Source: an optimization exercise on an open RTL-to-GDS flow (aim: small area, a short achievable clock period and few clock cycles). Production flows keep margins and buffers that such runs may drop.
In this exercise RTL edits were held to simulation tests only and were not proved equivalent to the original.
The series may have gaps, and a smaller design here may also do less where the tests do not look.

==> flow/run.sh <==
#!/bin/bash
# synth_recipe.tcl (not shown) runs the flow's synth.tcl, then flattens the netlist and writes it again
# the make line also repeats each setting of config.mk as NAME=value (left out here)
make -C /OpenROAD-flow-scripts/flow DESIGN_CONFIG=/design/flow/config.mk WORK_HOME=/design/flow/orfs CLKGATE_MAP_FILE= SYNTH_SCRIPT=/design/flow/synth_recipe.tcl finish
==> flow/config.mk <==
export PLATFORM = sky130hd
export DESIGN_NAME = ysyx_23060025
export DESIGN_NICKNAME = ysyx_23060025
export VERILOG_FILES = /design/flow/design.v
export SDC_FILE = /design/flow/constraint.sdc
export NUM_CORES = 4
export LEC_CHECK = 0
export CAP_MARGIN = 20
export CORE_MARGIN = 2
export CORE_UTILIZATION = 40
export SLEW_MARGIN = 20
==> flow/constraint.sdc <==
create_clock -name core_clock -period 12.0 [get_ports {clock}]
set_input_delay 2.4000 -clock core_clock [delete_from_list [all_inputs] [get_ports {clock}]]
set_output_delay 2.4000 -clock core_clock [all_outputs]
set_load 0.01 [all_outputs]
==> flow/design.v <==
module ysyx_23060025 (
	input				clock,
	input				reset,
	input				io_interrupt,
	input				io_master_awready,
	output				io_master_awvalid,
	output		[31:0]	io_master_awaddr,
	output		[3:0]	io_master_awid,
	output		[7:0]	io_master_awlen,
	output		[2:0]	io_master_awsize,
	output		[1:0]	io_master_awburst,
	input				io_master_wready,
	output				io_master_wvalid,
	output		[31:0]	io_master_wdata,
	output		[3:0]	io_master_wstrb,
	output				io_master_wlast,
	output				io_master_bready,
	input				io_master_bvalid,
	input		[1:0]	io_master_bresp,
	input		[3:0]	io_master_bid,
	input				io_master_arready,
	output				io_master_arvalid,
	output		[31:0]	io_master_araddr,
	output		[3:0]	io_master_arid,
	output		[7:0]	io_master_arlen,
	output		[2:0]	io_master_arsize,
	output		[1:0]	io_master_arburst,
	output				io_master_rready,
	input				io_master_rvalid,
	input		[1:0]	io_master_rresp,
	input		[31:0]	io_master_rdata,
	input				io_master_rlast,
	input		[3:0]	io_master_rid,
	output				io_slave_awready,
	input				io_slave_awvalid,
	input		[31:0]	io_slave_awaddr,
	input		[3:0]	io_slave_awid,
	input		[7:0]	io_slave_awlen,
	input		[2:0]	io_slave_awsize,
	input		[1:0]	io_slave_awburst,
	output				io_slave_wready,
	input				io_slave_wvalid,
	input		[31:0]	io_slave_wdata,
	input		[3:0]	io_slave_wstrb,
	input				io_slave_wlast,
	input				io_slave_bready,
	output				io_slave_bvalid,
	output		[1:0]	io_slave_bresp,
	output		[3:0]	io_slave_bid,
	output				io_slave_arready,
	input				io_slave_arvalid,
	input		[31:0]	io_slave_araddr,
	input		[3:0]	io_slave_arid,
	input		[7:0]	io_slave_arlen,
	input		[2:0]	io_slave_arsize,
	input		[1:0]	io_slave_arburst,
	input				io_slave_rready,
	output				io_slave_rvalid,
	output		[1:0]	io_slave_rresp,
	output		[31:0]	io_slave_rdata,
	output				io_slave_rlast,
	output		[3:0]	io_slave_rid
);
	assign io_slave_awready = 1'b0;
	assign io_slave_wready  = 1'b0;
	assign io_slave_bvalid  = 1'b0;
	assign io_slave_bresp   = 2'b0;
	assign io_slave_bid     = 4'b0;
	assign io_slave_arready = 1'b0;
	assign io_slave_rvalid  = 1'b0;
	assign io_slave_rresp   = 2'b0;
	assign io_slave_rdata   = 32'b0;
	assign io_slave_rlast   = 1'b0;
	assign io_slave_rid     = 4'b0;
	reg  [29:0] pc_f;		 
	reg  [29:0] pc_x;		 
	reg  [31:0] ir;
	reg         ir_v;
	reg  [1:0]  xs;			 
	reg  [63:0] mtime;
	reg  [31:0] rf [1:15];
	reg  [31:0] mtvec, mepc, mcause;
	localparam R_IDLE = 2'd0, R_FILL = 2'd1, R_LOAD = 2'd2;
	reg  [1:0]  rs;
	reg         arv;
	reg  [31:0] ara;
	reg  [1:0]  arl;
	reg  [1:0]  fidx;		 
	reg  [1:0]  fw;			 
	reg         awv, wv;
	reg  [29:0] awa;
	reg  [31:0] wd;
	reg  [3:0]  wst;
	reg  [31:0] ic_data [0:15];
	reg  [25:0] ic_tag  [0:3];
	reg  [3:0]  ic_wv   [0:3];
	assign io_master_arvalid = arv;
	assign io_master_araddr  = ara;
	assign io_master_arid    = 4'd0;
	assign io_master_arlen   = {6'd0, arl};
	assign io_master_arsize  = 3'b010;
	assign io_master_arburst = 2'b01;
	assign io_master_rready  = 1'b1;
	assign io_master_awvalid = awv;
	assign io_master_awaddr  = {awa, 2'b00};
	assign io_master_awid    = 4'd1;
	assign io_master_awlen   = 8'd0;
	assign io_master_awsize  = 3'b010;
	assign io_master_awburst = 2'b01;
	assign io_master_wvalid  = wv;
	assign io_master_wdata   = wd;
	assign io_master_wstrb   = wst;
	assign io_master_wlast   = 1'b1;
	assign io_master_bready  = 1'b1;
	wire [1:0]  f_idx  = pc_f[3:2];
	wire [1:0]  f_word = pc_f[1:0];
	wire        f_tag_ok = (ic_tag[f_idx] == pc_f[29:4]);
	wire        f_hit  = f_tag_ok & ic_wv[f_idx][f_word];
	wire [31:0] f_inst = ic_data[pc_f[3:0]];
	wire [4:0] opc = ir[6:2];
	wire [2:0] f3  = ir[14:12];
	wire is_lui   = (opc == 5'b01101);
	wire is_auipc = (opc == 5'b00101);
	wire is_jal   = (opc == 5'b11011);
	wire is_jalr  = (opc == 5'b11001);
	wire is_br    = (opc == 5'b11000);
	wire is_ld    = (opc == 5'b00000);
	wire is_st    = (opc == 5'b01000);
	wire is_opi   = (opc == 5'b00100);
	wire is_op    = (opc == 5'b01100);
	wire is_sys   = (opc == 5'b11100);
	wire is_csr   = is_sys & (f3 == 3'b001 | f3 == 3'b010);
	wire is_ecall = is_sys & (f3 == 3'b000) & ~ir[29] & ~ir[20];
	wire is_mret  = is_sys & (f3 == 3'b000) & ir[29];
	wire is_ctrl  = is_jal | is_jalr | is_br | is_ecall | is_mret;
	wire [3:0] ra1 = ir[18:15];
	wire [3:0] ra2 = ir[23:20];
	wire [3:0] rd  = ir[10:7];
	wire [31:0] rv1 = (ra1 == 4'd0) ? 32'd0 : rf[ra1];
	wire [31:0] rv2 = (ra2 == 4'd0) ? 32'd0 : rf[ra2];
	wire [31:0] imm_i = {{20{ir[31]}}, ir[31:20]};
	wire [31:0] imm_s = {{20{ir[31]}}, ir[31:25], ir[11:7]};
	wire [31:0] imm_b = {{20{ir[31]}}, ir[7], ir[30:25], ir[11:8], 1'b0};
	wire [31:0] imm_u = {ir[31:12], 12'd0};
	wire [31:0] imm_j = {{12{ir[31]}}, ir[19:12], ir[20], ir[30:21], 1'b0};
	wire use_rs2 = is_op | is_br;
	wire [31:0] opb = use_rs2 ? rv2 : (is_st ? imm_s : imm_i);
	wire do_sub = is_br | ((is_op | is_opi) & (f3 == 3'b010 | f3 == 3'b011)) | (is_op & (f3 == 3'b000) & ir[30]);
	wire [32:0] sum33 = {1'b0, rv1} + {1'b0, opb ^ {32{do_sub}}} + {32'd0, do_sub};
	wire [31:0] sum = sum33[31:0];
	wire ltu = ~sum33[32];
	wire lts = (rv1[31] == opb[31]) ? sum[31] : rv1[31];
	wire eq  = (rv1 == opb);
	wire br_cond = f3[2] ? (f3[1] ? ltu : lts) : eq;
	wire br_taken = br_cond ^ f3[0];
	wire [4:0]  shamt = opb[4:0];
	wire        sh_left = (f3 == 3'b001);
	wire [31:0] sh_in;
	genvar gi;
	generate for (gi = 0; gi < 32; gi = gi + 1) begin : g_rev
		assign sh_in[gi] = sh_left ? rv1[31-gi] : rv1[gi];
	end endgenerate
	wire        sh_fill = ir[30] & rv1[31] & ~sh_left;
	wire [31:0] sh_out = $signed({sh_fill, sh_in}) >>> shamt;
	wire [31:0] sh_res;
	generate for (gi = 0; gi < 32; gi = gi + 1) begin : g_rev2
		assign sh_res[gi] = sh_left ? sh_out[31-gi] : sh_out[gi];
	end endgenerate
	reg [31:0] alu_res;
	always @(*) begin
		case (f3)
			3'b000: alu_res = sum;
			3'b001: alu_res = sh_res;
			3'b010: alu_res = {31'd0, lts};
			3'b011: alu_res = {31'd0, ltu};
			3'b100: alu_res = rv1 ^ opb;
			3'b101: alu_res = sh_res;
			3'b110: alu_res = rv1 | opb;
			default: alu_res = rv1 & opb;
		endcase
	end
	wire [31:0] pc_imm = is_br ? imm_b : (is_jal ? imm_j : imm_u);
	wire [31:0] pc_add = {pc_x, 2'b00} + pc_imm;
	wire [11:0] csr_a = ir[31:20];
	reg  [31:0] csr_old;
	always @(*) begin
		case (csr_a)
			12'h300: csr_old = 32'h0000_1800;
			12'h305: csr_old = mtvec;
			12'h341: csr_old = mepc;
			12'h342: csr_old = mcause;
			12'hF11: csr_old = 32'h7973_7978;
			12'hF12: csr_old = 32'd23060025;
			default: csr_old = 32'd0;
		endcase
	end
	wire [31:0] csr_new = f3[1] ? (csr_old | rv1) : rv1;
	wire        ld_clint = (sum[31:16] == 16'h0200);
	wire        bus_idle = (rs == R_IDLE);
	wire        ld_issue = ir_v & is_ld & (xs == 2'd0) & bus_idle & ~wv;
	wire        ld_data_v = (rs == R_LOAD) & io_master_rvalid;
	wire [31:0] ld_word = (xs == 2'd3) ? (ara[2] ? mtime[63:32] : mtime[31:0]) : io_master_rdata;
	wire [31:0] ld_sh   = ld_word >> {ara[1:0], 3'b000};
	wire [31:0] ld_val  = f3[1] ? ld_sh :
	                      f3[0] ? {{16{~f3[2] & ld_sh[15]}}, ld_sh[15:0]} :
	                              {{24{~f3[2] & ld_sh[7]}}, ld_sh[7:0]};
	wire        ld_done = (xs == 2'd3) | ((xs == 2'd2) & ld_data_v);
	wire        st_ok = ~awv & ~wv;
	wire [3:0]  st_mask = f3[1] ? 4'b1111 : f3[0] ? (sum[1] ? 4'b1100 : 4'b0011) :
	                      (4'b0001 << sum[1:0]);
	wire [31:0] st_data = f3[1] ? rv2 : f3[0] ? {2{rv2[15:0]}} : {4{rv2[7:0]}};
	wire x_done = ir_v & (is_ld ? ld_done : is_st ? st_ok : 1'b1);
	wire redirect = ir_v & (is_jal | is_jalr | (is_br & br_taken) | is_ecall | is_mret);
	wire [31:0] target = is_jalr ? sum : is_ecall ? mtvec : is_mret ? mepc : pc_add;
	wire wr_rd = x_done & (is_lui | is_auipc | is_jal | is_jalr | is_ld | is_opi | is_op | is_csr) & (rd != 4'd0);
	wire [31:0] rd_val = is_ld ? ld_val :
	                     is_lui ? imm_u :
	                     is_auipc ? pc_add :
	                     (is_jal | is_jalr) ? {pc_f, 2'b00} :
	                     is_csr ? csr_old : alu_res;
	integer k;
	always @(posedge clock) begin
		if (wr_rd) rf[rd] <= rd_val;
	end
	always @(posedge clock) begin
		if (ir_v & is_csr & (csr_a == 12'h305)) mtvec <= csr_new;
		if (ir_v & is_ecall) mepc <= {pc_x, 2'b00};
		else if (ir_v & is_csr & (csr_a == 12'h341)) mepc <= csr_new;
		if (ir_v & is_ecall) mcause <= 32'd11;
		else if (ir_v & is_csr & (csr_a == 12'h342)) mcause <= csr_new;
	end
	always @(posedge clock) begin
		if (reset) mtime <= 64'd0;
		else mtime <= mtime + 64'd1;
	end
	wire take = f_hit & (~ir_v | x_done) & ~redirect;
	wire fill_start = bus_idle & ~f_hit & ~(ir_v & (is_ctrl | is_ld));
	always @(posedge clock) begin
		if (reset) begin
			pc_f <= 30'h0C00_0000;
			ir_v <= 1'b0;
		end else if (redirect) begin
			pc_f <= target[31:2];
			ir_v <= 1'b0;
		end else if (take) begin
			pc_f <= pc_f + 30'd1;
			ir_v <= 1'b1;
		end else if (x_done) begin
			ir_v <= 1'b0;
		end
	end
	always @(posedge clock) begin
		if (take) begin
			ir   <= f_inst;
			pc_x <= pc_f;
		end
	end
	always @(posedge clock) begin
		if (reset) xs <= 2'd0;
		else if (ld_issue) xs <= ld_clint ? 2'd3 : 2'd2;
		else if (ld_done) xs <= 2'd0;
	end
	always @(posedge clock) begin
		if (reset) begin
			rs  <= R_IDLE;
			arv <= 1'b0;
		end else begin
			if (arv & io_master_arready) arv <= 1'b0;
			case (rs)
				R_IDLE: begin
					if (ld_issue) begin
						if (~ld_clint) begin
							arv <= 1'b1;
							rs  <= R_LOAD;
						end
					end else if (fill_start) begin
						arv <= 1'b1;
						rs  <= R_FILL;
					end
				end
				default: begin
					if (io_master_rvalid & io_master_rlast) rs <= R_IDLE;
				end
			endcase
		end
	end
	always @(posedge clock) begin
		if (bus_idle) begin
			if (ld_issue) begin
				ara <= sum;
				arl <= 2'd0;
			end else begin
				ara <= {pc_f, 2'b00};
				arl <= ~pc_f[1:0];
				fidx <= pc_f[3:2];
				fw   <= pc_f[1:0];
			end
		end else if ((rs == R_FILL) & io_master_rvalid) begin
			fw <= fw + 2'd1;
		end
	end
	always @(posedge clock) begin
		if ((rs == R_FILL) & io_master_rvalid) ic_data[{fidx, fw}] <= io_master_rdata;
	end
	always @(posedge clock) begin
		if (bus_idle & ~ld_issue & fill_start & ~f_tag_ok) ic_tag[f_idx] <= pc_f[29:4];
	end
	always @(posedge clock) begin
		if (reset) begin
			for (k = 0; k < 4; k = k + 1) ic_wv[k] <= 4'd0;
		end else if ((rs == R_FILL) & io_master_rvalid) begin
			ic_wv[fidx][fw] <= 1'b1;
		end else if (bus_idle & ~ld_issue & fill_start & ~f_tag_ok) begin
			ic_wv[f_idx] <= 4'd0;
		end
	end
	wire st_go = ir_v & is_st & st_ok;
	always @(posedge clock) begin
		if (reset) begin
			awv <= 1'b0;
			wv  <= 1'b0;
		end else if (st_go) begin
			awv <= 1'b1;
			wv  <= 1'b1;
		end else begin
			if (io_master_awready) awv <= 1'b0;
			if (io_master_wready)  wv  <= 1'b0;
		end
	end
	always @(posedge clock) begin
		if (st_go) begin
			awa <= sum[31:2];
			wd  <= st_data;
			wst <= st_mask;
		end
	end
endmodule
Fig. 1: run 1, cell sizes after repair
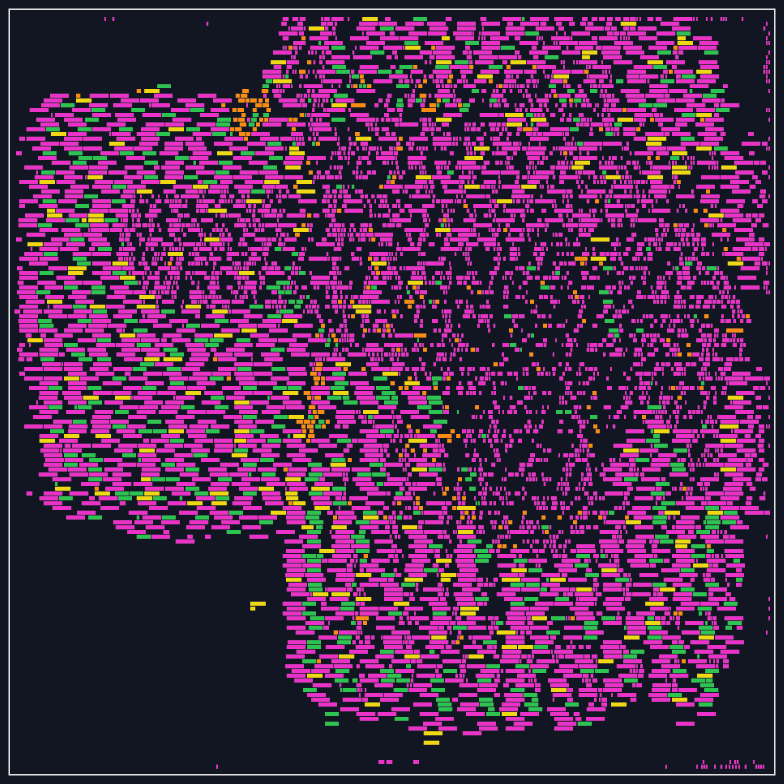
- yellow: _6 and larger (cells 198)
- orange: _3 and _4 cells (cells 257)
- magenta: _0 and _1 cells (cells 5004)
- green: _2 cells (cells 513)

Fig. 2: run 1, signal wires on met3
The bar under the picture is 100 um long.
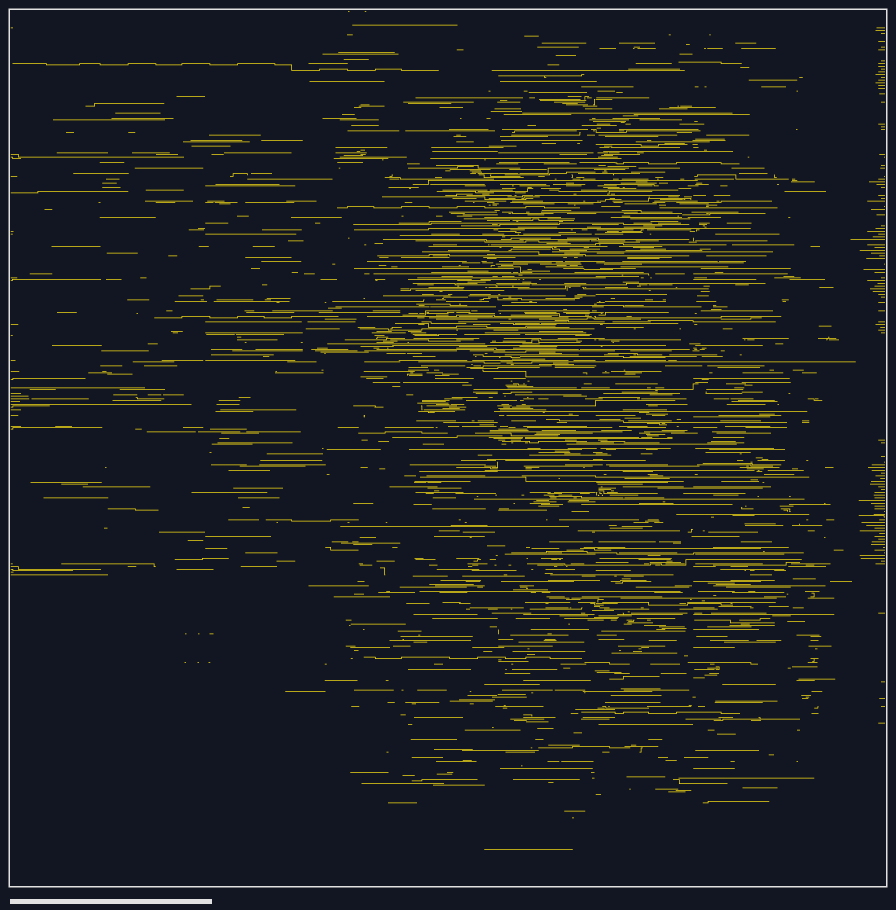
- main direction: horizontal
- longest straight run: 163 um
routed wire length: 270 mm
total via count in the routed design: 53.0k
met3 capacity usage during global routing: 7.57%

Fig. 3: run 1, clock distribution
The bar under the picture is 100 um long.
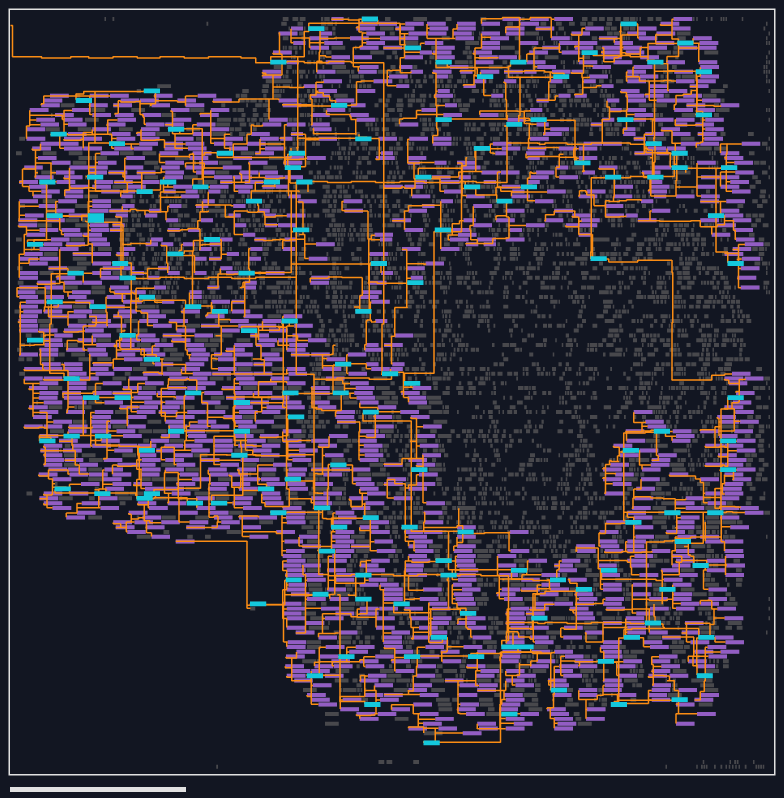
- purple: flip-flops (count 1444)
- orange: clock wires (length 17800 um)
- cyan: clock drivers (count 155)
- routed clock nets: 156
- flops lie: all over the die

==> summary.md, run 1 <==
The run finished with no timing, DRC or antenna violations. The largest stage delay on the critical path is 0.85 ns, and the data arrival time of the critical path is 9.78 ns. Number of cells on the critical path: 22. In the final layout, the share of cells above drive strength 1 is 16.2%. The library cell used most frequently in the layout, excluding fill and tap cells, is sky130_fd_sc_hd__edfxtp_1. At the pin with the least slew margin, the transition time is 1.26 ns. The fraction of the mapped netlist area in compound gates is 11.5%. The clock passes through at most 3 buffers. After clock tree synthesis, the repair step resized 0 gates.

Sorting the synthesized cells by how often they occur yields sky130_fd_sc_hd__edfxtp_1, sky130_fd_sc_hd__nor2_1, sky130_fd_sc_hd__nand2_1, sky130_fd_sc_hd__mux4_2, sky130_fd_sc_hd__a21oi_1. The logs give 1 for the yosys synthesis warning count and 0.0420 mm2 for the area used by sequential logic in the layout. Ranked by total cell area, the synthesized netlist is headed by sky130_fd_sc_hd__edfxtp_1, sky130_fd_sc_hd__mux4_2, sky130_fd_sc_hd__dfxtp_1. In the final layout, flip-flops and latches take up 50.2% of the cell area. The number of buffers other than clock buffers in the final layout is 355.

The core region is 0.183 mm2. In the synthesized netlist, mux cells make up 14.8% of the area. Flip-flop cell with the highest count after synthesis: sky130_fd_sc_hd__edfxtp_1. In the final routed layout, each cell accounts on average for 31.9 um.

Initial cell density of the core: 40.3%. After synthesis, the share of flip-flops with an asynchronous set or reset is 0%.
Testbench counts for the RTL of run 1, summed over its fixed seeds: cycles 140,580.
==> run 1 -> run 2 <==
--- a/flow/design.v
+++ b/flow/design.v
@@ -118,3 +118,6 @@
 	wire        f_hit  = f_tag_ok & ic_wv[f_idx][f_word];
-	wire [31:0] f_inst = ic_data[pc_f[3:0]];
+	wire        fill_beat = (rs == R_FILL) & io_master_rvalid;
+	wire        f_byp  = fill_beat & f_tag_ok & (pc_f[3:0] == {fidx, fw});
+	wire        f_avail = f_hit | f_byp;
+	wire [31:0] f_inst = f_hit ? ic_data[pc_f[3:0]] : io_master_rdata;
 	wire [4:0] opc = ir[6:2];
@@ -138,4 +141,3 @@
 	wire [3:0] rd  = ir[10:7];
-	wire [31:0] rv1 = (ra1 == 4'd0) ? 32'd0 : rf[ra1];
-	wire [31:0] rv2 = (ra2 == 4'd0) ? 32'd0 : rf[ra2];
+	reg  [31:0] rv1, rv2;		 
 	wire [31:0] imm_i = {{20{ir[31]}}, ir[31:20]};
@@ -235,3 +237,9 @@
 	end
-	wire take = f_hit & (~ir_v | x_done) & ~redirect;
+	wire take = f_avail & (~ir_v | x_done);
+	wire [3:0]  fa1 = f_inst[18:15];
+	wire [3:0]  fa2 = f_inst[23:20];
+	wire [31:0] frv1 = (fa1 == 4'd0) ? 32'd0 : rf[fa1];
+	wire [31:0] frv2 = (fa2 == 4'd0) ? 32'd0 : rf[fa2];
+	wire        fwd1 = wr_rd & (rd == fa1);
+	wire        fwd2 = wr_rd & (rd == fa2);
 	wire fill_start = bus_idle & ~f_hit & ~(ir_v & (is_ctrl | is_ld));
@@ -255,2 +263,4 @@
 			pc_x <= pc_f;
+			rv1  <= fwd1 ? rd_val : frv1;
+			rv2  <= fwd2 ? rd_val : frv2;
 		end
--- a/flow/config.mk
+++ b/flow/config.mk
@@ -7,2 +7,3 @@
 export LEC_CHECK = 0
+export ABC_CLOCK_PERIOD_IN_PS = 4000
 export CAP_MARGIN = 20
@@ -10,2 +11,3 @@
 export CORE_UTILIZATION = 40
+export SETUP_SLACK_MARGIN = 5
 export SLEW_MARGIN = 20
==> run 2 against run 1 <==
Fmax grew 38%; global-route usage increased by 1.0 points; non-clock buffer count up 48; via count grew 11%; flip-flop and latch count grew 66; hold slack got worse by 0.0070 ns; core utilization down 0.21 points; die area rose by 4.9%; critical path type unchanged; critical endpoint is now rv2[3]; largest cell class unchanged.
==> summary.md, run 2 <==
The flow ran to the end and the layout has no timing, DRC or antenna violations. Area occupied by multi-input gates: 0.0311 mm2. 383 I/O pins were placed. By area the synthesized netlist is led by sky130_fd_sc_hd__edfxtp_1, sky130_fd_sc_hd__mux2i_1, sky130_fd_sc_hd__mux4_2.

The tools report the aggregate routed wire length as 297 mm (+10%). Flip-flop cell with the highest count after synthesis: sky130_fd_sc_hd__edfxtp_1. The fraction of the mapped netlist area in compound gates is 13.0% (+1.4 points), and the slew at the pin closest to its max-slew limit is 1.25 ns (-0.0175 ns).

The share of synthesized registers carrying an async set or reset was 0% (unchanged). The highest metal layer carrying signal wires in the routed design is met5. The number of buffers and inverters on the critical path is 2. Maximum clock frequency: 147 MHz. Among all cell classes, the greatest summed area belongs to flip-flops and latches.

The register fraction of the total cell area was 50.3% (+0.098 points); the number of buffers between clock root and the deepest sink was 3 (unchanged). By count the netlist is led by sky130_fd_sc_hd__edfxtp_1, sky130_fd_sc_hd__nand2_1, sky130_fd_sc_hd__mux2i_1, sky130_fd_sc_hd__a21oi_1, sky130_fd_sc_hd__nor2_1. Detail-routed net length per standard cell: 32.1 um (+0.48%). The count of nets left with antenna violations once routing finished came out at 0. In this run, placement finished with an instance count of 8947.

The number of cells on the critical path came out at 12 (-45%). The run gives 40.3% (about the same) as the initial cell density of the core. For the data arrival time of the critical path, the log shows 7.27 ns (-2.51 ns).

Traced cell by cell, the critical path runs through mux2i_1 > xnor2_1 > or4_4 > a2111oi_4 > and4_1 > nand2_4 > a21oi_2 > inv_2 > buf_4 > or3_1 > nand2_2 > o311ai_1. The final setup slack of the worst path was 5.20 ns; the number of buffers other than clock buffers in the final layout was 403 (+14%). Leaving out fill and tap cells, the most frequent cell in the layout is sky130_fd_sc_hd__edfxtp_1. Number of instances in the synthesized netlist: 6485. For this run, design rule violations remaining after detail routing come to 0. After Yosys synthesis, and, or, nand and nor cells account for 10.1% of the synthesized area. Yosys synthesis warning count: 1 (unchanged). The tools report the number of gates resized after CTS as 18 (+18).

The tools report the terminating pin of the worst hold path as mtime[0]. The area used by sequential logic in the layout was 0.0440 mm2 (+4.7%). The kind of start point of the critical path was a flip-flop.

The tools report the routing usage on met3 as 6.70% (-0.87 points). Global routing usage summed across all routing layers: 29.3%.
Testbench counts for the RTL of run 2, summed over its fixed seeds: cycles 137,174.
Fig. 4: run 2, the clock tree on the layout
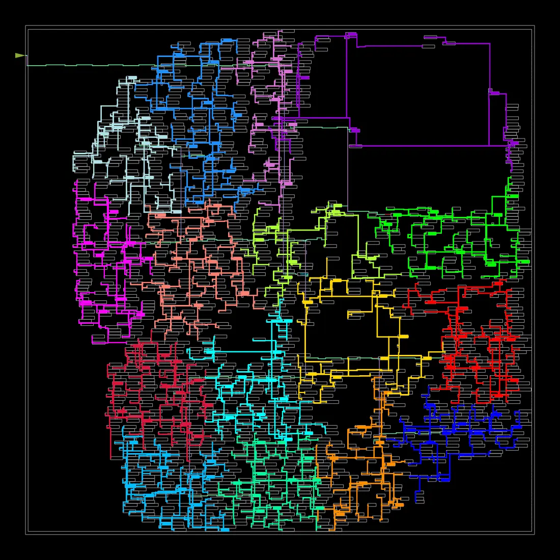
number of clock sinks: 1510
maximum level of the CTS H-tree: 4
Inserted Clock Buffers: 161

Fig. 5: run 2, clock distribution
The bar under the picture is 100 um long.
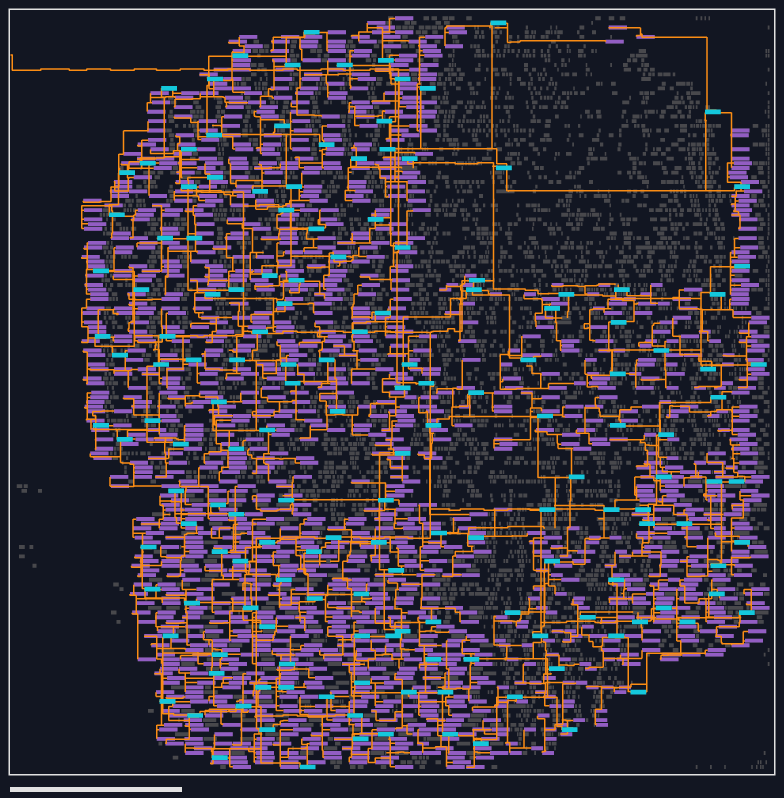
- orange: clock wires (length 19000 um)
- purple: flip-flops (count 1510)
- cyan: clock drivers (count 161)
- flops lie: all over the die
clock latency reported for the late side of the worst-skew pair: 0.84 ns
skew final: 0.0376 ns

## Run 3: files that changed since run 2, shown whole
removed: flow/run.sh
==> flow/design.v <==
module ysyx_23060025 (
	input				clock,
	input				reset,
	input				io_interrupt,
	input				io_master_awready,
	output				io_master_awvalid,
	output		[31:0]	io_master_awaddr,
	output		[3:0]	io_master_awid,
	output		[7:0]	io_master_awlen,
	output		[2:0]	io_master_awsize,
	output		[1:0]	io_master_awburst,
	input				io_master_wready,
	output				io_master_wvalid,
	output		[31:0]	io_master_wdata,
	output		[3:0]	io_master_wstrb,
	output				io_master_wlast,
	output				io_master_bready,
	input				io_master_bvalid,
	input		[1:0]	io_master_bresp,
	input		[3:0]	io_master_bid,
	input				io_master_arready,
	output				io_master_arvalid,
	output		[31:0]	io_master_araddr,
	output		[3:0]	io_master_arid,
	output		[7:0]	io_master_arlen,
	output		[2:0]	io_master_arsize,
	output		[1:0]	io_master_arburst,
	output				io_master_rready,
	input				io_master_rvalid,
	input		[1:0]	io_master_rresp,
	input		[31:0]	io_master_rdata,
	input				io_master_rlast,
	input		[3:0]	io_master_rid,
	output				io_slave_awready,
	input				io_slave_awvalid,
	input		[31:0]	io_slave_awaddr,
	input		[3:0]	io_slave_awid,
	input		[7:0]	io_slave_awlen,
	input		[2:0]	io_slave_awsize,
	input		[1:0]	io_slave_awburst,
	output				io_slave_wready,
	input				io_slave_wvalid,
	input		[31:0]	io_slave_wdata,
	input		[3:0]	io_slave_wstrb,
	input				io_slave_wlast,
	input				io_slave_bready,
	output				io_slave_bvalid,
	output		[1:0]	io_slave_bresp,
	output		[3:0]	io_slave_bid,
	output				io_slave_arready,
	input				io_slave_arvalid,
	input		[31:0]	io_slave_araddr,
	input		[3:0]	io_slave_arid,
	input		[7:0]	io_slave_arlen,
	input		[2:0]	io_slave_arsize,
	input		[1:0]	io_slave_arburst,
	input				io_slave_rready,
	output				io_slave_rvalid,
	output		[1:0]	io_slave_rresp,
	output		[31:0]	io_slave_rdata,
	output				io_slave_rlast,
	output		[3:0]	io_slave_rid
);
	assign io_slave_awready = 1'b0;
	assign io_slave_wready  = 1'b0;
	assign io_slave_bvalid  = 1'b0;
	assign io_slave_bresp   = 2'b0;
	assign io_slave_bid     = 4'b0;
	assign io_slave_arready = 1'b0;
	assign io_slave_rvalid  = 1'b0;
	assign io_slave_rresp   = 2'b0;
	assign io_slave_rdata   = 32'b0;
	assign io_slave_rlast   = 1'b0;
	assign io_slave_rid     = 4'b0;
	reg  [29:0] pc_f;		 
	reg  [29:0] alt;		 
	reg  [31:0] ir;
	reg         ir_v;
	reg         pred;		 
	reg  [1:0]  xs;			 
	reg  [3:0]  ld_off;		 
	reg  [27:0] dtag;
	reg  [3:0]  dvw;
	reg  [31:0] dline [0:3];
	reg  [1:0]  dpos;		 
	reg         dfill;		 
	reg  [63:0] mtime;
	reg  [31:0] rf [1:15];
	reg  [31:0] mtvec, mepc, mcause;
	localparam R_IDLE = 2'd0, R_FILL = 2'd1, R_LOAD = 2'd2;
	reg  [1:0]  rs;
	reg         arv;
	reg  [31:0] ara;
	reg  [2:0]  arl;
	reg  [3:0]  fpos;		 
	reg         awv, wv;
	reg  [29:0] awa;
	reg  [31:0] wd;
	reg  [3:0]  wst;
	reg  [31:0] ic_data [0:15];
	reg  [25:0] ic_tag  [0:3];
	reg  [3:0]  ic_wv   [0:3];
	assign io_master_arvalid = arv;
	assign io_master_araddr  = ara;
	assign io_master_arid    = 4'd0;
	assign io_master_arlen   = {5'd0, arl};
	assign io_master_arsize  = 3'b010;
	assign io_master_arburst = 2'b01;
	assign io_master_rready  = 1'b1;
	assign io_master_awvalid = awv;
	assign io_master_awaddr  = {awa, 2'b00};
	assign io_master_awid    = 4'd1;
	assign io_master_awlen   = 8'd0;
	assign io_master_awsize  = 3'b010;
	assign io_master_awburst = 2'b01;
	assign io_master_wvalid  = wv;
	assign io_master_wdata   = wd;
	assign io_master_wstrb   = wst;
	assign io_master_wlast   = 1'b1;
	assign io_master_bready  = 1'b1;
	wire [1:0]  f_idx  = pc_f[3:2];
	wire [1:0]  f_word = pc_f[1:0];
	wire        f_tag_ok = (ic_tag[f_idx] == pc_f[29:4]);
	wire        f_hit  = f_tag_ok & ic_wv[f_idx][f_word];
	wire        fill_beat = (rs == R_FILL) & io_master_rvalid;
	wire        f_byp  = fill_beat & f_tag_ok & (pc_f[3:0] == fpos);
	wire [27:0] n_line = pc_f[29:2] + 28'd1;
	wire [1:0]  n_idx  = n_line[1:0];
	wire        n_tag_ok = (ic_tag[n_idx] == n_line[27:2]);
	wire        n_ext  = ~(n_tag_ok & (&ic_wv[n_idx]));
	wire        f_avail = f_hit | f_byp;
	wire [31:0] f_inst = f_hit ? ic_data[pc_f[3:0]] : io_master_rdata;
	wire [4:0] opc = ir[6:2];
	wire [2:0] f3  = ir[14:12];
	wire is_lui   = (opc == 5'b01101);
	wire is_auipc = (opc == 5'b00101);
	wire is_jal   = (opc == 5'b11011);
	wire is_jalr  = (opc == 5'b11001);
	wire is_br    = (opc == 5'b11000);
	wire is_ld    = (opc == 5'b00000);
	wire is_st    = (opc == 5'b01000);
	wire is_opi   = (opc == 5'b00100);
	wire is_op    = (opc == 5'b01100);
	wire is_sys   = (opc == 5'b11100);
	wire is_csr   = is_sys & (f3 == 3'b001 | f3 == 3'b010);
	wire is_ecall = is_sys & (f3 == 3'b000) & ~ir[29] & ~ir[20];
	wire is_mret  = is_sys & (f3 == 3'b000) & ir[29];
	wire is_ctrl  = is_jalr | is_br | is_ecall | is_mret;
	wire [3:0] ra1 = ir[18:15];
	wire [3:0] ra2 = ir[23:20];
	wire [3:0] rd  = ir[10:7];
	reg  [31:0] rv1;		 
	reg  [31:0] opb_r;		 
	reg         sub_r;
	reg  [31:0] rv2;		 
	wire [31:0] imm_i = {{20{ir[31]}}, ir[31:20]};
	wire [31:0] imm_s = {{20{ir[31]}}, ir[31:25], ir[11:7]};
	wire [31:0] imm_b = {{20{ir[31]}}, ir[7], ir[30:25], ir[11:8], 1'b0};
	wire [31:0] imm_u = {ir[31:12], 12'd0};
	wire [31:0] imm_j = {{12{ir[31]}}, ir[19:12], ir[20], ir[30:21], 1'b0};
	wire [31:0] opb = opb_r ^ {32{sub_r}};
	wire [32:0] sum33 = {1'b0, rv1} + {1'b0, opb_r} + {32'd0, sub_r};
	wire [31:0] sum = sum33[31:0];
	wire ltu = ~sum33[32];
	wire lts = (rv1[31] == opb[31]) ? sum[31] : rv1[31];
	wire eq  = (rv1 == opb);
	wire br_cond = f3[2] ? (f3[1] ? ltu : lts) : eq;
	wire br_taken = br_cond ^ f3[0];
	wire [4:0]  shamt = opb_r[4:0];
	wire        sh_left = (f3 == 3'b001);
	wire [31:0] sh_in;
	genvar gi;
	generate for (gi = 0; gi < 32; gi = gi + 1) begin : g_rev
		assign sh_in[gi] = sh_left ? rv1[31-gi] : rv1[gi];
	end endgenerate
	wire        sh_fill = ir[30] & rv1[31] & ~sh_left;
	wire [31:0] sh_out = $signed({sh_fill, sh_in}) >>> shamt;
	wire [31:0] sh_res;
	generate for (gi = 0; gi < 32; gi = gi + 1) begin : g_rev2
		assign sh_res[gi] = sh_left ? sh_out[31-gi] : sh_out[gi];
	end endgenerate
	reg [31:0] alu_res;
	always @(*) begin
		case (f3)
			3'b000: alu_res = sum;
			3'b001: alu_res = sh_res;
			3'b010: alu_res = {31'd0, lts};
			3'b011: alu_res = {31'd0, ltu};
			3'b100: alu_res = rv1 ^ opb;
			3'b101: alu_res = sh_res;
			3'b110: alu_res = rv1 | opb;
			default: alu_res = rv1 & opb;
		endcase
	end
	wire [11:0] csr_a = ir[31:20];
	reg  [31:0] csr_old;
	always @(*) begin
		case (csr_a)
			12'h300: csr_old = 32'h0000_1800;
			12'h305: csr_old = mtvec;
			12'h341: csr_old = mepc;
			12'h342: csr_old = mcause;
			12'hF11: csr_old = 32'h7973_7978;
			12'hF12: csr_old = 32'd23060025;
			default: csr_old = 32'd0;
		endcase
	end
	wire [31:0] csr_new = f3[1] ? (csr_old | rv1) : rv1;
	wire        ld_clint = (sum[31:16] == 16'h0200);
	wire        ld_cable = (sum[31:29] == 3'b100);
	wire        d_tag_ok = (dtag == sum[31:4]);
	wire        d_hit    = ld_cable & d_tag_ok & dvw[sum[3:2]];
	wire        bus_idle = (rs == R_IDLE);
	wire        ld_x0    = ir_v & is_ld & (xs == 2'd0);
	wire        ld_issue = ld_x0 & bus_idle & ~wv & ~d_hit & ~ld_clint;
	wire        ld_data_v = (rs == R_LOAD) & io_master_rvalid;
	wire [31:0] ld_word = (xs == 2'd3) ? (ld_off[2] ? mtime[63:32] : mtime[31:0]) :
	                      (xs == 2'd1) ? dline[ld_off[3:2]] : io_master_rdata;
	wire [31:0] ld_sh   = ld_word >> {ld_off[1:0], 3'b000};
	wire [31:0] ld_val  = f3[1] ? ld_sh :
	                      f3[0] ? {{16{~f3[2] & ld_sh[15]}}, ld_sh[15:0]} :
	                              {{24{~f3[2] & ld_sh[7]}}, ld_sh[7:0]};
	wire        ld_done = (xs == 2'd3) | (xs == 2'd1) | ((xs == 2'd2) & ld_data_v);
	wire        st_ok = ~awv & ~wv;
	wire [3:0]  st_mask = f3[1] ? 4'b1111 : f3[0] ? (sum[1] ? 4'b1100 : 4'b0011) :
	                      (4'b0001 << sum[1:0]);
	wire [31:0] st_data = f3[1] ? rv2 : f3[0] ? {2{rv2[15:0]}} : {4{rv2[7:0]}};
	wire st_go = ir_v & is_st & st_ok;
	wire x_done = ir_v & (is_ld ? ld_done : is_st ? st_ok : 1'b1);
	wire redirect = ir_v & (is_jalr | (is_br & (br_taken ^ pred)) | is_ecall | is_mret);
	wire [31:0] target = is_jalr ? sum : is_ecall ? mtvec : is_mret ? mepc :
	                     {alt, 2'b00};
	wire wr_rd = x_done & (is_lui | is_auipc | is_jal | is_jalr | is_ld | is_opi | is_op | is_csr) & (rd != 4'd0);
	wire [31:0] rd_val = is_ld ? ld_val :
	                     (is_lui | is_auipc) ? sum :
	                     is_jal ? {alt, 2'b00} : is_jalr ? {pc_f, 2'b00} :
	                     is_csr ? csr_old : alu_res;
	integer k;
	always @(posedge clock) begin
		if (wr_rd) rf[rd] <= rd_val;
	end
	always @(posedge clock) begin
		if (ir_v & is_csr & (csr_a == 12'h305)) mtvec <= csr_new;
		if (ir_v & is_ecall) mepc <= {pc_f, 2'b00};
		else if (ir_v & is_csr & (csr_a == 12'h341)) mepc <= csr_new;
		if (ir_v & is_ecall) mcause <= 32'd11;
		else if (ir_v & is_csr & (csr_a == 12'h342)) mcause <= csr_new;
	end
	always @(posedge clock) begin
		if (reset) mtime <= 64'd0;
		else mtime <= mtime + 64'd1;
	end
	wire take = f_avail & (~ir_v | x_done);
	wire        f_is_jal = (f_inst[6:2] == 5'b11011);
	wire        f_is_br  = (f_inst[6:2] == 5'b11000);
	wire        f_pred   = f_is_jal | (f_is_br & f_inst[31]);
	wire [29:0] f_off    = f_is_jal ? {{12{f_inst[31]}}, f_inst[19:12], f_inst[20], f_inst[30:22]}
	                                : {{20{f_inst[31]}}, f_inst[7], f_inst[30:25], f_inst[11:9]};
	wire [29:0] f_tinc   = pc_f + 30'd1;
	wire [29:0] f_toff   = pc_f + f_off;
	wire [29:0] f_next   = f_pred ? f_toff : f_tinc;
	wire [3:0]  fa1 = f_inst[18:15];
	wire [3:0]  fa2 = f_inst[23:20];
	wire [31:0] frv1 = (fa1 == 4'd0) ? 32'd0 : rf[fa1];
	wire [31:0] frv2 = (fa2 == 4'd0) ? 32'd0 : rf[fa2];
	wire        fwd1 = wr_rd & (rd == fa1);
	wire        fwd2 = wr_rd & (rd == fa2);
	wire [31:0] fr1 = fwd1 ? rd_val : frv1;
	wire [31:0] fr2 = fwd2 ? rd_val : frv2;
	wire [2:0]  ff3     = f_inst[14:12];
	wire        f_lui   = (f_inst[6:2] == 5'b01101);
	wire        f_auipc = (f_inst[6:2] == 5'b00101);
	wire        f_op    = (f_inst[6:2] == 5'b01100);
	wire        f_opi   = (f_inst[6:2] == 5'b00100);
	wire        f_st    = (f_inst[6:2] == 5'b01000);
	wire        f_br    = (f_inst[6:2] == 5'b11000);
	wire [31:0] f_imm   = (f_lui | f_auipc) ? {f_inst[31:12], 12'd0} :
	                      f_st ? {{20{f_inst[31]}}, f_inst[31:25], f_inst[11:7]} :
	                             {{20{f_inst[31]}}, f_inst[31:20]};
	wire        f_sub   = f_br | ((f_op | f_opi) & (ff3 == 3'b010 | ff3 == 3'b011)) |
	                      (f_op & (ff3 == 3'b000) & f_inst[30]);
	wire fill_start = bus_idle & ~f_hit & ~(ir_v & (is_ctrl | is_ld));
	always @(posedge clock) begin
		if (reset) begin
			pc_f <= 30'h0C00_0000;
			ir_v <= 1'b0;
		end else if (redirect) begin
			pc_f <= target[31:2];
			ir_v <= 1'b0;
		end else if (take) begin
			pc_f <= f_next;
			ir_v <= 1'b1;
		end else if (x_done) begin
			ir_v <= 1'b0;
		end
	end
	always @(posedge clock) begin
		if (take) begin
			ir   <= f_inst;
			alt  <= f_pred ? f_tinc : f_toff;
			rv2  <= fr2;
			pred <= f_pred;
			rv1   <= f_lui ? 32'd0 : f_auipc ? {pc_f, 2'b00} : fr1;
			opb_r <= ((f_op | f_br) ? fr2 : f_imm) ^ {32{f_sub}};
			sub_r <= f_sub;
		end
	end
	always @(posedge clock) begin
		if (reset) xs <= 2'd0;
		else if (ld_x0 & ld_clint) xs <= 2'd3;
		else if (ld_x0 & d_hit) xs <= 2'd1;
		else if (ld_issue) xs <= 2'd2;
		else if (ld_done) xs <= 2'd0;
	end
	always @(posedge clock) begin
		if (xs == 2'd0) ld_off <= sum[3:0];
	end
	always @(posedge clock) begin
		if (reset) begin
			dvw   <= 4'd0;
			dfill <= 1'b0;
		end else if (st_go) begin
			dvw   <= 4'd0;
			dfill <= 1'b0;
		end else if (ld_issue) begin
			dfill <= ld_cable;
			if (ld_cable & ~d_tag_ok) dvw <= 4'd0;
		end else if (ld_data_v & dfill) begin
			dvw[dpos] <= 1'b1;
		end
	end
	always @(posedge clock) begin
		if (ld_issue) begin
			if (ld_cable & ~d_tag_ok) dtag <= sum[31:4];
			dpos <= sum[3:2];
		end else if (ld_data_v) begin
			dpos <= dpos + 2'd1;
		end
		if (ld_data_v & dfill) dline[dpos] <= io_master_rdata;
	end
	always @(posedge clock) begin
		if (reset) begin
			rs  <= R_IDLE;
			arv <= 1'b0;
		end else begin
			if (arv & io_master_arready) arv <= 1'b0;
			case (rs)
				R_IDLE: begin
					if (ld_issue) begin
						arv <= 1'b1;
						rs  <= R_LOAD;
					end else if (fill_start) begin
						arv <= 1'b1;
						rs  <= R_FILL;
					end
				end
				default: begin
					if (io_master_rvalid & io_master_rlast) rs <= R_IDLE;
				end
			endcase
		end
	end
	always @(posedge clock) begin
		if (bus_idle) begin
			if (ir_v & is_ld) begin
				ara <= sum;
				arl <= ld_cable ? {1'b0, ~sum[3:2]} : 3'd0;
			end else begin
				ara <= {pc_f, 2'b00};
				arl <= {n_ext, ~pc_f[1:0]};
				fpos <= pc_f[3:0];
			end
		end else if ((rs == R_FILL) & io_master_rvalid) begin
			fpos <= fpos + 4'd1;
		end
	end
	always @(posedge clock) begin
		if ((rs == R_FILL) & io_master_rvalid) ic_data[fpos] <= io_master_rdata;
	end
	always @(posedge clock) begin
		if (bus_idle & ~ld_issue & fill_start & ~f_tag_ok) ic_tag[f_idx] <= pc_f[29:4];
		if (bus_idle & ~ld_issue & fill_start & n_ext & ~n_tag_ok) ic_tag[n_idx] <= n_line[27:2];
	end
	always @(posedge clock) begin
		if (reset) begin
			for (k = 0; k < 4; k = k + 1) ic_wv[k] <= 4'd0;
		end else if ((rs == R_FILL) & io_master_rvalid) begin
			ic_wv[fpos[3:2]][fpos[1:0]] <= 1'b1;
		end else if (bus_idle & ~ld_issue & fill_start) begin
			if (~f_tag_ok) ic_wv[f_idx] <= 4'd0;
			if (n_ext & ~n_tag_ok) ic_wv[n_idx] <= 4'd0;
		end
	end
	always @(posedge clock) begin
		if (reset) begin
			awv <= 1'b0;
			wv  <= 1'b0;
		end else if (st_go) begin
			awv <= 1'b1;
			wv  <= 1'b1;
		end else begin
			if (io_master_awready) awv <= 1'b0;
			if (io_master_wready)  wv  <= 1'b0;
		end
	end
	always @(posedge clock) begin
		if (st_go) begin
			awa <= sum[31:2];
			wd  <= st_data;
			wst <= st_mask;
		end
	end
endmodule
==> flow/flow/run.sh <==
#!/bin/bash
# The standard ORFS layout, unchanged except that timing repair aims for more setup
# slack than the 12 ns clock needs (the clock, constraints and all steps stay the same).
set -euo pipefail
bash standard.sh SETUP_SLACK_MARGIN=7 TNS_END_PERCENT=20 finish > standard_flow.log 2>&1
==> flow/standard.sh <==
#!/bin/bash
# synth_recipe.tcl (not shown) runs the flow's synth.tcl, then flattens the netlist and writes it again
# the make line also repeats each setting of config.mk as NAME=value (left out here)
make -C /OpenROAD-flow-scripts/flow DESIGN_CONFIG=/design/flow/config.mk WORK_HOME=/design/flow/orfs CLKGATE_MAP_FILE= SYNTH_SCRIPT=/design/flow/synth_recipe.tcl "${@:-finish}"
==> flow/config.mk <==
export PLATFORM = sky130hd
export DESIGN_NAME = ysyx_23060025
export DESIGN_NICKNAME = ysyx_23060025
export VERILOG_FILES = /design/flow/design.v
export SDC_FILE = /design/flow/constraint.sdc
export NUM_CORES = 4
export LEC_CHECK = 0
export ABC_CLOCK_PERIOD_IN_PS = 4000
export CAP_MARGIN = 20
export CORE_MARGIN = 2
export CORE_UTILIZATION = 40
export SLEW_MARGIN = 20
==> run 3 against run 2 <==
Fmax rose by 2.2%; die area grew 17%; sequential share of layout area fell by 5.1 points; non-clock buffer count up 366; global-route usage is 2.3 points higher; via count rose by 24%; clock skew up 0.058 ns; first-iteration DRC count rose by 32%; critical path depth increased by 13; setup slack better by 0.15 ns.
==> summary.md, run 3 <==
Number of buffers between clock root and the deepest sink: 3 (unchanged). The number of cells on the critical path works out to 25 (+13). Wire segments on met2 add up to 163 mm in the final route. The share of synthesized registers carrying an async set or reset was 0% (unchanged). In this run the worst hold path is classified as flip-flop to flip-flop.

Sorting the synthesized cells by how often they occur yields sky130_fd_sc_hd__edfxtp_1, sky130_fd_sc_hd__nand2_1, sky130_fd_sc_hd__a21oi_1, sky130_fd_sc_hd__nor2_1, sky130_fd_sc_hd__clkbuf_1. The tools report the area used by sequential logic in the layout as 0.0497 mm2 (+13%). The final hold violation count is 0, and the area growth from synthesis to layout is 21.7%. The detail-routed net length per standard cell works out to 32.8 um (+2.3%). The number of buffers other than clock buffers in the final layout is 769 (+91%). Fraction of the mapped netlist area in compound gates: 12.3% (-0.66 points). The buffers plus inverters on the worst setup path was 8 (+6). Most frequent standard cell in the layout excluding fill and tap cells: sky130_fd_sc_hd__edfxtp_1.

After floorplanning, the core was sized to cover 0.225 mm2. The run gives 0 (unchanged) as the detailed-route DRC error count. The detailed router used layers up to and including met5.

The number of enable-type register cells in the synthesized netlist is 1545. The area occupied by multi-input gates is 0.0412 mm2 (+32%), and the slew at the pin closest to its max-slew limit is 1.20 ns (-0.0454 ns). The run gives 4 (unchanged) as the H-tree depth. The path with the worst hold slack has its endpoint at mtime[0]. The detailed router's first-iteration violation count is 10.8k, and the register fraction of the total cell area is 45.1% (-5.1 points). The data arrival time of the critical path was 7.46 ns (+0.19 ns).

The number of placed I/O pins is 383 (unchanged). The worst setup path is launched from a flip-flop. The logs give 0.0951 ns (+0.0575 ns) for the worst clock skew and 0 (unchanged) for the number of routed nets with antenna violations. Ranked by total area, the top cell class in this layout is flip-flops and latches.

The number of instances in the synthesized netlist is 7870 (+21%), and the clock network latency to the later pin of the worst-skew pair is 0.93 ns (+0.09 ns). The number of gates resized after CTS is 736 (+718). The run gives 10.7k (+20%) as the number of cells after detailed placement. The flow ran to the end and the layout has no timing, DRC or antenna violations. The flip-flop cell with the highest count after synthesis is sky130_fd_sc_hd__edfxtp_1.

By area the synthesized netlist is led by sky130_fd_sc_hd__edfxtp_1, sky130_fd_sc_hd__mux4_2, sky130_fd_sc_hd__nand2_1. The post-synthesis share of cell area spent on and, or, nand and nor gates came out at 12.0% (+1.9 points). The yosys synthesis warning count came out at 1 (unchanged). Following the worst setup path forward leads to its endpoint at pc_f[28]. The maximum clock frequency was 150 MHz (+2.2%); the length of routed met3 wiring was 45.7 mm.

The remaining global-route overflow was 0; the initial cell density of the core was 40.2% (-0.045 points).
Testbench counts for the RTL of run 3, summed over its fixed seeds: cycles 113,554.
Fig. 6: run 3, signal wires on met3
The bar under the picture is 100 um long.
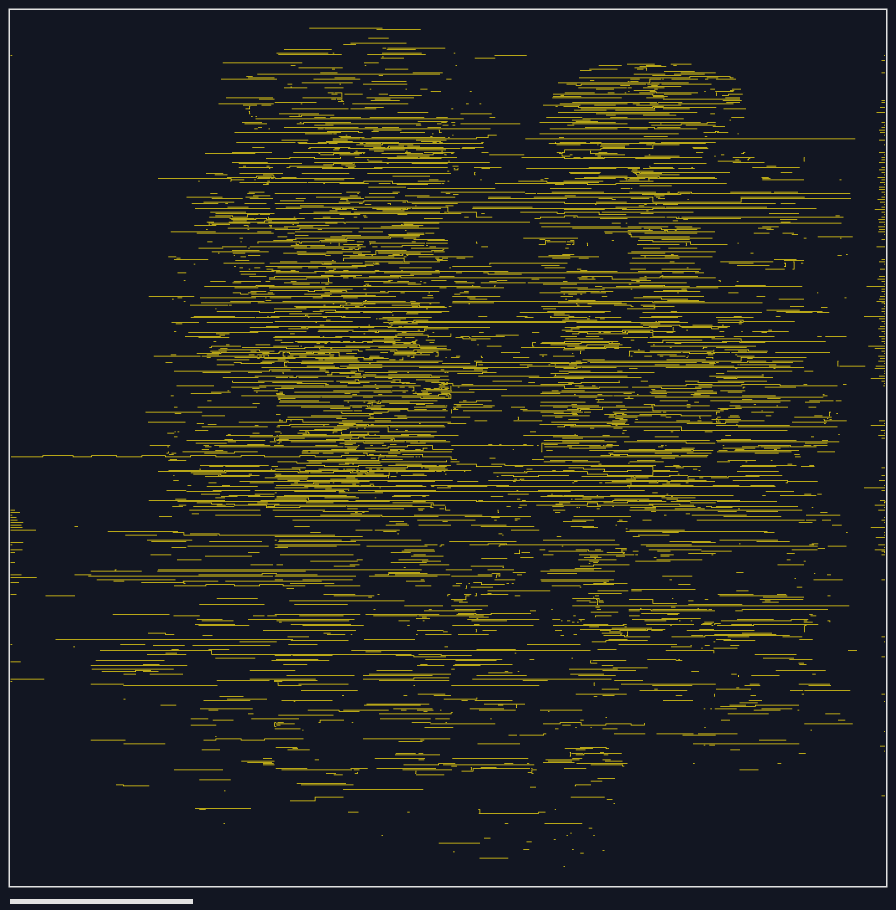
- main direction: horizontal
- share of all routed wire: 12%
- nets with wire on the layer: 1347
- wire length on this layer: 45.7 mm
- longest straight run: 180 um
routed wire length: 375 mm
total via count in the routed design: 72.9k
met3 capacity usage during global routing: 8.54%

Fig. 7: run 3, the clock tree on the layout
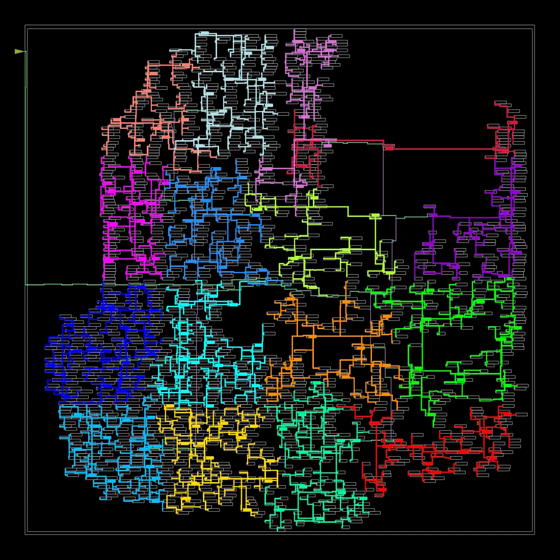
Inserted Clock Buffers: 181
Root Driver: sky130_fd_sc_hd__clkbuf_16
number of clock sinks: 1708
sequential cell count: 1708

==> run 3 -> run 4 <==
--- a/flow/design.v
+++ b/flow/design.v
@@ -1 +1,31 @@
+module ysyx_23060025_add #(parameter W = 32, L = 5) (
+	input  [W-1:0] a,
+	input  [W-1:0] b,
+	input          ci,
+	output [W-1:0] s,
+	output         co
+);
+	wire [W-1:0] p0 = a ^ b;
+	wire [W-1:0] g  [0:L];
+	wire [W-1:0] p  [0:L];
+	assign g[0] = {a[W-1:1] & b[W-1:1], (a[0] & b[0]) | (p0[0] & ci)};
+	assign p[0] = p0;
+	genvar l, i;
+	generate
+		for (l = 0; l < L; l = l + 1) begin : g_lvl
+			for (i = 0; i < W; i = i + 1) begin : g_bit
+				if ((i >> l) & 1) begin : g_comb
+					localparam integer J = ((i >> l) << l) - 1;
+					assign g[l+1][i] = g[l][i] | (p[l][i] & g[l][J]);
+					assign p[l+1][i] = p[l][i] & p[l][J];
+				end else begin : g_pass
+					assign g[l+1][i] = g[l][i];
+					assign p[l+1][i] = p[l][i];
+				end
+			end
+		end
+	endgenerate
+	assign s  = p0 ^ {g[L][W-2:0], ci};
+	assign co = g[L][W-1];
+endmodule
 module ysyx_23060025 (
@@ -124,5 +154,4 @@
 	wire        f_hit  = f_tag_ok & ic_wv[f_idx][f_word];
-	wire        fill_beat = (rs == R_FILL) & io_master_rvalid;
-	wire        f_byp  = fill_beat & f_tag_ok & (pc_f[3:0] == fpos);
-	wire [27:0] n_line = pc_f[29:2] + 28'd1;
+	wire [27:0] n_line;
+	ysyx_23060025_add #(28) u_nline (.a(pc_f[29:2]), .b(28'd0), .ci(1'b1), .s(n_line), .co());
 	wire [1:0]  n_idx  = n_line[1:0];
@@ -130,4 +159,4 @@
 	wire        n_ext  = ~(n_tag_ok & (&ic_wv[n_idx]));
-	wire        f_avail = f_hit | f_byp;
-	wire [31:0] f_inst = f_hit ? ic_data[pc_f[3:0]] : io_master_rdata;
+	wire        f_avail = f_hit;
+	wire [31:0] f_inst = ic_data[pc_f[3:0]];
 	wire [4:0] opc = ir[6:2];
@@ -161,3 +190,4 @@
 	wire [31:0] opb = opb_r ^ {32{sub_r}};
-	wire [32:0] sum33 = {1'b0, rv1} + {1'b0, opb_r} + {32'd0, sub_r};
+	wire [32:0] sum33;
+	ysyx_23060025_add #(32) u_alu_add (.a(rv1), .b(opb_r), .ci(sub_r), .s(sum33[31:0]), .co(sum33[32]));
 	wire [31:0] sum = sum33[31:0];
@@ -210,4 +240,7 @@
 	wire        ld_cable = (sum[31:29] == 3'b100);
-	wire        d_tag_ok = (dtag == sum[31:4]);
-	wire        d_hit    = ld_cable & d_tag_ok & dvw[sum[3:2]];
+	wire [4:0]  lo4 = {1'b0, rv1[3:0]} + {1'b0, opb_r[3:0]};
+	wire [27:0] hx  = rv1[31:4] ^ opb_r[31:4];
+	wire [27:0] hc  = {(rv1[30:4] & opb_r[30:4]) | (hx[26:0] & ~dtag[26:0]), lo4[4]};
+	wire        d_tag_ok = ~|(hx ^ dtag ^ hc);
+	wire        d_hit    = d_tag_ok & dvw[lo4[3:2]];
 	wire        bus_idle = (rs == R_IDLE);
@@ -232,7 +265,8 @@
 	                     {alt, 2'b00};
-	wire wr_rd = x_done & (is_lui | is_auipc | is_jal | is_jalr | is_ld | is_opi | is_op | is_csr) & (rd != 4'd0);
-	wire [31:0] rd_val = is_ld ? ld_val :
-	                     (is_lui | is_auipc) ? sum :
+	wire wr_x  = ir_v & (is_lui | is_auipc | is_jal | is_jalr | is_opi | is_op | is_csr) & (rd != 4'd0);
+	wire wr_rd = wr_x | (ir_v & is_ld & ld_done & (rd != 4'd0));
+	wire [31:0] rd_x   = (is_lui | is_auipc) ? sum :
 	                     is_jal ? {alt, 2'b00} : is_jalr ? {pc_f, 2'b00} :
 	                     is_csr ? csr_old : alu_res;
+	wire [31:0] rd_val = is_ld ? ld_val : rd_x;
 	integer k;
@@ -248,7 +282,10 @@
 	end
+	wire [63:0] mtime_inc;
+	ysyx_23060025_add #(64, 6) u_mtime (.a(mtime), .b(64'd0), .ci(1'b1), .s(mtime_inc), .co());
 	always @(posedge clock) begin
 		if (reset) mtime <= 64'd0;
-		else mtime <= mtime + 64'd1;
+		else mtime <= mtime_inc;
 	end
-	wire take = f_avail & (~ir_v | x_done);
+	wire ld_hazard = ir_v & is_ld & (rd != 4'd0) & ((rd == f_inst[18:15]) | (rd == f_inst[23:20]));
+	wire take = f_avail & (~ir_v | x_done) & ~ld_hazard;
 	wire        f_is_jal = (f_inst[6:2] == 5'b11011);
@@ -258,4 +295,5 @@
 	                                : {{20{f_inst[31]}}, f_inst[7], f_inst[30:25], f_inst[11:9]};
-	wire [29:0] f_tinc   = pc_f + 30'd1;
-	wire [29:0] f_toff   = pc_f + f_off;
+	wire [29:0] f_tinc, f_toff;
+	ysyx_23060025_add #(30) u_finc (.a(pc_f), .b(30'd0), .ci(1'b1), .s(f_tinc), .co());
+	ysyx_23060025_add #(30) u_foff (.a(pc_f), .b(f_off), .ci(1'b0), .s(f_toff), .co());
 	wire [29:0] f_next   = f_pred ? f_toff : f_tinc;
@@ -265,6 +303,6 @@
 	wire [31:0] frv2 = (fa2 == 4'd0) ? 32'd0 : rf[fa2];
-	wire        fwd1 = wr_rd & (rd == fa1);
-	wire        fwd2 = wr_rd & (rd == fa2);
-	wire [31:0] fr1 = fwd1 ? rd_val : frv1;
-	wire [31:0] fr2 = fwd2 ? rd_val : frv2;
+	wire        fwd1 = wr_x & (rd == fa1);
+	wire        fwd2 = wr_x & (rd == fa2);
+	wire [31:0] fr1 = fwd1 ? rd_x : frv1;
+	wire [31:0] fr2 = fwd2 ? rd_x : frv2;
 	wire [2:0]  ff3     = f_inst[14:12];
==> run 4 against run 3 <==
Core utilization fell by 2.7 points; first-iteration DRC count fell by 21%; design area fell by 7.5%; critical endpoint is now rv2[3]; highest routed layer unchanged.
==> summary.md, run 4 <==
The run finished with no timing, DRC or antenna violations. In this run the worst setup path terminates at rv2[3]. The post-synthesis share of cell area spent on and, or, nand and nor gates was 8.05% (-3.9 points); the TritonCTS sink count was 1708 (unchanged). The data arrival time of the critical path was 5.86 ns (-1.60 ns). The length of routed met3 wiring came out at 33.8 mm (-26%). The number of placed I/O pins came out at 383 (unchanged).

The logs give 4 (unchanged) for the H-tree depth and 0 (unchanged) for the detailed-route DRC error count. The terminating pin of the worst hold path was mcause[16]. Ranked by total cell area, the synthesized netlist is headed by sky130_fd_sc_hd__edfxtp_1, sky130_fd_sc_hd__mux4_2, sky130_fd_sc_hd__dfxtp_1. The number of buffers other than clock buffers in the final layout works out to 466 (-39%). The detailed router's first-iteration violation count came out at 8543 (-21%). Number of flip-flops and latches: 1708 (unchanged). The run gives 6720 (-15%) as the number of instances in the synthesized netlist. The register fraction of the total cell area works out to 48.8% (+3.7 points). The tightest min-delay check is of the flip-flop to flip-flop type. Buffers plus inverters on the worst setup path: 3 (-5).

The number of cells on the critical path is 9 (-64%). The fraction of the mapped netlist area in compound gates came out at 9.33% (-3.0 points). By area, the class that comes first in the final layout consists of flip-flops and latches. The run gives 185 MHz (+23%) as the maximum clock frequency. The run gives 160 (-78%) as the number of gates resized after CTS.

The final hold violation count is 0 (unchanged).
Testbench counts for the RTL of run 4, summed over its fixed seeds: cycles 115,197.
Fig. 8: run 4, cell sizes after repair
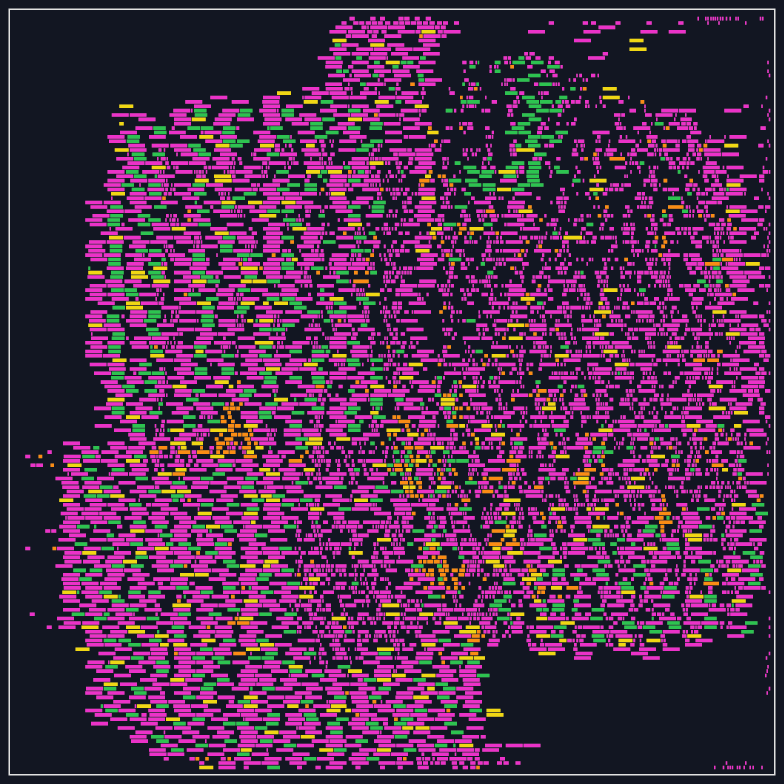
- yellow: _6 and larger (cells 280)
- orange: _3 and _4 cells (cells 371)
- green: _2 cells (cells 715)
- magenta: _0 and _1 cells (cells 5683)

Fig. 9: run 4, ports around the boundary
The bar under the picture is 100 um long. Pins as bars across the die edge, other pins in grey.
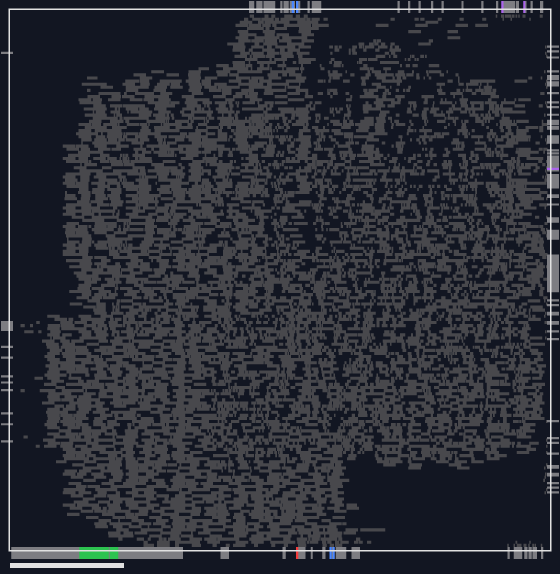
- purple: `io_master_awsize` (pins 3; direction output; edge 2 top, 1 right)
- blue: `io_master_wstrb` (pins 4; direction output; edge 2 bottom, 2 top)
- red: `io_master_awready` (pins 1; direction input; edge bottom)
- green: `io_slave_awaddr` (pins 32; direction input; edge bottom)
Die H: 475 um
number of buffer cells added on primary ports: 142
width of the die: 475 um

==> run 4 -> run 5 <==
--- a/flow/design.v
+++ b/flow/design.v
@@ -249,5 +249,6 @@
 	wire        ld_data_v = (rs == R_LOAD) & io_master_rvalid;
-	wire [31:0] ld_word = (xs == 2'd3) ? (ld_off[2] ? mtime[63:32] : mtime[31:0]) :
-	                      (xs == 2'd1) ? dline[ld_off[3:2]] : io_master_rdata;
-	wire [31:0] ld_sh   = ld_word >> {ld_off[1:0], 3'b000};
+	wire [31:0] ld_word = (xs == 2'd0) ? dline[lo4[3:2]] :
+	                      (xs == 2'd3) ? (ld_off[2] ? mtime[63:32] : mtime[31:0]) : io_master_rdata;
+	wire [1:0]  ld_b    = (xs == 2'd0) ? lo4[1:0] : ld_off[1:0];
+	wire [31:0] ld_sh   = ld_word >> {ld_b, 3'b000};
 	wire [31:0] ld_val  = f3[1] ? ld_sh :
@@ -255,3 +256,3 @@
 	                              {{24{~f3[2] & ld_sh[7]}}, ld_sh[7:0]};
-	wire        ld_done = (xs == 2'd3) | (xs == 2'd1) | ((xs == 2'd2) & ld_data_v);
+	wire        ld_done = (xs == 2'd3) | ((xs == 2'd0) & d_hit) | ((xs == 2'd2) & ld_data_v);
 	wire        st_ok = ~awv & ~wv;
@@ -348,3 +349,2 @@
 		else if (ld_x0 & ld_clint) xs <= 2'd3;
-		else if (ld_x0 & d_hit) xs <= 2'd1;
 		else if (ld_issue) xs <= 2'd2;
==> run 5 against run 4 <==
Clock-buffer cell count down 7; fmax grew 4.7%; global-route usage rose by 0.80 points; die area is 1.8% higher; critical path depth grew 2; setup slack better by 0.24 ns; area after synthesis is 1.9% higher; highest routed layer unchanged.
==> summary.md, run 5 <==
The height of the chip came out at 479 um (+0.92%). The quantity of I/O buffers inserted on ports came out at 142 (unchanged). The mux share of post-synthesis cell area is 12.5%. The width of the die is 479 um (+0.92%), and the number of buffers other than clock buffers in the final layout is 529 (+14%). The post-synthesis share of cell area spent on and, or, nand and nor gates was 9.75% (+1.7 points).

For the final routed database, the setup TNS stands at 0 ns. The fraction of the mapped netlist area in compound gates came out at 11.9% (+2.5 points). The run gives 383 (unchanged) as the number of placed I/O pins.

The flow ran to the end and the layout has no timing, DRC or antenna violations. Register fraction of the total cell area: 47.4% (-1.4 points).

The tools report the detailed router's first-iteration violation count as 9878 (+16%). The data arrival time of the critical path is 5.71 ns (-0.15 ns), and the number of cells on the critical path is 11 (+2). Largest cell class by area: flip-flops and latches.

The number of gates resized after CTS was 203 (+27%). The weighted congestion reported at the end of routability-driven placement came out at 0.988. The tightest min-delay check is of the flip-flop to flip-flop type. Number of global-route vias before repair: 64.3k. The worst hold path terminates at mtime[0]. For the number of instances in the synthesized netlist, the log shows 7334 (+9.1%).

The final hold violation count is 0 (unchanged). The final number of max-transition violations was 0. In the routed layout, each cell is associated on average with a via count of 6.33.

The TritonCTS sink count came out at 1705 (-0.18%). Sorting the synthesized cells by area gives the leading types as sky130_fd_sc_hd__edfxtp_1, sky130_fd_sc_hd__mux4_2, sky130_fd_sc_hd__dfxtp_1. The logs give 0 (unchanged) for the detailed-route DRC error count and 36.6 mm (+8.5%) for the length of routed met3 wiring. The buffers plus inverters on the worst setup path is 2 (-1). The clock-cell share of area is 6.00%, and the maximum clock frequency is 193 MHz (+4.7%).

For the H-tree depth, the log shows 4 (unchanged). The number of flip-flops and latches was 1705 (-0.18%). Post-CTS timing repair inserted 92 buffers for setup. The adder-cell area share of the yosys netlist is 3.01%.
Testbench counts for the RTL of run 5, summed over its fixed seeds: cycles 110,559.
Fig. 10: run 5, clock distribution
The bar under the picture is 100 um long.
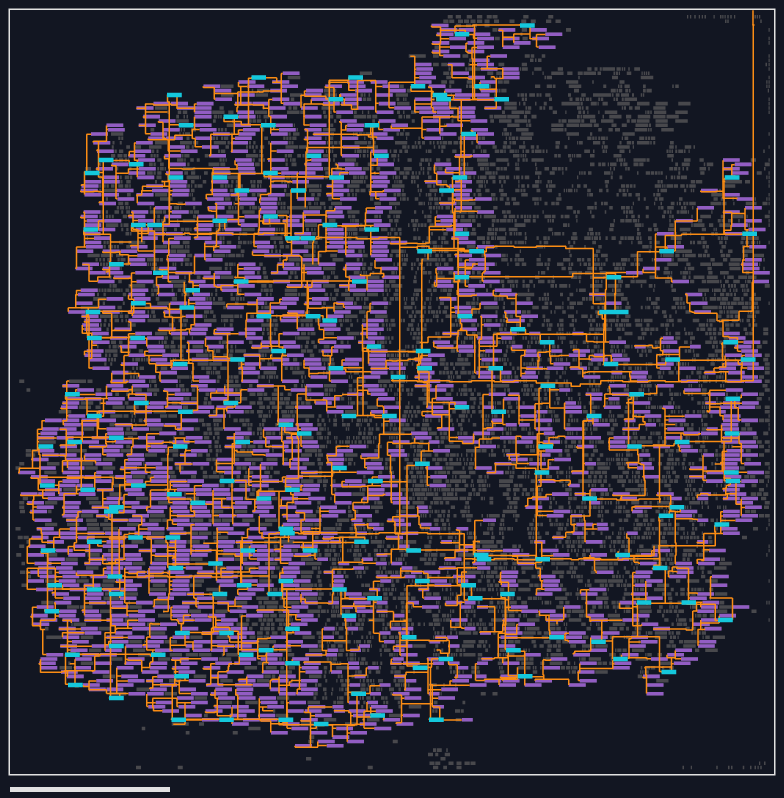
- orange: clock wires (length 21.6 mm)
- purple: flip-flops (count 1705)
- cyan: clock drivers (count 185)
- routed clock nets: 186
clock latency reported for the late side of the worst-skew pair: 0.90 ns

Fig. 11: run 5, signal wires on met3
The bar under the picture is 100 um long.
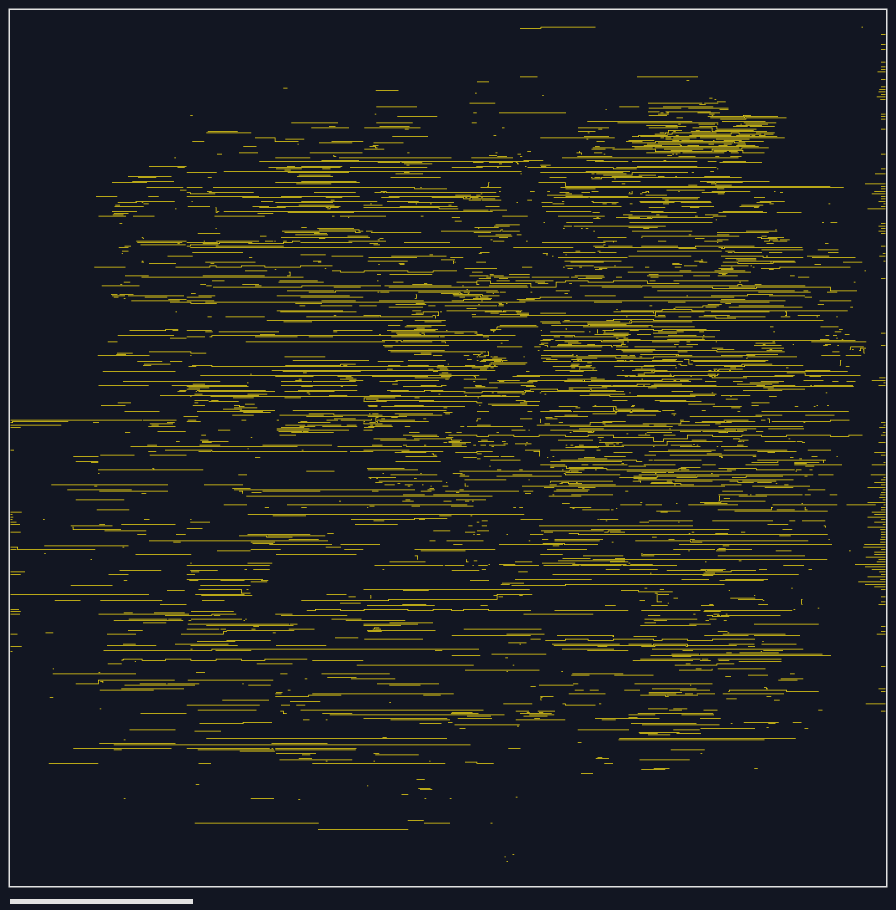
- nets with wire on the layer: 1127
- wire length on this layer: 36.6 mm
- longest straight run: 195 um
- share of all routed wire: 11%
- main direction: horizontal

==> run 5 -> run 6 <==
--- a/flow/design.v
+++ b/flow/design.v
@@ -157,3 +157,6 @@
 	wire [1:0]  n_idx  = n_line[1:0];
-	wire        n_tag_ok = (ic_tag[n_idx] == n_line[27:2]);
+	wire [25:0] n_k    = ic_tag[n_idx];
+	wire [25:0] n_t    = pc_f[29:4] ^ n_k;
+	wire [25:0] n_lc   = {pc_f[28:4] & ~n_k[24:0], &pc_f[3:2]};
+	wire        n_tag_ok = ~|(n_t ^ n_lc);
 	wire        n_ext  = ~(n_tag_ok & (&ic_wv[n_idx]));
@@ -176,3 +179,3 @@
 	wire is_mret  = is_sys & (f3 == 3'b000) & ir[29];
-	wire is_ctrl  = is_jalr | is_br | is_ecall | is_mret;
+	wire is_ctrl  = is_jalr | (is_jal & ~pred) | is_br | is_ecall | is_mret;
 	wire [3:0] ra1 = ir[18:15];
@@ -263,4 +266,4 @@
 	wire x_done = ir_v & (is_ld ? ld_done : is_st ? st_ok : 1'b1);
-	wire redirect = ir_v & (is_jalr | (is_br & (br_taken ^ pred)) | is_ecall | is_mret);
-	wire [31:0] target = is_jalr ? sum : is_ecall ? mtvec : is_mret ? mepc :
+	wire redirect = ir_v & (is_jalr | (is_jal & ~pred) | (is_br & (br_taken ^ pred)) | is_ecall | is_mret);
+	wire [31:0] target = (is_jalr | is_jal) ? sum : is_ecall ? mtvec : is_mret ? mepc :
 	                     {alt, 2'b00};
@@ -269,3 +272,3 @@
 	wire [31:0] rd_x   = (is_lui | is_auipc) ? sum :
-	                     is_jal ? {alt, 2'b00} : is_jalr ? {pc_f, 2'b00} :
+	                     (is_jal | is_jalr) ? {alt, 2'b00} :
 	                     is_csr ? csr_old : alu_res;
@@ -293,8 +296,17 @@
 	wire        f_is_br  = (f_inst[6:2] == 5'b11000);
-	wire        f_pred   = f_is_jal | (f_is_br & f_inst[31]);
-	wire [29:0] f_off    = f_is_jal ? {{12{f_inst[31]}}, f_inst[19:12], f_inst[20], f_inst[30:22]}
-	                                : {{20{f_inst[31]}}, f_inst[7], f_inst[30:25], f_inst[11:9]};
-	wire [29:0] f_tinc, f_toff;
+	wire        f_sgn    = f_inst[31];
+	wire        f_jshort = (f_inst[19:12] == {8{f_sgn}});
+	wire        f_pred   = (f_is_jal & f_jshort) | (f_is_br & f_sgn);
+	wire [10:0] f_off    = f_is_jal ? {f_inst[12], f_inst[20], f_inst[30:22]}
+	                                : {f_sgn, f_inst[7], f_inst[30:25], f_inst[11:9]};
+	wire [29:0] f_tinc;
 	ysyx_23060025_add #(30) u_finc (.a(pc_f), .b(30'd0), .ci(1'b1), .s(f_tinc), .co());
-	ysyx_23060025_add #(30) u_foff (.a(pc_f), .b(f_off), .ci(1'b0), .s(f_toff), .co());
+	wire [10:0] f_lo;
+	wire        f_lo_c;
+	ysyx_23060025_add #(11, 4) u_flo (.a(pc_f[10:0]), .b(f_off), .ci(1'b0), .s(f_lo), .co(f_lo_c));
+	wire [18:0] f_upp, f_upm;
+	ysyx_23060025_add #(19) u_fupp (.a(pc_f[29:11]), .b(19'd0), .ci(1'b1), .s(f_upp), .co());
+	ysyx_23060025_add #(19) u_fupm (.a(pc_f[29:11]), .b({19{1'b1}}), .ci(1'b0), .s(f_upm), .co());
+	wire [18:0] f_up     = (f_lo_c == f_sgn) ? pc_f[29:11] : f_lo_c ? f_upp : f_upm;
+	wire [29:0] f_toff   = {f_up, f_lo};
 	wire [29:0] f_next   = f_pred ? f_toff : f_tinc;
@@ -316,2 +328,3 @@
 	wire [31:0] f_imm   = (f_lui | f_auipc) ? {f_inst[31:12], 12'd0} :
+	                      f_is_jal ? {{12{f_inst[31]}}, f_inst[19:12], f_inst[20], f_inst[30:21], 1'b0} :
 	                      f_st ? {{20{f_inst[31]}}, f_inst[31:25], f_inst[11:7]} :
@@ -338,6 +351,6 @@
 			ir   <= f_inst;
-			alt  <= f_pred ? f_tinc : f_toff;
+			alt  <= (f_is_br & ~f_pred) ? f_toff : f_tinc;
 			rv2  <= fr2;
 			pred <= f_pred;
-			rv1   <= f_lui ? 32'd0 : f_auipc ? {pc_f, 2'b00} : fr1;
+			rv1   <= f_lui ? 32'd0 : (f_auipc | f_is_jal) ? {pc_f, 2'b00} : fr1;
 			opb_r <= ((f_op | f_br) ? fr2 : f_imm) ^ {32{f_sub}};
--- a/flow/config.mk
+++ b/flow/config.mk
@@ -10,3 +10,4 @@
 export CORE_MARGIN = 2
-export CORE_UTILIZATION = 40
+export CORE_UTILIZATION = 55
+export PLACE_DENSITY = 0.65
 export SLEW_MARGIN = 20
==> run 6 against run 5 <==
Global-route usage up 11 points; via count increased by 0.68%; clock skew down 0.020 ns; routed wire length is 0.80% higher; design area shrank 2.1%; flip-flop and latch count unchanged.
==> summary.md, run 6 <==
The number of instances in the synthesized netlist came out at 7353 (+0.26%). After routing the design area is 0.102 mm2. Largest cell class by area: flip-flops and latches. The number of buffers other than clock buffers in the final layout came out at 474 (-10%). The run gives 64.0k (-0.47%) as the number of global-route vias before repair. The fraction of the mapped netlist area in compound gates works out to 11.7% (-0.17 points).

The terminating pin of the worst hold path is mtime[0]. The ratio of routed vias to standard cells works out to 6.92 (+9.4%). The mux share of post-synthesis cell area was 12.7% (+0.14 points). The final number of max-transition violations was 0 (unchanged); the buffers plus inverters on the worst setup path was 2 (unchanged).

Data arrival time of the critical path: 5.96 ns (+0.25 ns). The tools report the weighted congestion reported at the end of routability-driven placement as 1.02 (+3.2%). The length of routed met3 wiring is 41.1 mm (+12%).

Quantity of I/O buffers inserted on ports: 142 (unchanged). In the post-synthesis netlist, the biggest area contributors are sky130_fd_sc_hd__edfxtp_1, sky130_fd_sc_hd__mux4_2, sky130_fd_sc_hd__nand2_1. The clock network latency to the later pin of the worst-skew pair was 0.88 ns (-0.02 ns). The final worst-path cycle share is 43.4%. The flow ran to the end and the layout has no timing, DRC or antenna violations. After detailed routing, the wire length on met1 is 127 mm. The maximum clock frequency is 192 MHz (-0.78%). The tools report the detailed-route DRC error count as 0 (unchanged).

The number of cells on the critical path is 18 (+7). The kind of path behind the tightest hold check is flip-flop to flip-flop. The post-CTS setup repair buffer count is 57 (-38%).

The register fraction of the total cell area was 48.5% (+1.0 points). The worst path meets setup with 6.79 ns of slack. The number of gates resized after CTS was 207 (+2.0%). Placed standard-cell area: 0.0942 mm2.
Testbench counts for the RTL of run 6, summed over its fixed seeds: cycles 110,559.
Fig. 12: run 6, ports around the boundary
The bar under the picture is 100 um long. Pins as bars across the die edge, other pins in grey.
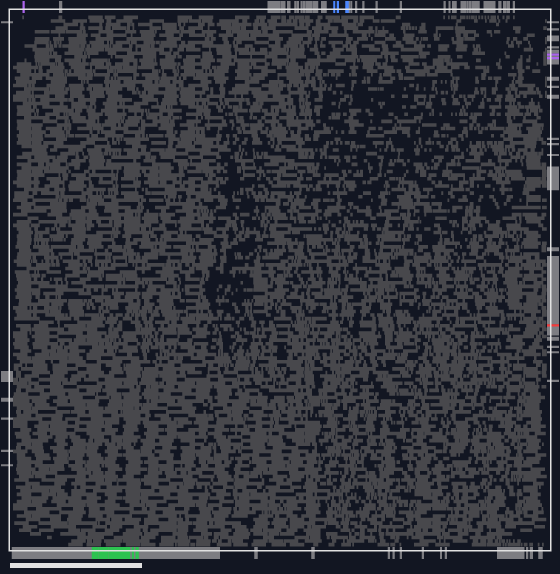
- blue: `io_master_wstrb` (pins 4; direction output; edge top)
- purple: `io_master_awsize` (pins 3; direction output; edge 2 right, 1 top)
- red: `io_master_awready` (pins 1; direction input; edge right)
- green: `io_slave_awaddr` (pins 32; direction input; edge bottom)
- all pins by edge: 208 bottom, 86 right, 77 top, 12 left
Die H: 409 um
width of the die: 409 um

Fig. 13: run 6, the clock tree on the layout
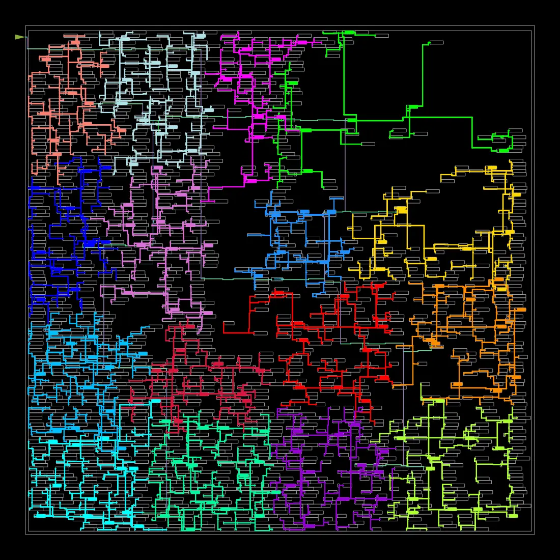
number of clock sinks: 1705
sequential cell count: 1705
Inserted Clock Buffers: 179

==> run 6 -> run 7 <==
--- a/flow/design.v
+++ b/flow/design.v
@@ -123,3 +123,3 @@
 	reg  [31:0] ara;
-	reg  [2:0]  arl;
+	reg  [3:0]  arl;
 	reg  [3:0]  fpos;		 
@@ -130,4 +130,4 @@
 	reg  [31:0] ic_data [0:15];
-	reg  [25:0] ic_tag  [0:3];
-	reg  [3:0]  ic_wv   [0:3];
+	reg  [25:0] ic_tag  [0:1];
+	reg  [7:0]  ic_wv   [0:1];
 	assign io_master_arvalid = arv;
@@ -135,3 +135,3 @@
 	assign io_master_arid    = 4'd0;
-	assign io_master_arlen   = {5'd0, arl};
+	assign io_master_arlen   = {4'd0, arl};
 	assign io_master_arsize  = 3'b010;
@@ -150,12 +150,12 @@
 	assign io_master_bready  = 1'b1;
-	wire [1:0]  f_idx  = pc_f[3:2];
-	wire [1:0]  f_word = pc_f[1:0];
+	wire        f_idx  = pc_f[3];
+	wire [2:0]  f_word = pc_f[2:0];
 	wire        f_tag_ok = (ic_tag[f_idx] == pc_f[29:4]);
 	wire        f_hit  = f_tag_ok & ic_wv[f_idx][f_word];
-	wire [27:0] n_line;
-	ysyx_23060025_add #(28) u_nline (.a(pc_f[29:2]), .b(28'd0), .ci(1'b1), .s(n_line), .co());
-	wire [1:0]  n_idx  = n_line[1:0];
+	wire [26:0] n_line;
+	ysyx_23060025_add #(27) u_nline (.a(pc_f[29:3]), .b(27'd0), .ci(1'b1), .s(n_line), .co());
+	wire        n_idx  = n_line[0];
 	wire [25:0] n_k    = ic_tag[n_idx];
 	wire [25:0] n_t    = pc_f[29:4] ^ n_k;
-	wire [25:0] n_lc   = {pc_f[28:4] & ~n_k[24:0], &pc_f[3:2]};
+	wire [25:0] n_lc   = {pc_f[28:4] & ~n_k[24:0], pc_f[3]};
 	wire        n_tag_ok = ~|(n_t ^ n_lc);
@@ -417,6 +417,6 @@
 				ara <= sum;
-				arl <= ld_cable ? {1'b0, ~sum[3:2]} : 3'd0;
+				arl <= ld_cable ? {2'b0, ~sum[3:2]} : 4'd0;
 			end else begin
 				ara <= {pc_f, 2'b00};
-				arl <= {n_ext, ~pc_f[1:0]};
+				arl <= {n_ext, ~pc_f[2:0]};
 				fpos <= pc_f[3:0];
@@ -432,3 +432,3 @@
 		if (bus_idle & ~ld_issue & fill_start & ~f_tag_ok) ic_tag[f_idx] <= pc_f[29:4];
-		if (bus_idle & ~ld_issue & fill_start & n_ext & ~n_tag_ok) ic_tag[n_idx] <= n_line[27:2];
+		if (bus_idle & ~ld_issue & fill_start & n_ext & ~n_tag_ok) ic_tag[n_idx] <= n_line[26:1];
 	end
@@ -436,8 +436,8 @@
 		if (reset) begin
-			for (k = 0; k < 4; k = k + 1) ic_wv[k] <= 4'd0;
+			for (k = 0; k < 2; k = k + 1) ic_wv[k] <= 8'd0;
 		end else if ((rs == R_FILL) & io_master_rvalid) begin
-			ic_wv[fpos[3:2]][fpos[1:0]] <= 1'b1;
+			ic_wv[fpos[3]][fpos[2:0]] <= 1'b1;
 		end else if (bus_idle & ~ld_issue & fill_start) begin
-			if (~f_tag_ok) ic_wv[f_idx] <= 4'd0;
-			if (n_ext & ~n_tag_ok) ic_wv[n_idx] <= 4'd0;
+			if (~f_tag_ok) ic_wv[f_idx] <= 8'd0;
+			if (n_ext & ~n_tag_ok) ic_wv[n_idx] <= 8'd0;
 		end
==> run 7 against run 6 <==
Still clean on timing, DRC and antenna; critical path depth is 5 lower; global-route usage decreased by 1.3 points; setup slack lost 0.057 ns; routed wire length down 6.3%; clock skew down 0.034 ns.
==> summary.md, run 7 <==
The largest cell class by area was flip-flops and latches. The weighted congestion reported at the end of routability-driven placement is 1.05 (+2.6%). The placed standard-cell area was 0.0907 mm2 (-3.8%); the met1 wire length was 118 mm (-7.4%).

The data arrival time of the critical path is 5.70 ns (-0.26 ns), and the ratio of routed vias to standard cells is 6.96 (+0.56%). The fraction of the mapped netlist area in compound gates is 12.1% (+0.43 points). The mux share of post-synthesis cell area works out to 12.2% (-0.48 points). The tools report the number of global-route vias before repair as 61.6k (-3.7%). The final non-filler cell area came out at 0.0987 mm2 (-3.6%).

Number of flip-flops and latches: 1654 (-3.0%). Final setup slack of the worst path: 6.73 ns (-0.0572 ns). The kind of path behind the tightest hold check was flip-flop to flip-flop. The number of buffers other than clock buffers in the final layout works out to 480 (+1.3%). The final worst-path cycle share came out at 43.9% (+0.48 points).

The height of the chip is 401 um (-2.0%), and the TritonCTS sink count is 1654 (-3.0%). For the length of routed met3 wiring, the log shows 38.8 mm (-5.8%). By area the synthesized netlist is led by sky130_fd_sc_hd__edfxtp_1, sky130_fd_sc_hd__mux4_2, sky130_fd_sc_hd__dfxtp_1. The post-CTS setup repair buffer count is 67 (+18%), and the buffers plus inverters on the worst setup path is 3 (+1). For the detailed-route DRC error count, the log shows 0 (unchanged). Register fraction of the total cell area: 48.7% (+0.24 points). The run finished with no timing, DRC or antenna violations. The width of the die is 401 um (-2.0%), and the final number of max-transition violations is 0 (unchanged). The number of instances in the synthesized netlist is 7068 (-3.9%).

The quantity of I/O buffers inserted on ports was 143 (+0.70%).
Testbench counts for the RTL of run 7, summed over its fixed seeds: cycles 110,999.
Fig. 14: run 7, cell sizes after repair
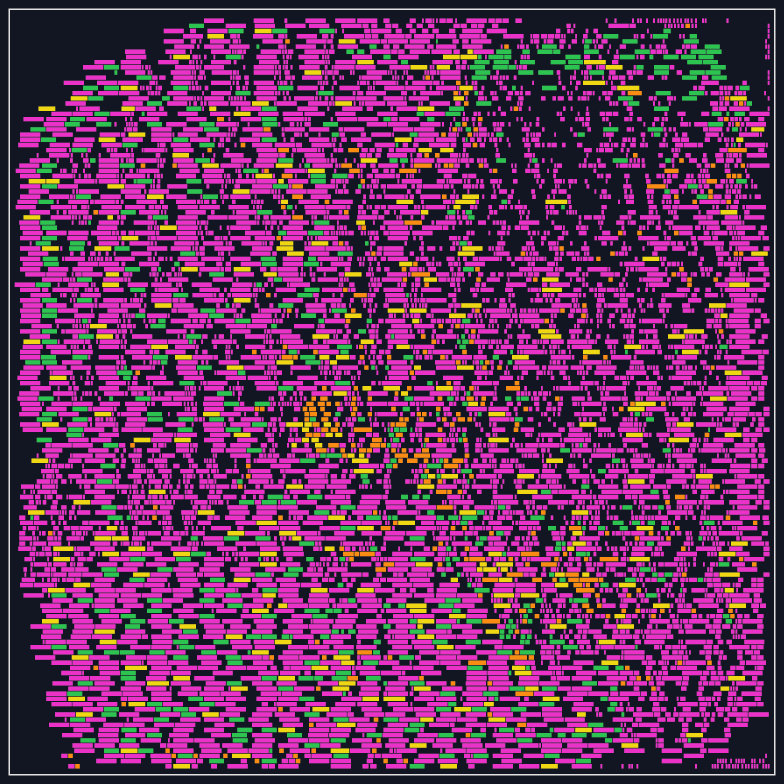
- yellow: _6 and larger (cells 283)
- magenta: _0 and _1 cells (cells 6117)
- orange: _3 and _4 cells (cells 364)
- green: _2 cells (cells 609)

Fig. 15: run 7, clock distribution
The bar under the picture is 100 um long.
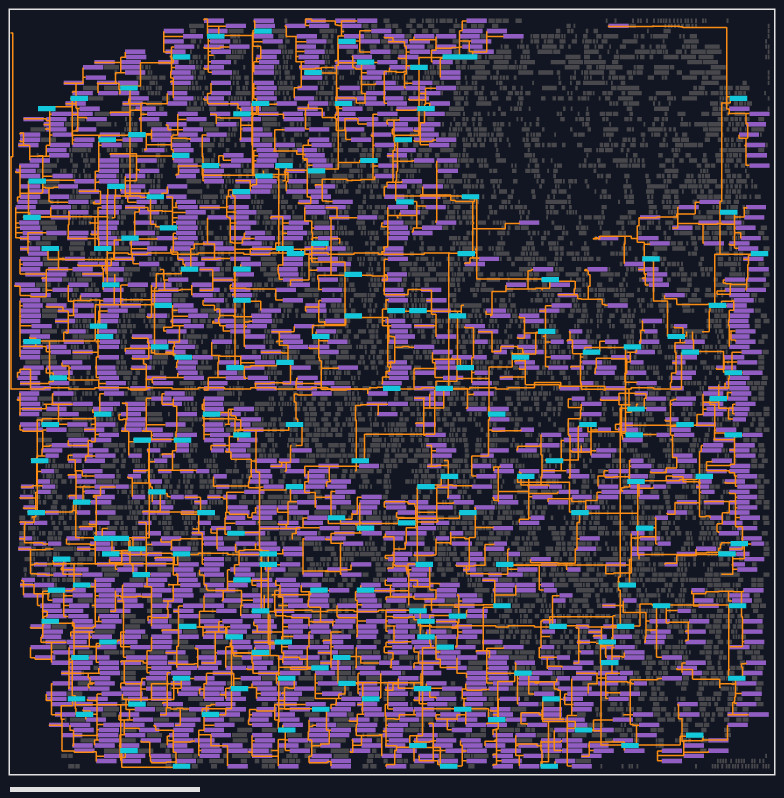
- purple: flip-flops (count 1654)
- cyan: clock drivers (count 175)
- orange: clock wires (length 19700 um)
- routed clock nets: 176
- flops lie: all over the die

==> run 7 -> run 8 <==
--- a/flow/design.v
+++ b/flow/design.v
@@ -122,3 +122,3 @@
 	reg         arv;
-	reg  [31:0] ara;
+	reg  [31:0] maddr;		 
 	reg  [3:0]  arl;
@@ -126,3 +126,2 @@
 	reg         awv, wv;
-	reg  [29:0] awa;
 	reg  [31:0] wd;
@@ -133,3 +132,3 @@
 	assign io_master_arvalid = arv;
-	assign io_master_araddr  = ara;
+	assign io_master_araddr  = maddr;
 	assign io_master_arid    = 4'd0;
@@ -140,3 +139,3 @@
 	assign io_master_awvalid = awv;
-	assign io_master_awaddr  = {awa, 2'b00};
+	assign io_master_awaddr  = {maddr[31:2], 2'b00};
 	assign io_master_awid    = 4'd1;
@@ -186,3 +185,2 @@
 	reg         sub_r;
-	reg  [31:0] rv2;		 
 	wire [31:0] imm_i = {{20{ir[31]}}, ir[31:20]};
@@ -194,3 +192,4 @@
 	wire [32:0] sum33;
-	ysyx_23060025_add #(32) u_alu_add (.a(rv1), .b(opb_r), .ci(sub_r), .s(sum33[31:0]), .co(sum33[32]));
+	wire [31:0] add_b = is_st ? imm_s : opb_r;
+	ysyx_23060025_add #(32) u_alu_add (.a(rv1), .b(add_b), .ci(sub_r), .s(sum33[31:0]), .co(sum33[32]));
 	wire [31:0] sum = sum33[31:0];
@@ -260,6 +259,6 @@
 	wire        ld_done = (xs == 2'd3) | ((xs == 2'd0) & d_hit) | ((xs == 2'd2) & ld_data_v);
-	wire        st_ok = ~awv & ~wv;
+	wire        st_ok = ~awv & ~wv & ~arv;
 	wire [3:0]  st_mask = f3[1] ? 4'b1111 : f3[0] ? (sum[1] ? 4'b1100 : 4'b0011) :
 	                      (4'b0001 << sum[1:0]);
-	wire [31:0] st_data = f3[1] ? rv2 : f3[0] ? {2{rv2[15:0]}} : {4{rv2[7:0]}};
+	wire [31:0] st_data = f3[1] ? opb_r : f3[0] ? {2{opb_r[15:0]}} : {4{opb_r[7:0]}};
 	wire st_go = ir_v & is_st & st_ok;
@@ -333,3 +332,3 @@
 	                      (f_op & (ff3 == 3'b000) & f_inst[30]);
-	wire fill_start = bus_idle & ~f_hit & ~(ir_v & (is_ctrl | is_ld));
+	wire fill_start = bus_idle & ~awv & ~f_hit & ~(ir_v & (is_ctrl | is_ld | is_st));
 	always @(posedge clock) begin
@@ -352,6 +351,5 @@
 			alt  <= (f_is_br & ~f_pred) ? f_toff : f_tinc;
-			rv2  <= fr2;
 			pred <= f_pred;
 			rv1   <= f_lui ? 32'd0 : (f_auipc | f_is_jal) ? {pc_f, 2'b00} : fr1;
-			opb_r <= ((f_op | f_br) ? fr2 : f_imm) ^ {32{f_sub}};
+			opb_r <= ((f_op | f_br | f_st) ? fr2 : f_imm) ^ {32{f_sub}};
 			sub_r <= f_sub;
@@ -369,11 +367,10 @@
 	always @(posedge clock) begin
-		if (reset) begin
-			dvw   <= 4'd0;
-			dfill <= 1'b0;
-		end else if (st_go) begin
-			dvw   <= 4'd0;
-			dfill <= 1'b0;
-		end else if (ld_issue) begin
-			dfill <= ld_cable;
-			if (ld_cable & ~d_tag_ok) dvw <= 4'd0;
+		if (reset | st_go) dfill <= 1'b0;
+		else if (ld_issue) dfill <= ld_cable;
+	end
+	always @(posedge clock) begin
+		if (reset | st_go) begin
+			dvw <= 4'd0;
+		end else if (ld_x0 & bus_idle & ~wv & ~d_tag_ok) begin
+			dvw <= 4'd0;
 		end else if (ld_data_v & dfill) begin
@@ -383,4 +380,4 @@
 	always @(posedge clock) begin
-		if (ld_issue) begin
-			if (ld_cable & ~d_tag_ok) dtag <= sum[31:4];
+		if (ld_x0 & bus_idle & ~wv & ~d_tag_ok) dtag <= sum[31:4];
+		if (ld_x0 & bus_idle) begin
 			dpos <= sum[3:2];
@@ -414,8 +411,10 @@
 	always @(posedge clock) begin
-		if (bus_idle) begin
+		if (st_go) begin
+			maddr <= sum;
+		end else if (bus_idle & ~awv) begin
 			if (ir_v & is_ld) begin
-				ara <= sum;
+				maddr <= sum;
 				arl <= ld_cable ? {2'b0, ~sum[3:2]} : 4'd0;
 			end else begin
-				ara <= {pc_f, 2'b00};
+				maddr <= {pc_f, 2'b00};
 				arl <= {n_ext, ~pc_f[2:0]};
@@ -423,3 +422,4 @@
 			end
-		end else if ((rs == R_FILL) & io_master_rvalid) begin
+		end
+		if (~bus_idle & (rs == R_FILL) & io_master_rvalid) begin
 			fpos <= fpos + 4'd1;
@@ -431,4 +431,4 @@
 	always @(posedge clock) begin
-		if (bus_idle & ~ld_issue & fill_start & ~f_tag_ok) ic_tag[f_idx] <= pc_f[29:4];
-		if (bus_idle & ~ld_issue & fill_start & n_ext & ~n_tag_ok) ic_tag[n_idx] <= n_line[26:1];
+		if (bus_idle & fill_start & ~f_tag_ok) ic_tag[f_idx] <= pc_f[29:4];
+		if (bus_idle & fill_start & n_ext & ~n_tag_ok) ic_tag[n_idx] <= n_line[26:1];
 	end
@@ -439,3 +439,3 @@
 			ic_wv[fpos[3]][fpos[2:0]] <= 1'b1;
-		end else if (bus_idle & ~ld_issue & fill_start) begin
+		end else if (bus_idle & fill_start) begin
 			if (~f_tag_ok) ic_wv[f_idx] <= 8'd0;
@@ -458,3 +458,2 @@
 		if (st_go) begin
-			awa <= sum[31:2];
 			wd  <= st_data;
==> run 8 against run 7 <==
Setup slack gained 0.024 ns; synthesized cell count is 7.4% lower; design area decreased by 2.4%; non-clock buffer count rose by 1; global-route usage is 0.86 points lower; first-iteration DRC count fell by 13%; via count down 7.1%; critical endpoint is now rv1[13]; highest routed layer unchanged.
==> summary.md, run 8 <==
The cell depth of the worst min-delay path is 1. The commonest cells after synthesis are sky130_fd_sc_hd__edfxtp_1, sky130_fd_sc_hd__nand2_1, sky130_fd_sc_hd__nor2_1, sky130_fd_sc_hd__mux4_2, sky130_fd_sc_hd__a21oi_1. The run gives 6547 (-7.4%) as the number of instances in the synthesized netlist. The top fanout value on the critical path was 34; the height of the chip was 395 um (-1.5%). The flow ran to the end and the layout has no timing, DRC or antenna violations. Measured in cells, the most critical reg-to-reg path has a length of 13. The tools report the number of antenna diodes as 15. The number of cells on the critical path came out at 13. The TritonCTS sink count was 1593 (-3.7%); the placed standard-cell area was 0.0879 mm2 (-3.1%). The final worst-path cycle share works out to 43.7% (-0.20 points).

The fraction of the mapped netlist area in compound gates was 10.4% (-1.8 points). STA puts the critical path data required time at 12.52 ns. The final setup slack of the worst path was 6.76 ns (+0.0236 ns); the time the worst path needs with I/O delays and setup was 5.24 ns. The tools report the post-CTS setup repair buffer count as 78 (+16%). Following the worst setup path forward leads to its endpoint at rv1[13]. The length of routed met3 wiring was 36.6 mm (-5.6%). The final hold violation count is 0. Tracing the worst setup path back leads to its startpoint at ir[12]. The register fraction of the total cell area was 48.0% (-0.68 points). Weighted congestion reported at the end of routability-driven placement: 1.03 (-1.2%). The largest cell class by area is flip-flops and latches. The remaining global-route overflow is 0. The worst register-to-register path begins at ir[12]. The initial cell density of the core came out at 55.4%. In the layout the commonest cells are sky130_fd_sc_hd__edfxtp_1, sky130_fd_sc_hd__nand2_1, sky130_fd_sc_hd__nor2_1, sky130_fd_sc_hd__mux4_2, sky130_fd_sc_hd__a21oi_1. The post-cts hold buffer count is 0. The post-route netlist has 19.7% of its cells at a drive strength greater than 1. For the number of flip-flops and latches, the log shows 1593 (-3.7%). Leaving out fill and tap cells, the most frequent cell in the layout is sky130_fd_sc_hd__edfxtp_1.

The quantity of I/O buffers inserted on ports came out at 143 (unchanged). The run gives 0.0963 mm2 (-2.4%) as the final non-filler cell area. STA classifies the critical path endpoint as a flip-flop. The run gives 57.3k (-7.0%) as the number of global-route vias before repair. The min-delay analysis places its worst path in the category flip-flop to flip-flop. The buffers plus inverters on the worst setup path works out to 3 (unchanged). The final number of max-transition violations is 0 (unchanged). The logs give 423 mm for the global-route wire length before repair and 0 (unchanged) for the detailed-route DRC error count.

The mux share of post-synthesis cell area came out at 15.5% (+3.3 points). By area the synthesized netlist is led by sky130_fd_sc_hd__edfxtp_1, sky130_fd_sc_hd__mux4_2, sky130_fd_sc_hd__mux2i_1. The startpoint of the worst hold path is mtime[0].

The multi-input combinational cells in the finished layout cover a total of 0.0365 mm2. Ratio of routed vias to standard cells: 6.85 (-1.6%). The data arrival time of the critical path was 5.77 ns (+0.07 ns); the yosys synthesis warning count was 7. The tools report the met1 wire length as 115 mm (-2.8%). The width of the die came out at 395 um (-1.5%).

The met2 usage is 55.6%, and the number of buffers other than clock buffers in the final layout is 481 (+0.21%).
Testbench counts for the RTL of run 8, summed over its fixed seeds: cycles 111,643.
Fig. 16: run 8, signal wires on met3
The bar under the picture is 100 um long.
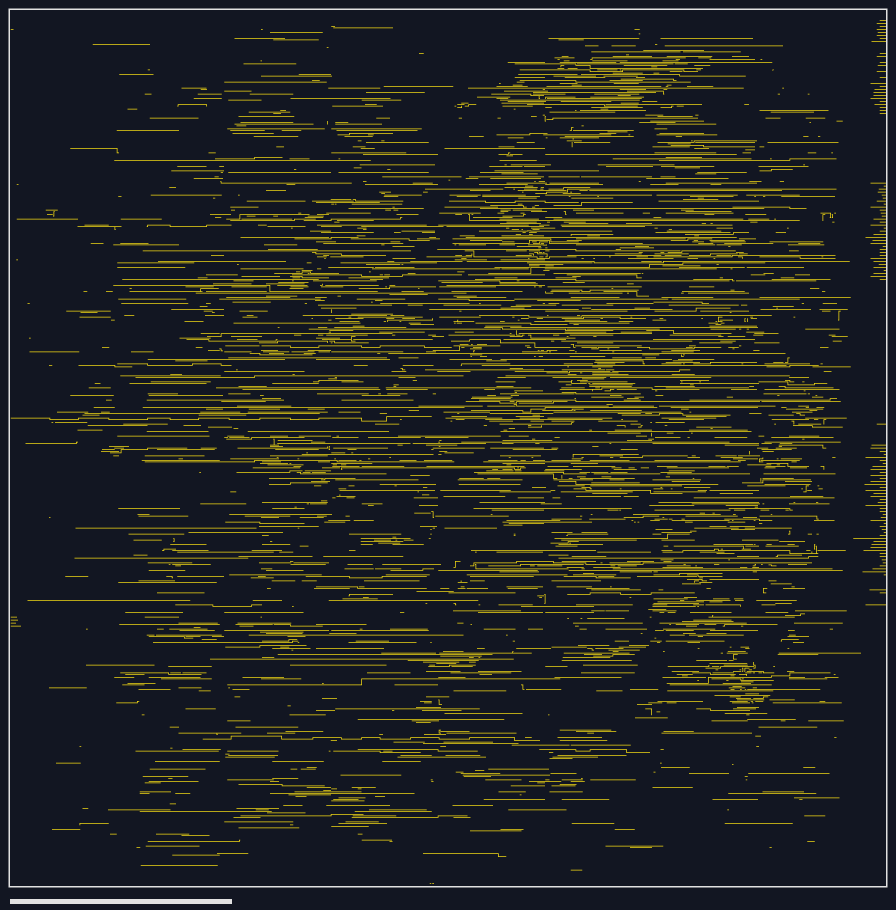
- main direction: horizontal
- longest straight run: 179 um
- share of all routed wire: 12%
- nets with wire on the layer: 1080
met3 capacity usage during global routing: 10.0%
total via count in the routed design: 61.0k
routed wire length: 303 mm

Fig. 17: run 8, cell sizes after repair
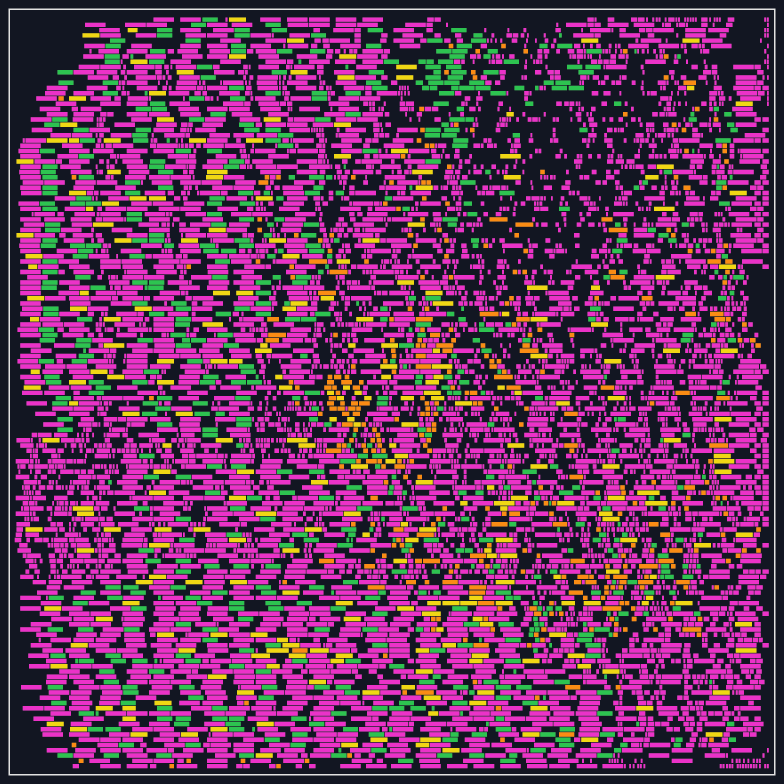
- yellow: _6 and larger (cells 275)
- orange: _3 and _4 cells (cells 386)
- green: _2 cells (cells 689)
- magenta: _0 and _1 cells (cells 5519)

==> run 8 -> run 9 <==
==> flow/flow/run.sh (replaced) <==
#!/bin/bash
# The standard ORFS layout, with two changes to how it is made (the clock, constraints
# and all steps stay the same):
#  - timing repair aims for more setup slack than the 12 ns clock needs;
#  - the buffer that every input and output port gets is a buf_4 instead of the default
#    clkdlybuf4s50_1, which is slower and larger.
set -euo pipefail
bash standard.sh SETUP_SLACK_MARGIN=7 TNS_END_PERCENT=20 \
  "BUFFER_PORTS_ARGS=-buffer_cell sky130_fd_sc_hd__buf_4" finish > standard_flow.log 2>&1
==> run 9 against run 8 <==
Register-to-register slack about the same; routed wire length increased by 2.1%; synthesized cell count unchanged; flip-flop and latch count unchanged; critical path depth increased by 3; core utilization decreased by 0.25 points; fmax about the same; design area decreased by 0.39%; clock-buffer cell count increased by 5; first-iteration DRC count increased by 6.3%; critical path type unchanged; critical endpoint is now rf[2][2].
==> summary.md, run 9 <==
The register fraction of the total cell area works out to 48.2% (+0.18 points). Largest cell class by area: flip-flops and latches. The logs give 9.35% (-0.68 points) for the routing usage on met3 and 14 (-1) for the number of antenna diodes. The TritonCTS sink count was 1593 (unchanged).

The fraction of the mapped netlist area in compound gates came out at 10.4% (unchanged). The worst register-to-register path begins at ir[6]. The remaining global-route overflow is 0 (unchanged). The tools report the endpoint type of the worst setup path as a flip-flop.

The detailed-route DRC error count is 0 (unchanged), and the number of global-route vias before repair is 57.1k (-0.40%). Counting instances in the post-synthesis netlist gives the leading cell types as sky130_fd_sc_hd__edfxtp_1, sky130_fd_sc_hd__nand2_1, sky130_fd_sc_hd__nor2_1, sky130_fd_sc_hd__mux4_2, sky130_fd_sc_hd__a21oi_1. Post-CTS setup repair buffer count: 66 (-15%). The width of the die works out to 395 um (unchanged).

For the met1 wire length, the log shows 117 mm (+2.3%). Leaving out fill and tap cells, the most frequent cells in the layout are sky130_fd_sc_hd__edfxtp_1, sky130_fd_sc_hd__nand2_1, sky130_fd_sc_hd__nor2_1, sky130_fd_sc_hd__mux4_2, sky130_fd_sc_hd__buf_4. The aggregate routed wire length is 309 mm (+2.1%). The initial cell density of the core is 55.4% (unchanged). By area the synthesized netlist is led by sky130_fd_sc_hd__edfxtp_1, sky130_fd_sc_hd__mux4_2, sky130_fd_sc_hd__mux2i_1. The cell depth of the worst min-delay path was 1 (unchanged). The via count was 61.1k (+0.057%); the final worst-path cycle share was 43.7% (about the same).

The quantity of I/O buffers inserted on ports is 143 (unchanged), and the post-cts hold buffer count is 0 (unchanged). The flow ran to the end and the layout has no timing, DRC or antenna violations. The fraction of final layout cells sized beyond drive strength 1 is 21.4% (+1.7 points), and the length of routed met3 wiring is 37.9 mm (+3.7%). The height of the chip is 395 um (unchanged).

In this run the worst setup path terminates at rf[2][2].
Fig. 18: run 9, clock distribution
The bar under the picture is 100 um long.
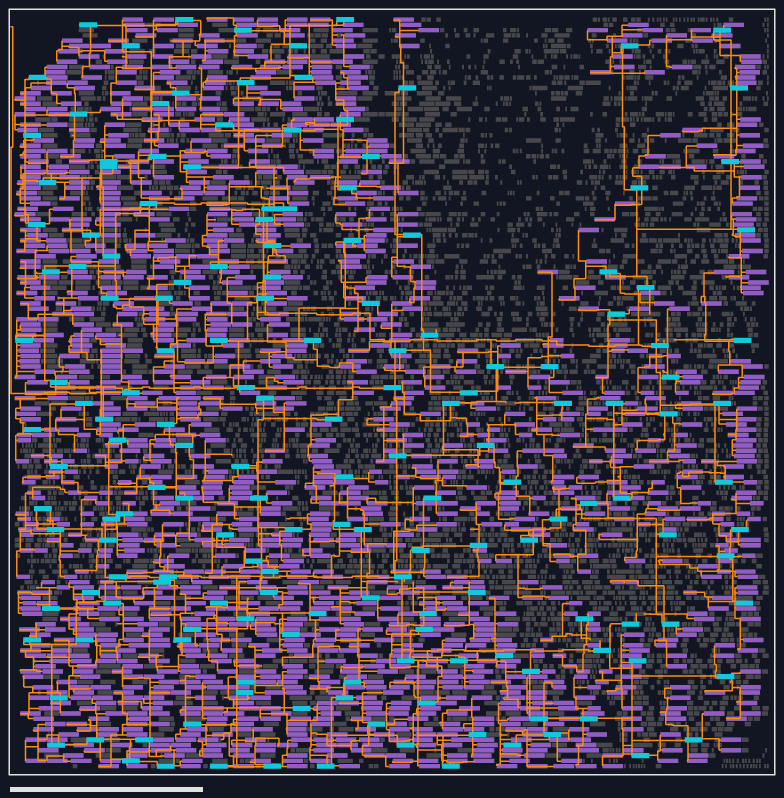
- cyan: clock drivers (count 169)
- purple: flip-flops (count 1593)
- orange: clock wires (length 19500 um)
- flops lie: all over the die
- routed clock nets: 170
clock latency reported for the late side of the worst-skew pair: 0.83 ns
skew final: 0.0745 ns

Fig. 19: run 9, cell sizes after repair
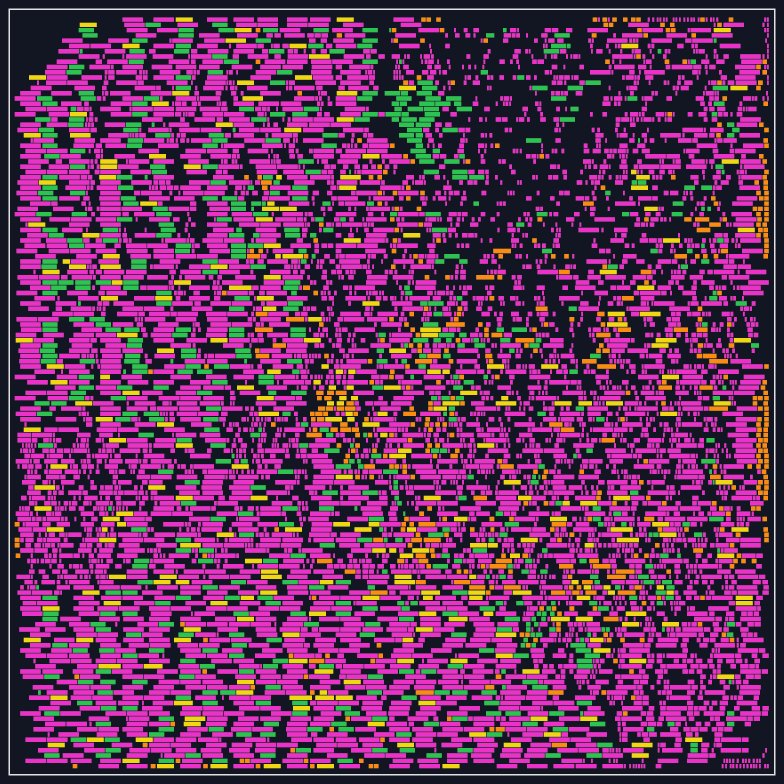
- yellow: _6 and larger (cells 274)
- magenta: _0 and _1 cells (cells 5389)
- orange: _3 and _4 cells (cells 520)
- green: _2 cells (cells 671)
Design Area, Final: 0.0959 mm2
least setup slack across all paths after layout: 6.76 ns
count of plain and timing-repair buffers: 468
synthesis-to-layout area growth: 13.9%

==> run 9 -> run 10 <==
--- a/flow/design.v
+++ b/flow/design.v
@@ -116,2 +116,5 @@
 	reg         dfill;		 
+	reg         sw_pend;		 
+	reg         pf;			 
+	reg         sw_full;		 
 	reg  [63:0] mtime;
@@ -248,3 +251,3 @@
 	wire        bus_idle = (rs == R_IDLE);
-	wire        ld_x0    = ir_v & is_ld & (xs == 2'd0);
+	wire        ld_x0    = ir_v & is_ld & (xs == 2'd0) & ~sw_pend;
 	wire        ld_issue = ld_x0 & bus_idle & ~wv & ~d_hit & ~ld_clint;
@@ -258,3 +261,3 @@
 	                              {{24{~f3[2] & ld_sh[7]}}, ld_sh[7:0]};
-	wire        ld_done = (xs == 2'd3) | ((xs == 2'd0) & d_hit) | ((xs == 2'd2) & ld_data_v);
+	wire        ld_done = (xs == 2'd3) | (ld_x0 & d_hit) | ((xs == 2'd2) & ld_data_v);
 	wire        st_ok = ~awv & ~wv & ~arv;
@@ -296,6 +299,4 @@
 	wire        f_sgn    = f_inst[31];
-	wire        f_jshort = (f_inst[19:12] == {8{f_sgn}});
-	wire        f_pred   = (f_is_jal & f_jshort) | (f_is_br & f_sgn);
-	wire [10:0] f_off    = f_is_jal ? {f_inst[12], f_inst[20], f_inst[30:22]}
-	                                : {f_sgn, f_inst[7], f_inst[30:25], f_inst[11:9]};
+	wire        f_pred   = f_is_br & f_sgn;
+	wire [10:0] f_off    = {f_sgn, f_inst[7], f_inst[30:25], f_inst[11:9]};
 	wire [29:0] f_tinc;
@@ -366,2 +367,11 @@
 	end
+	wire [27:0] dtag_n;
+	ysyx_23060025_add #(28) u_dtagn (.a(dtag), .b(28'd0), .ci(1'b1), .s(dtag_n), .co());
+	wire        pf_issue = pf & bus_idle & ~awv & ~wv & ~(ir_v & (is_ld | is_st)) & ~fill_start &
+	                       ~sw_pend & (dtag_n[27:25] == 3'b100);
+	always @(posedge clock) begin
+		if (reset) pf <= 1'b0;
+		else if (ld_x0 & d_hit & (lo4[3:2] == 2'd3)) pf <= 1'b1;
+		else if (pf_issue | st_go | ld_issue) pf <= 1'b0;
+	end
 	always @(posedge clock) begin
@@ -369,7 +379,21 @@
 		else if (ld_issue) dfill <= ld_cable;
+		else if (pf_issue) dfill <= 1'b1;
 	end
 	always @(posedge clock) begin
-		if (reset | st_go) begin
+		if (reset) sw_pend <= 1'b0;
+		else sw_pend <= st_go;
+		if (st_go) sw_full <= f3[1];
+	end
+	wire        sw_tag_ok = (dtag == maddr[31:4]);
+	wire        sw_cable  = (maddr[31:29] == 3'b100);
+	wire [1:0]  sw_w      = maddr[3:2];
+	wire        sw_alloc  = sw_pend & sw_full & sw_cable & ~sw_tag_ok;
+	wire        sw_wr     = sw_pend & sw_full & sw_cable;
+	always @(posedge clock) begin
+		if (reset) begin
 			dvw <= 4'd0;
-		end else if (ld_x0 & bus_idle & ~wv & ~d_tag_ok) begin
+		end else if (sw_pend) begin
+			if (sw_tag_ok) dvw[sw_w] <= sw_full & sw_cable;
+			else if (sw_alloc) dvw <= 4'b0001 << sw_w;
+		end else if ((ld_x0 & bus_idle & ~wv & ~d_tag_ok) | pf_issue) begin
 			dvw <= 4'd0;
@@ -381,3 +405,7 @@
 		if (ld_x0 & bus_idle & ~wv & ~d_tag_ok) dtag <= sum[31:4];
-		if (ld_x0 & bus_idle) begin
+		else if (sw_alloc) dtag <= maddr[31:4];
+		else if (pf_issue) dtag <= dtag_n;
+		if (pf_issue) begin
+			dpos <= 2'd0;
+		end else if (ld_x0 & bus_idle) begin
 			dpos <= sum[3:2];
@@ -386,3 +414,4 @@
 		end
-		if (ld_data_v & dfill) dline[dpos] <= io_master_rdata;
+		if (sw_wr) dline[sw_w] <= wd;
+		else if (ld_data_v & dfill) dline[dpos] <= io_master_rdata;
 	end
@@ -402,2 +431,5 @@
 						rs  <= R_FILL;
+					end else if (pf_issue) begin
+						arv <= 1'b1;
+						rs  <= R_LOAD;
 					end
@@ -418,4 +450,9 @@
 			end else begin
-				maddr <= {pc_f, 2'b00};
-				arl <= {n_ext, ~pc_f[2:0]};
+				if (pf_issue) begin
+					maddr <= {dtag_n, 4'd0};
+					arl <= 4'd3;
+				end else begin
+					maddr <= {pc_f, 2'b00};
+					arl <= {n_ext, ~pc_f[2:0]};
+				end
 				fpos <= pc_f[3:0];
==> run 10 against run 9 <==
Fmax is 2.8% higher; via count is 11% higher; die area is 3.3% higher; setup slack better by 0.15 ns; hold slack better by 0.0021 ns; synthesized cell count is 12% higher; non-clock buffer count is 11 higher; critical path depth is 4 lower; core utilization is 0.64 points lower.
==> summary.md, run 10 <==
The run finished with no timing, DRC or antenna violations. The fraction of final layout cells sized beyond drive strength 1 is 17.9% (-3.5 points), and the worst clock skew is 0.0751 ns (+0.000617 ns). Setup violations remaining at the end of the flow were counted as 0. In the layout the commonest cells are sky130_fd_sc_hd__edfxtp_1, sky130_fd_sc_hd__nand2_1, sky130_fd_sc_hd__nor2_1, sky130_fd_sc_hd__buf_4, sky130_fd_sc_hd__a21oi_1. The register fraction of the total cell area works out to 47.2% (-0.96 points).

The largest cell class by area was flip-flops and latches. For the length of routed met3 wiring, the log shows 44.8 mm (+18%). The TritonCTS sink count was 1596 (+0.19%); the post-synthesis share of cell area spent on and, or, nand and nor gates was 10.3%. The worst setup path is captured at a flip-flop. The post-cts hold buffer count is 0 (unchanged), and the clock network latency to the later pin of the worst-skew pair is 0.82 ns (about the same). The tools report the number of buffers between clock root and the deepest sink as 3. Following the worst setup path forward leads to its endpoint at rv1[22]. The logs give 6.90 ns (+0.145 ns) for the final setup slack of the worst path and 11.4% (+2.0 points) for the routing usage on met3.

After synthesis, the cell types taking the most area are sky130_fd_sc_hd__edfxtp_1, sky130_fd_sc_hd__mux4_2, sky130_fd_sc_hd__nand2_1. The post-CTS setup repair buffer count was 40 (-39%); the final non-filler cell area was 0.0980 mm2 (+2.1%). Via count: 67.5k (+11%).

The worst register-to-register path begins at ir[12]. The accumulated negative setup slack is 0 ns. After synthesis, the largest family of logic cells by area is multiplexers. For the initial cell density of the core, the log shows 55.5% (+0.083 points). The number of global-route vias before repair is 62.8k (+10%). The final worst-path cycle share works out to 42.5% (-1.2 points). Detailed-route DRC error count: 0 (unchanged). The commonest cells after synthesis are sky130_fd_sc_hd__edfxtp_1, sky130_fd_sc_hd__nand2_1, sky130_fd_sc_hd__nor2_1, sky130_fd_sc_hd__a21oi_1, sky130_fd_sc_hd__clkbuf_1. For the number of antenna diodes, the log shows 9 (-5). Fraction of the mapped netlist area in compound gates: 12.3% (+1.9 points). The number of different library cells used by synthesis comes to 104. Data on the critical path is required at its endpoint by 12.46 ns. The number of buffers other than clock buffers in the final layout is 479 (+2.4%). The logs give 340 mm (+10%) for the aggregate routed wire length and 0 (unchanged) for the remaining global-route overflow.

The area growth from synthesis to layout is 12.6%, and the cell depth of the worst min-delay path is 1 (unchanged).
Testbench counts for the RTL of run 10, summed over its fixed seeds: cycles 101,153.
Fig. 20: run 10, ports around the boundary
The bar under the picture is 100 um long. Pins as bars across the die edge, other pins in grey.
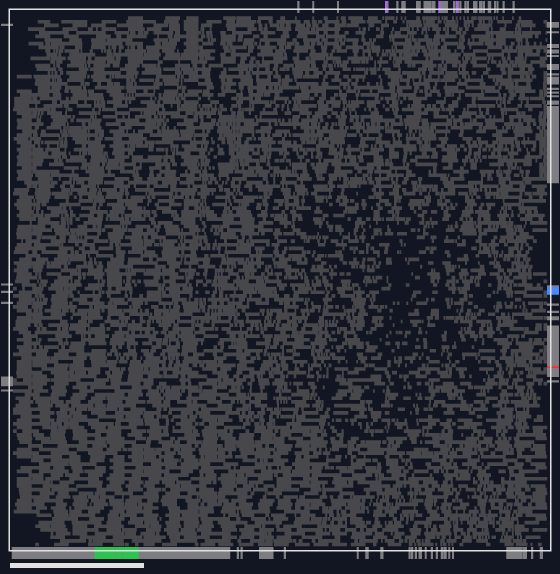
- green: `io_slave_awaddr` (pins 32; direction input; edge bottom)
- blue: `io_master_wstrb` (pins 4; direction output; edge right)
- red: `io_master_awready` (pins 1; direction input; edge right)
- purple: `io_master_awsize` (pins 3; direction output; edge top)
- all pins by edge: 226 bottom, 102 right, 45 top, 10 left
Die H: 402 um
width of the die: 402 um
number of buffer cells added on primary ports: 143

Fig. 21: run 10, clock distribution
The bar under the picture is 100 um long.
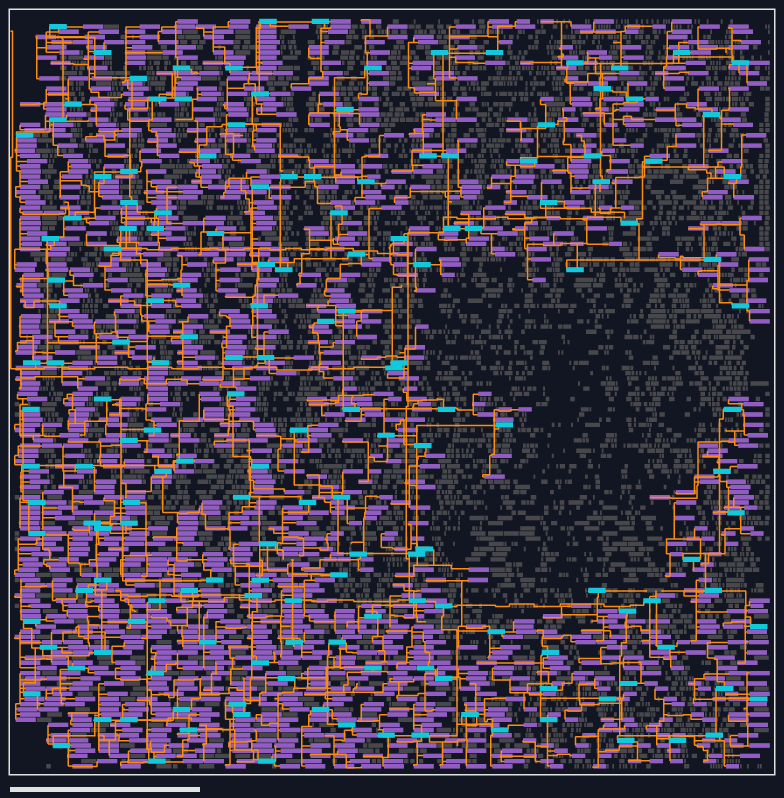
- cyan: clock drivers (count 169)
- purple: flip-flops (count 1596)
- orange: clock wires (length 19000 um)
- flops lie: all over the die
- routed clock nets: 170


==> layout pictures side by side <==
Cell sizes after repair.
shot_01.png
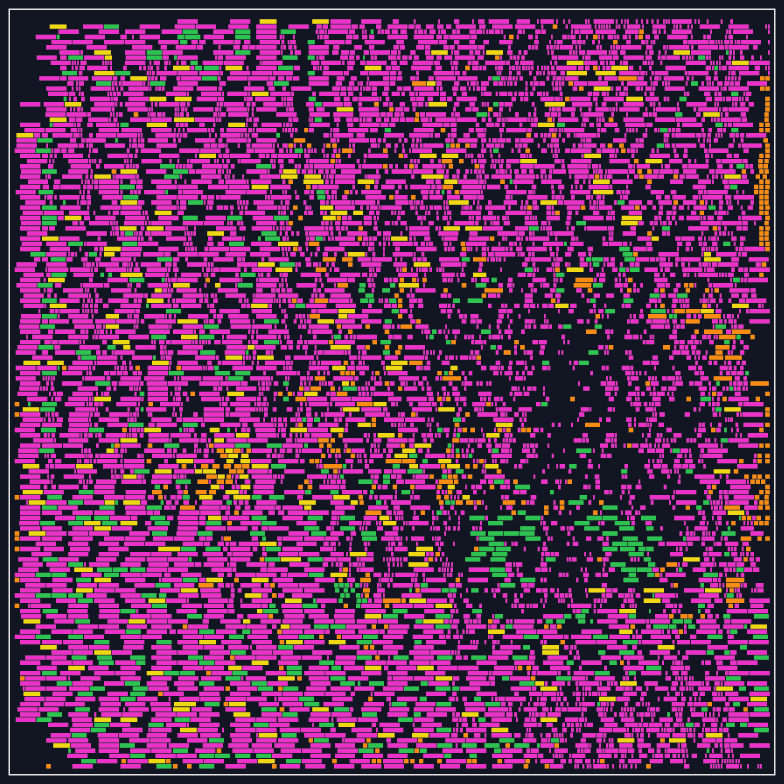
shot_02.png
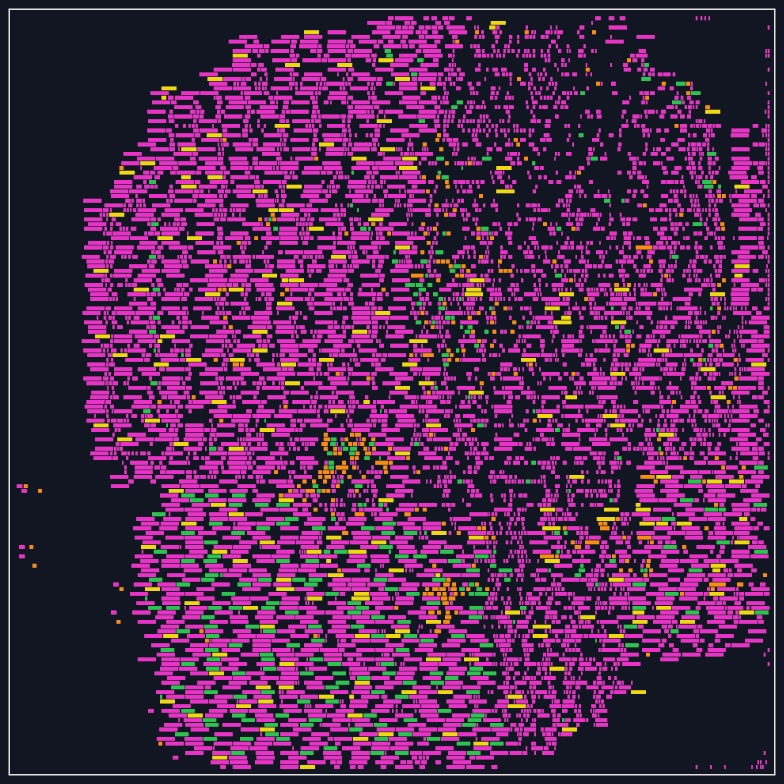
shot_03.png
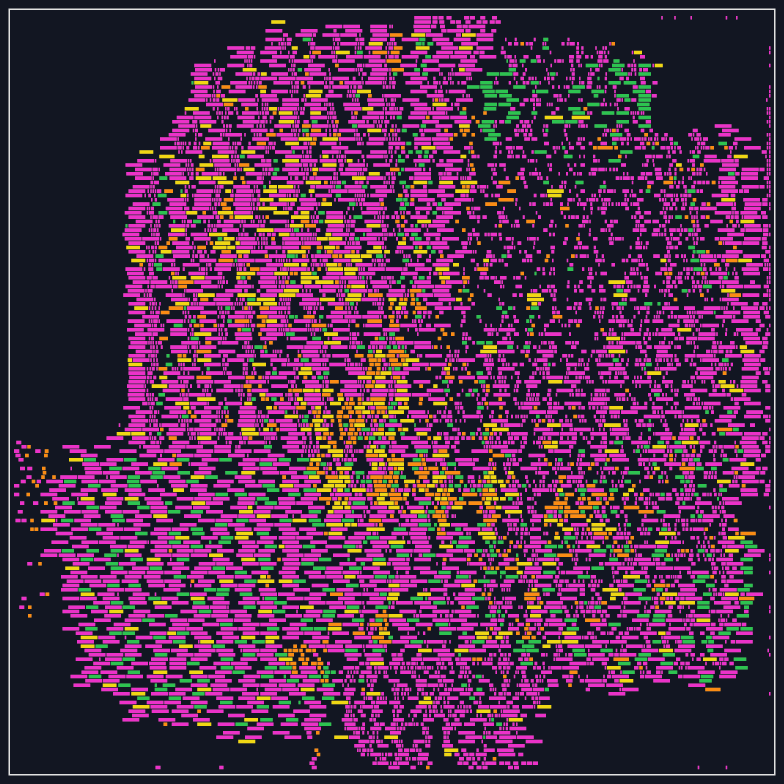
shot_04.png
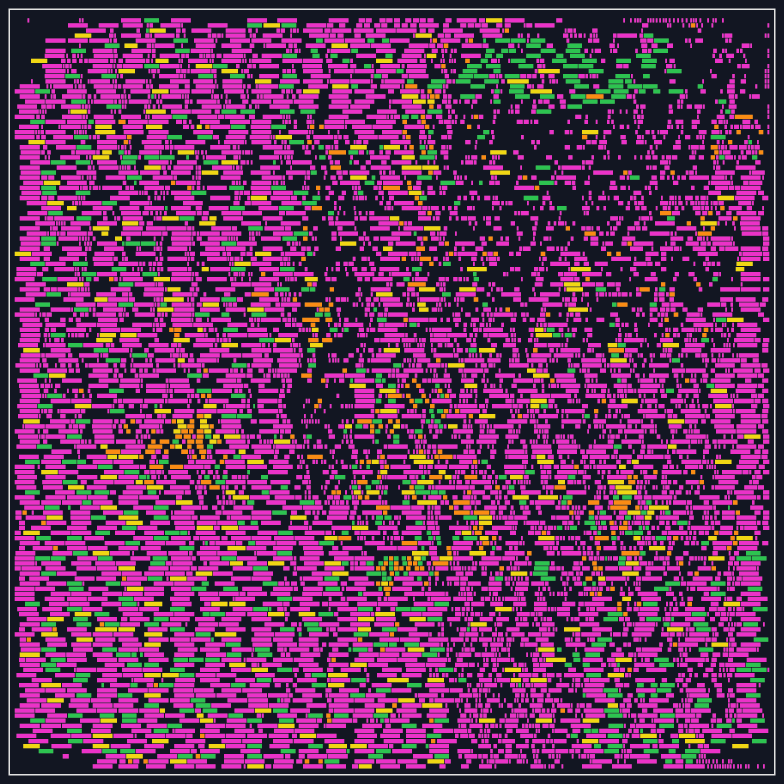
- shot_04.png = run 6
- shot_01.png = run 10
- shot_02.png = run 2
- shot_03.png = run 3
Of these, most cells: shot_03.png

Key to shot_03.png:
- magenta: _0 and _1 cells (cells 6599)
- yellow: _6 and larger (cells 447)
- green: _2 cells (cells 698)
- orange: _3 and _4 cells (cells 667)

-- separate check: timing with driven ports --
How much do the figures lean on ideal ports? The routed layouts below were timed once more, with nothing changed but the port constraints.
Step 1 assumes that a clkbuf_16 drives the clock port and a buf_2 every other input.
Step 2, shift: input delay + t, output delay - t, t = (earliest + latest rising clock arrival at the registers) / 2. This alone moves slack from input paths to output paths.
Three values: ideal, step 1, step 2; two values: the first two.
run	t, ns	slack for setup (ns)	hold WS [ns]	slew at the worst register clock pin (ns)	worst slew at a driven data input, ns
run 1	0.893	2.643 / 2.643 / 2.643	0.470 / 0.470 / 0.470	0.08 / 0.08	0.11
run 2	0.913	5.203 / 5.203 / 4.562	0.463 / 0.463 / 0.463	0.07 / 0.07	0.12
run 3	0.964	5.348 / 5.348 / 4.906	0.469 / 0.469 / 0.469	0.07 / 0.07	0.08
run 4	0.924	6.587 / 6.587 / 5.919	0.453 / 0.453 / 0.453	0.07 / 0.07	0.10
run 5	0.962	6.830 / 6.830 / 5.966	0.456 / 0.456 / 0.456	0.07 / 0.07	0.17
run 6	0.936	6.789 / 6.789 / 6.040	0.466 / 0.466 / 0.466	0.07 / 0.07	0.12
run 7	0.888	6.732 / 6.732 / 6.191	0.451 / 0.451 / 0.451	0.07 / 0.07	0.10
run 8	0.893	6.755 / 6.755 / 6.088	0.448 / 0.448 / 0.448	0.07 / 0.07	0.12
run 9	0.875	6.756 / 6.756 / 6.588	0.450 / 0.450 / 0.450	0.07 / 0.07	0.12
run 10	0.865	6.901 / 6.901 / 6.525	0.452 / 0.452 / 0.452	0.07 / 0.07	0.15
After both steps setup and hold are still met in every run listed. The setup slack of run 5, which loses most, moves by 0.000 ns with the drivers and by -0.864 ns with both steps.
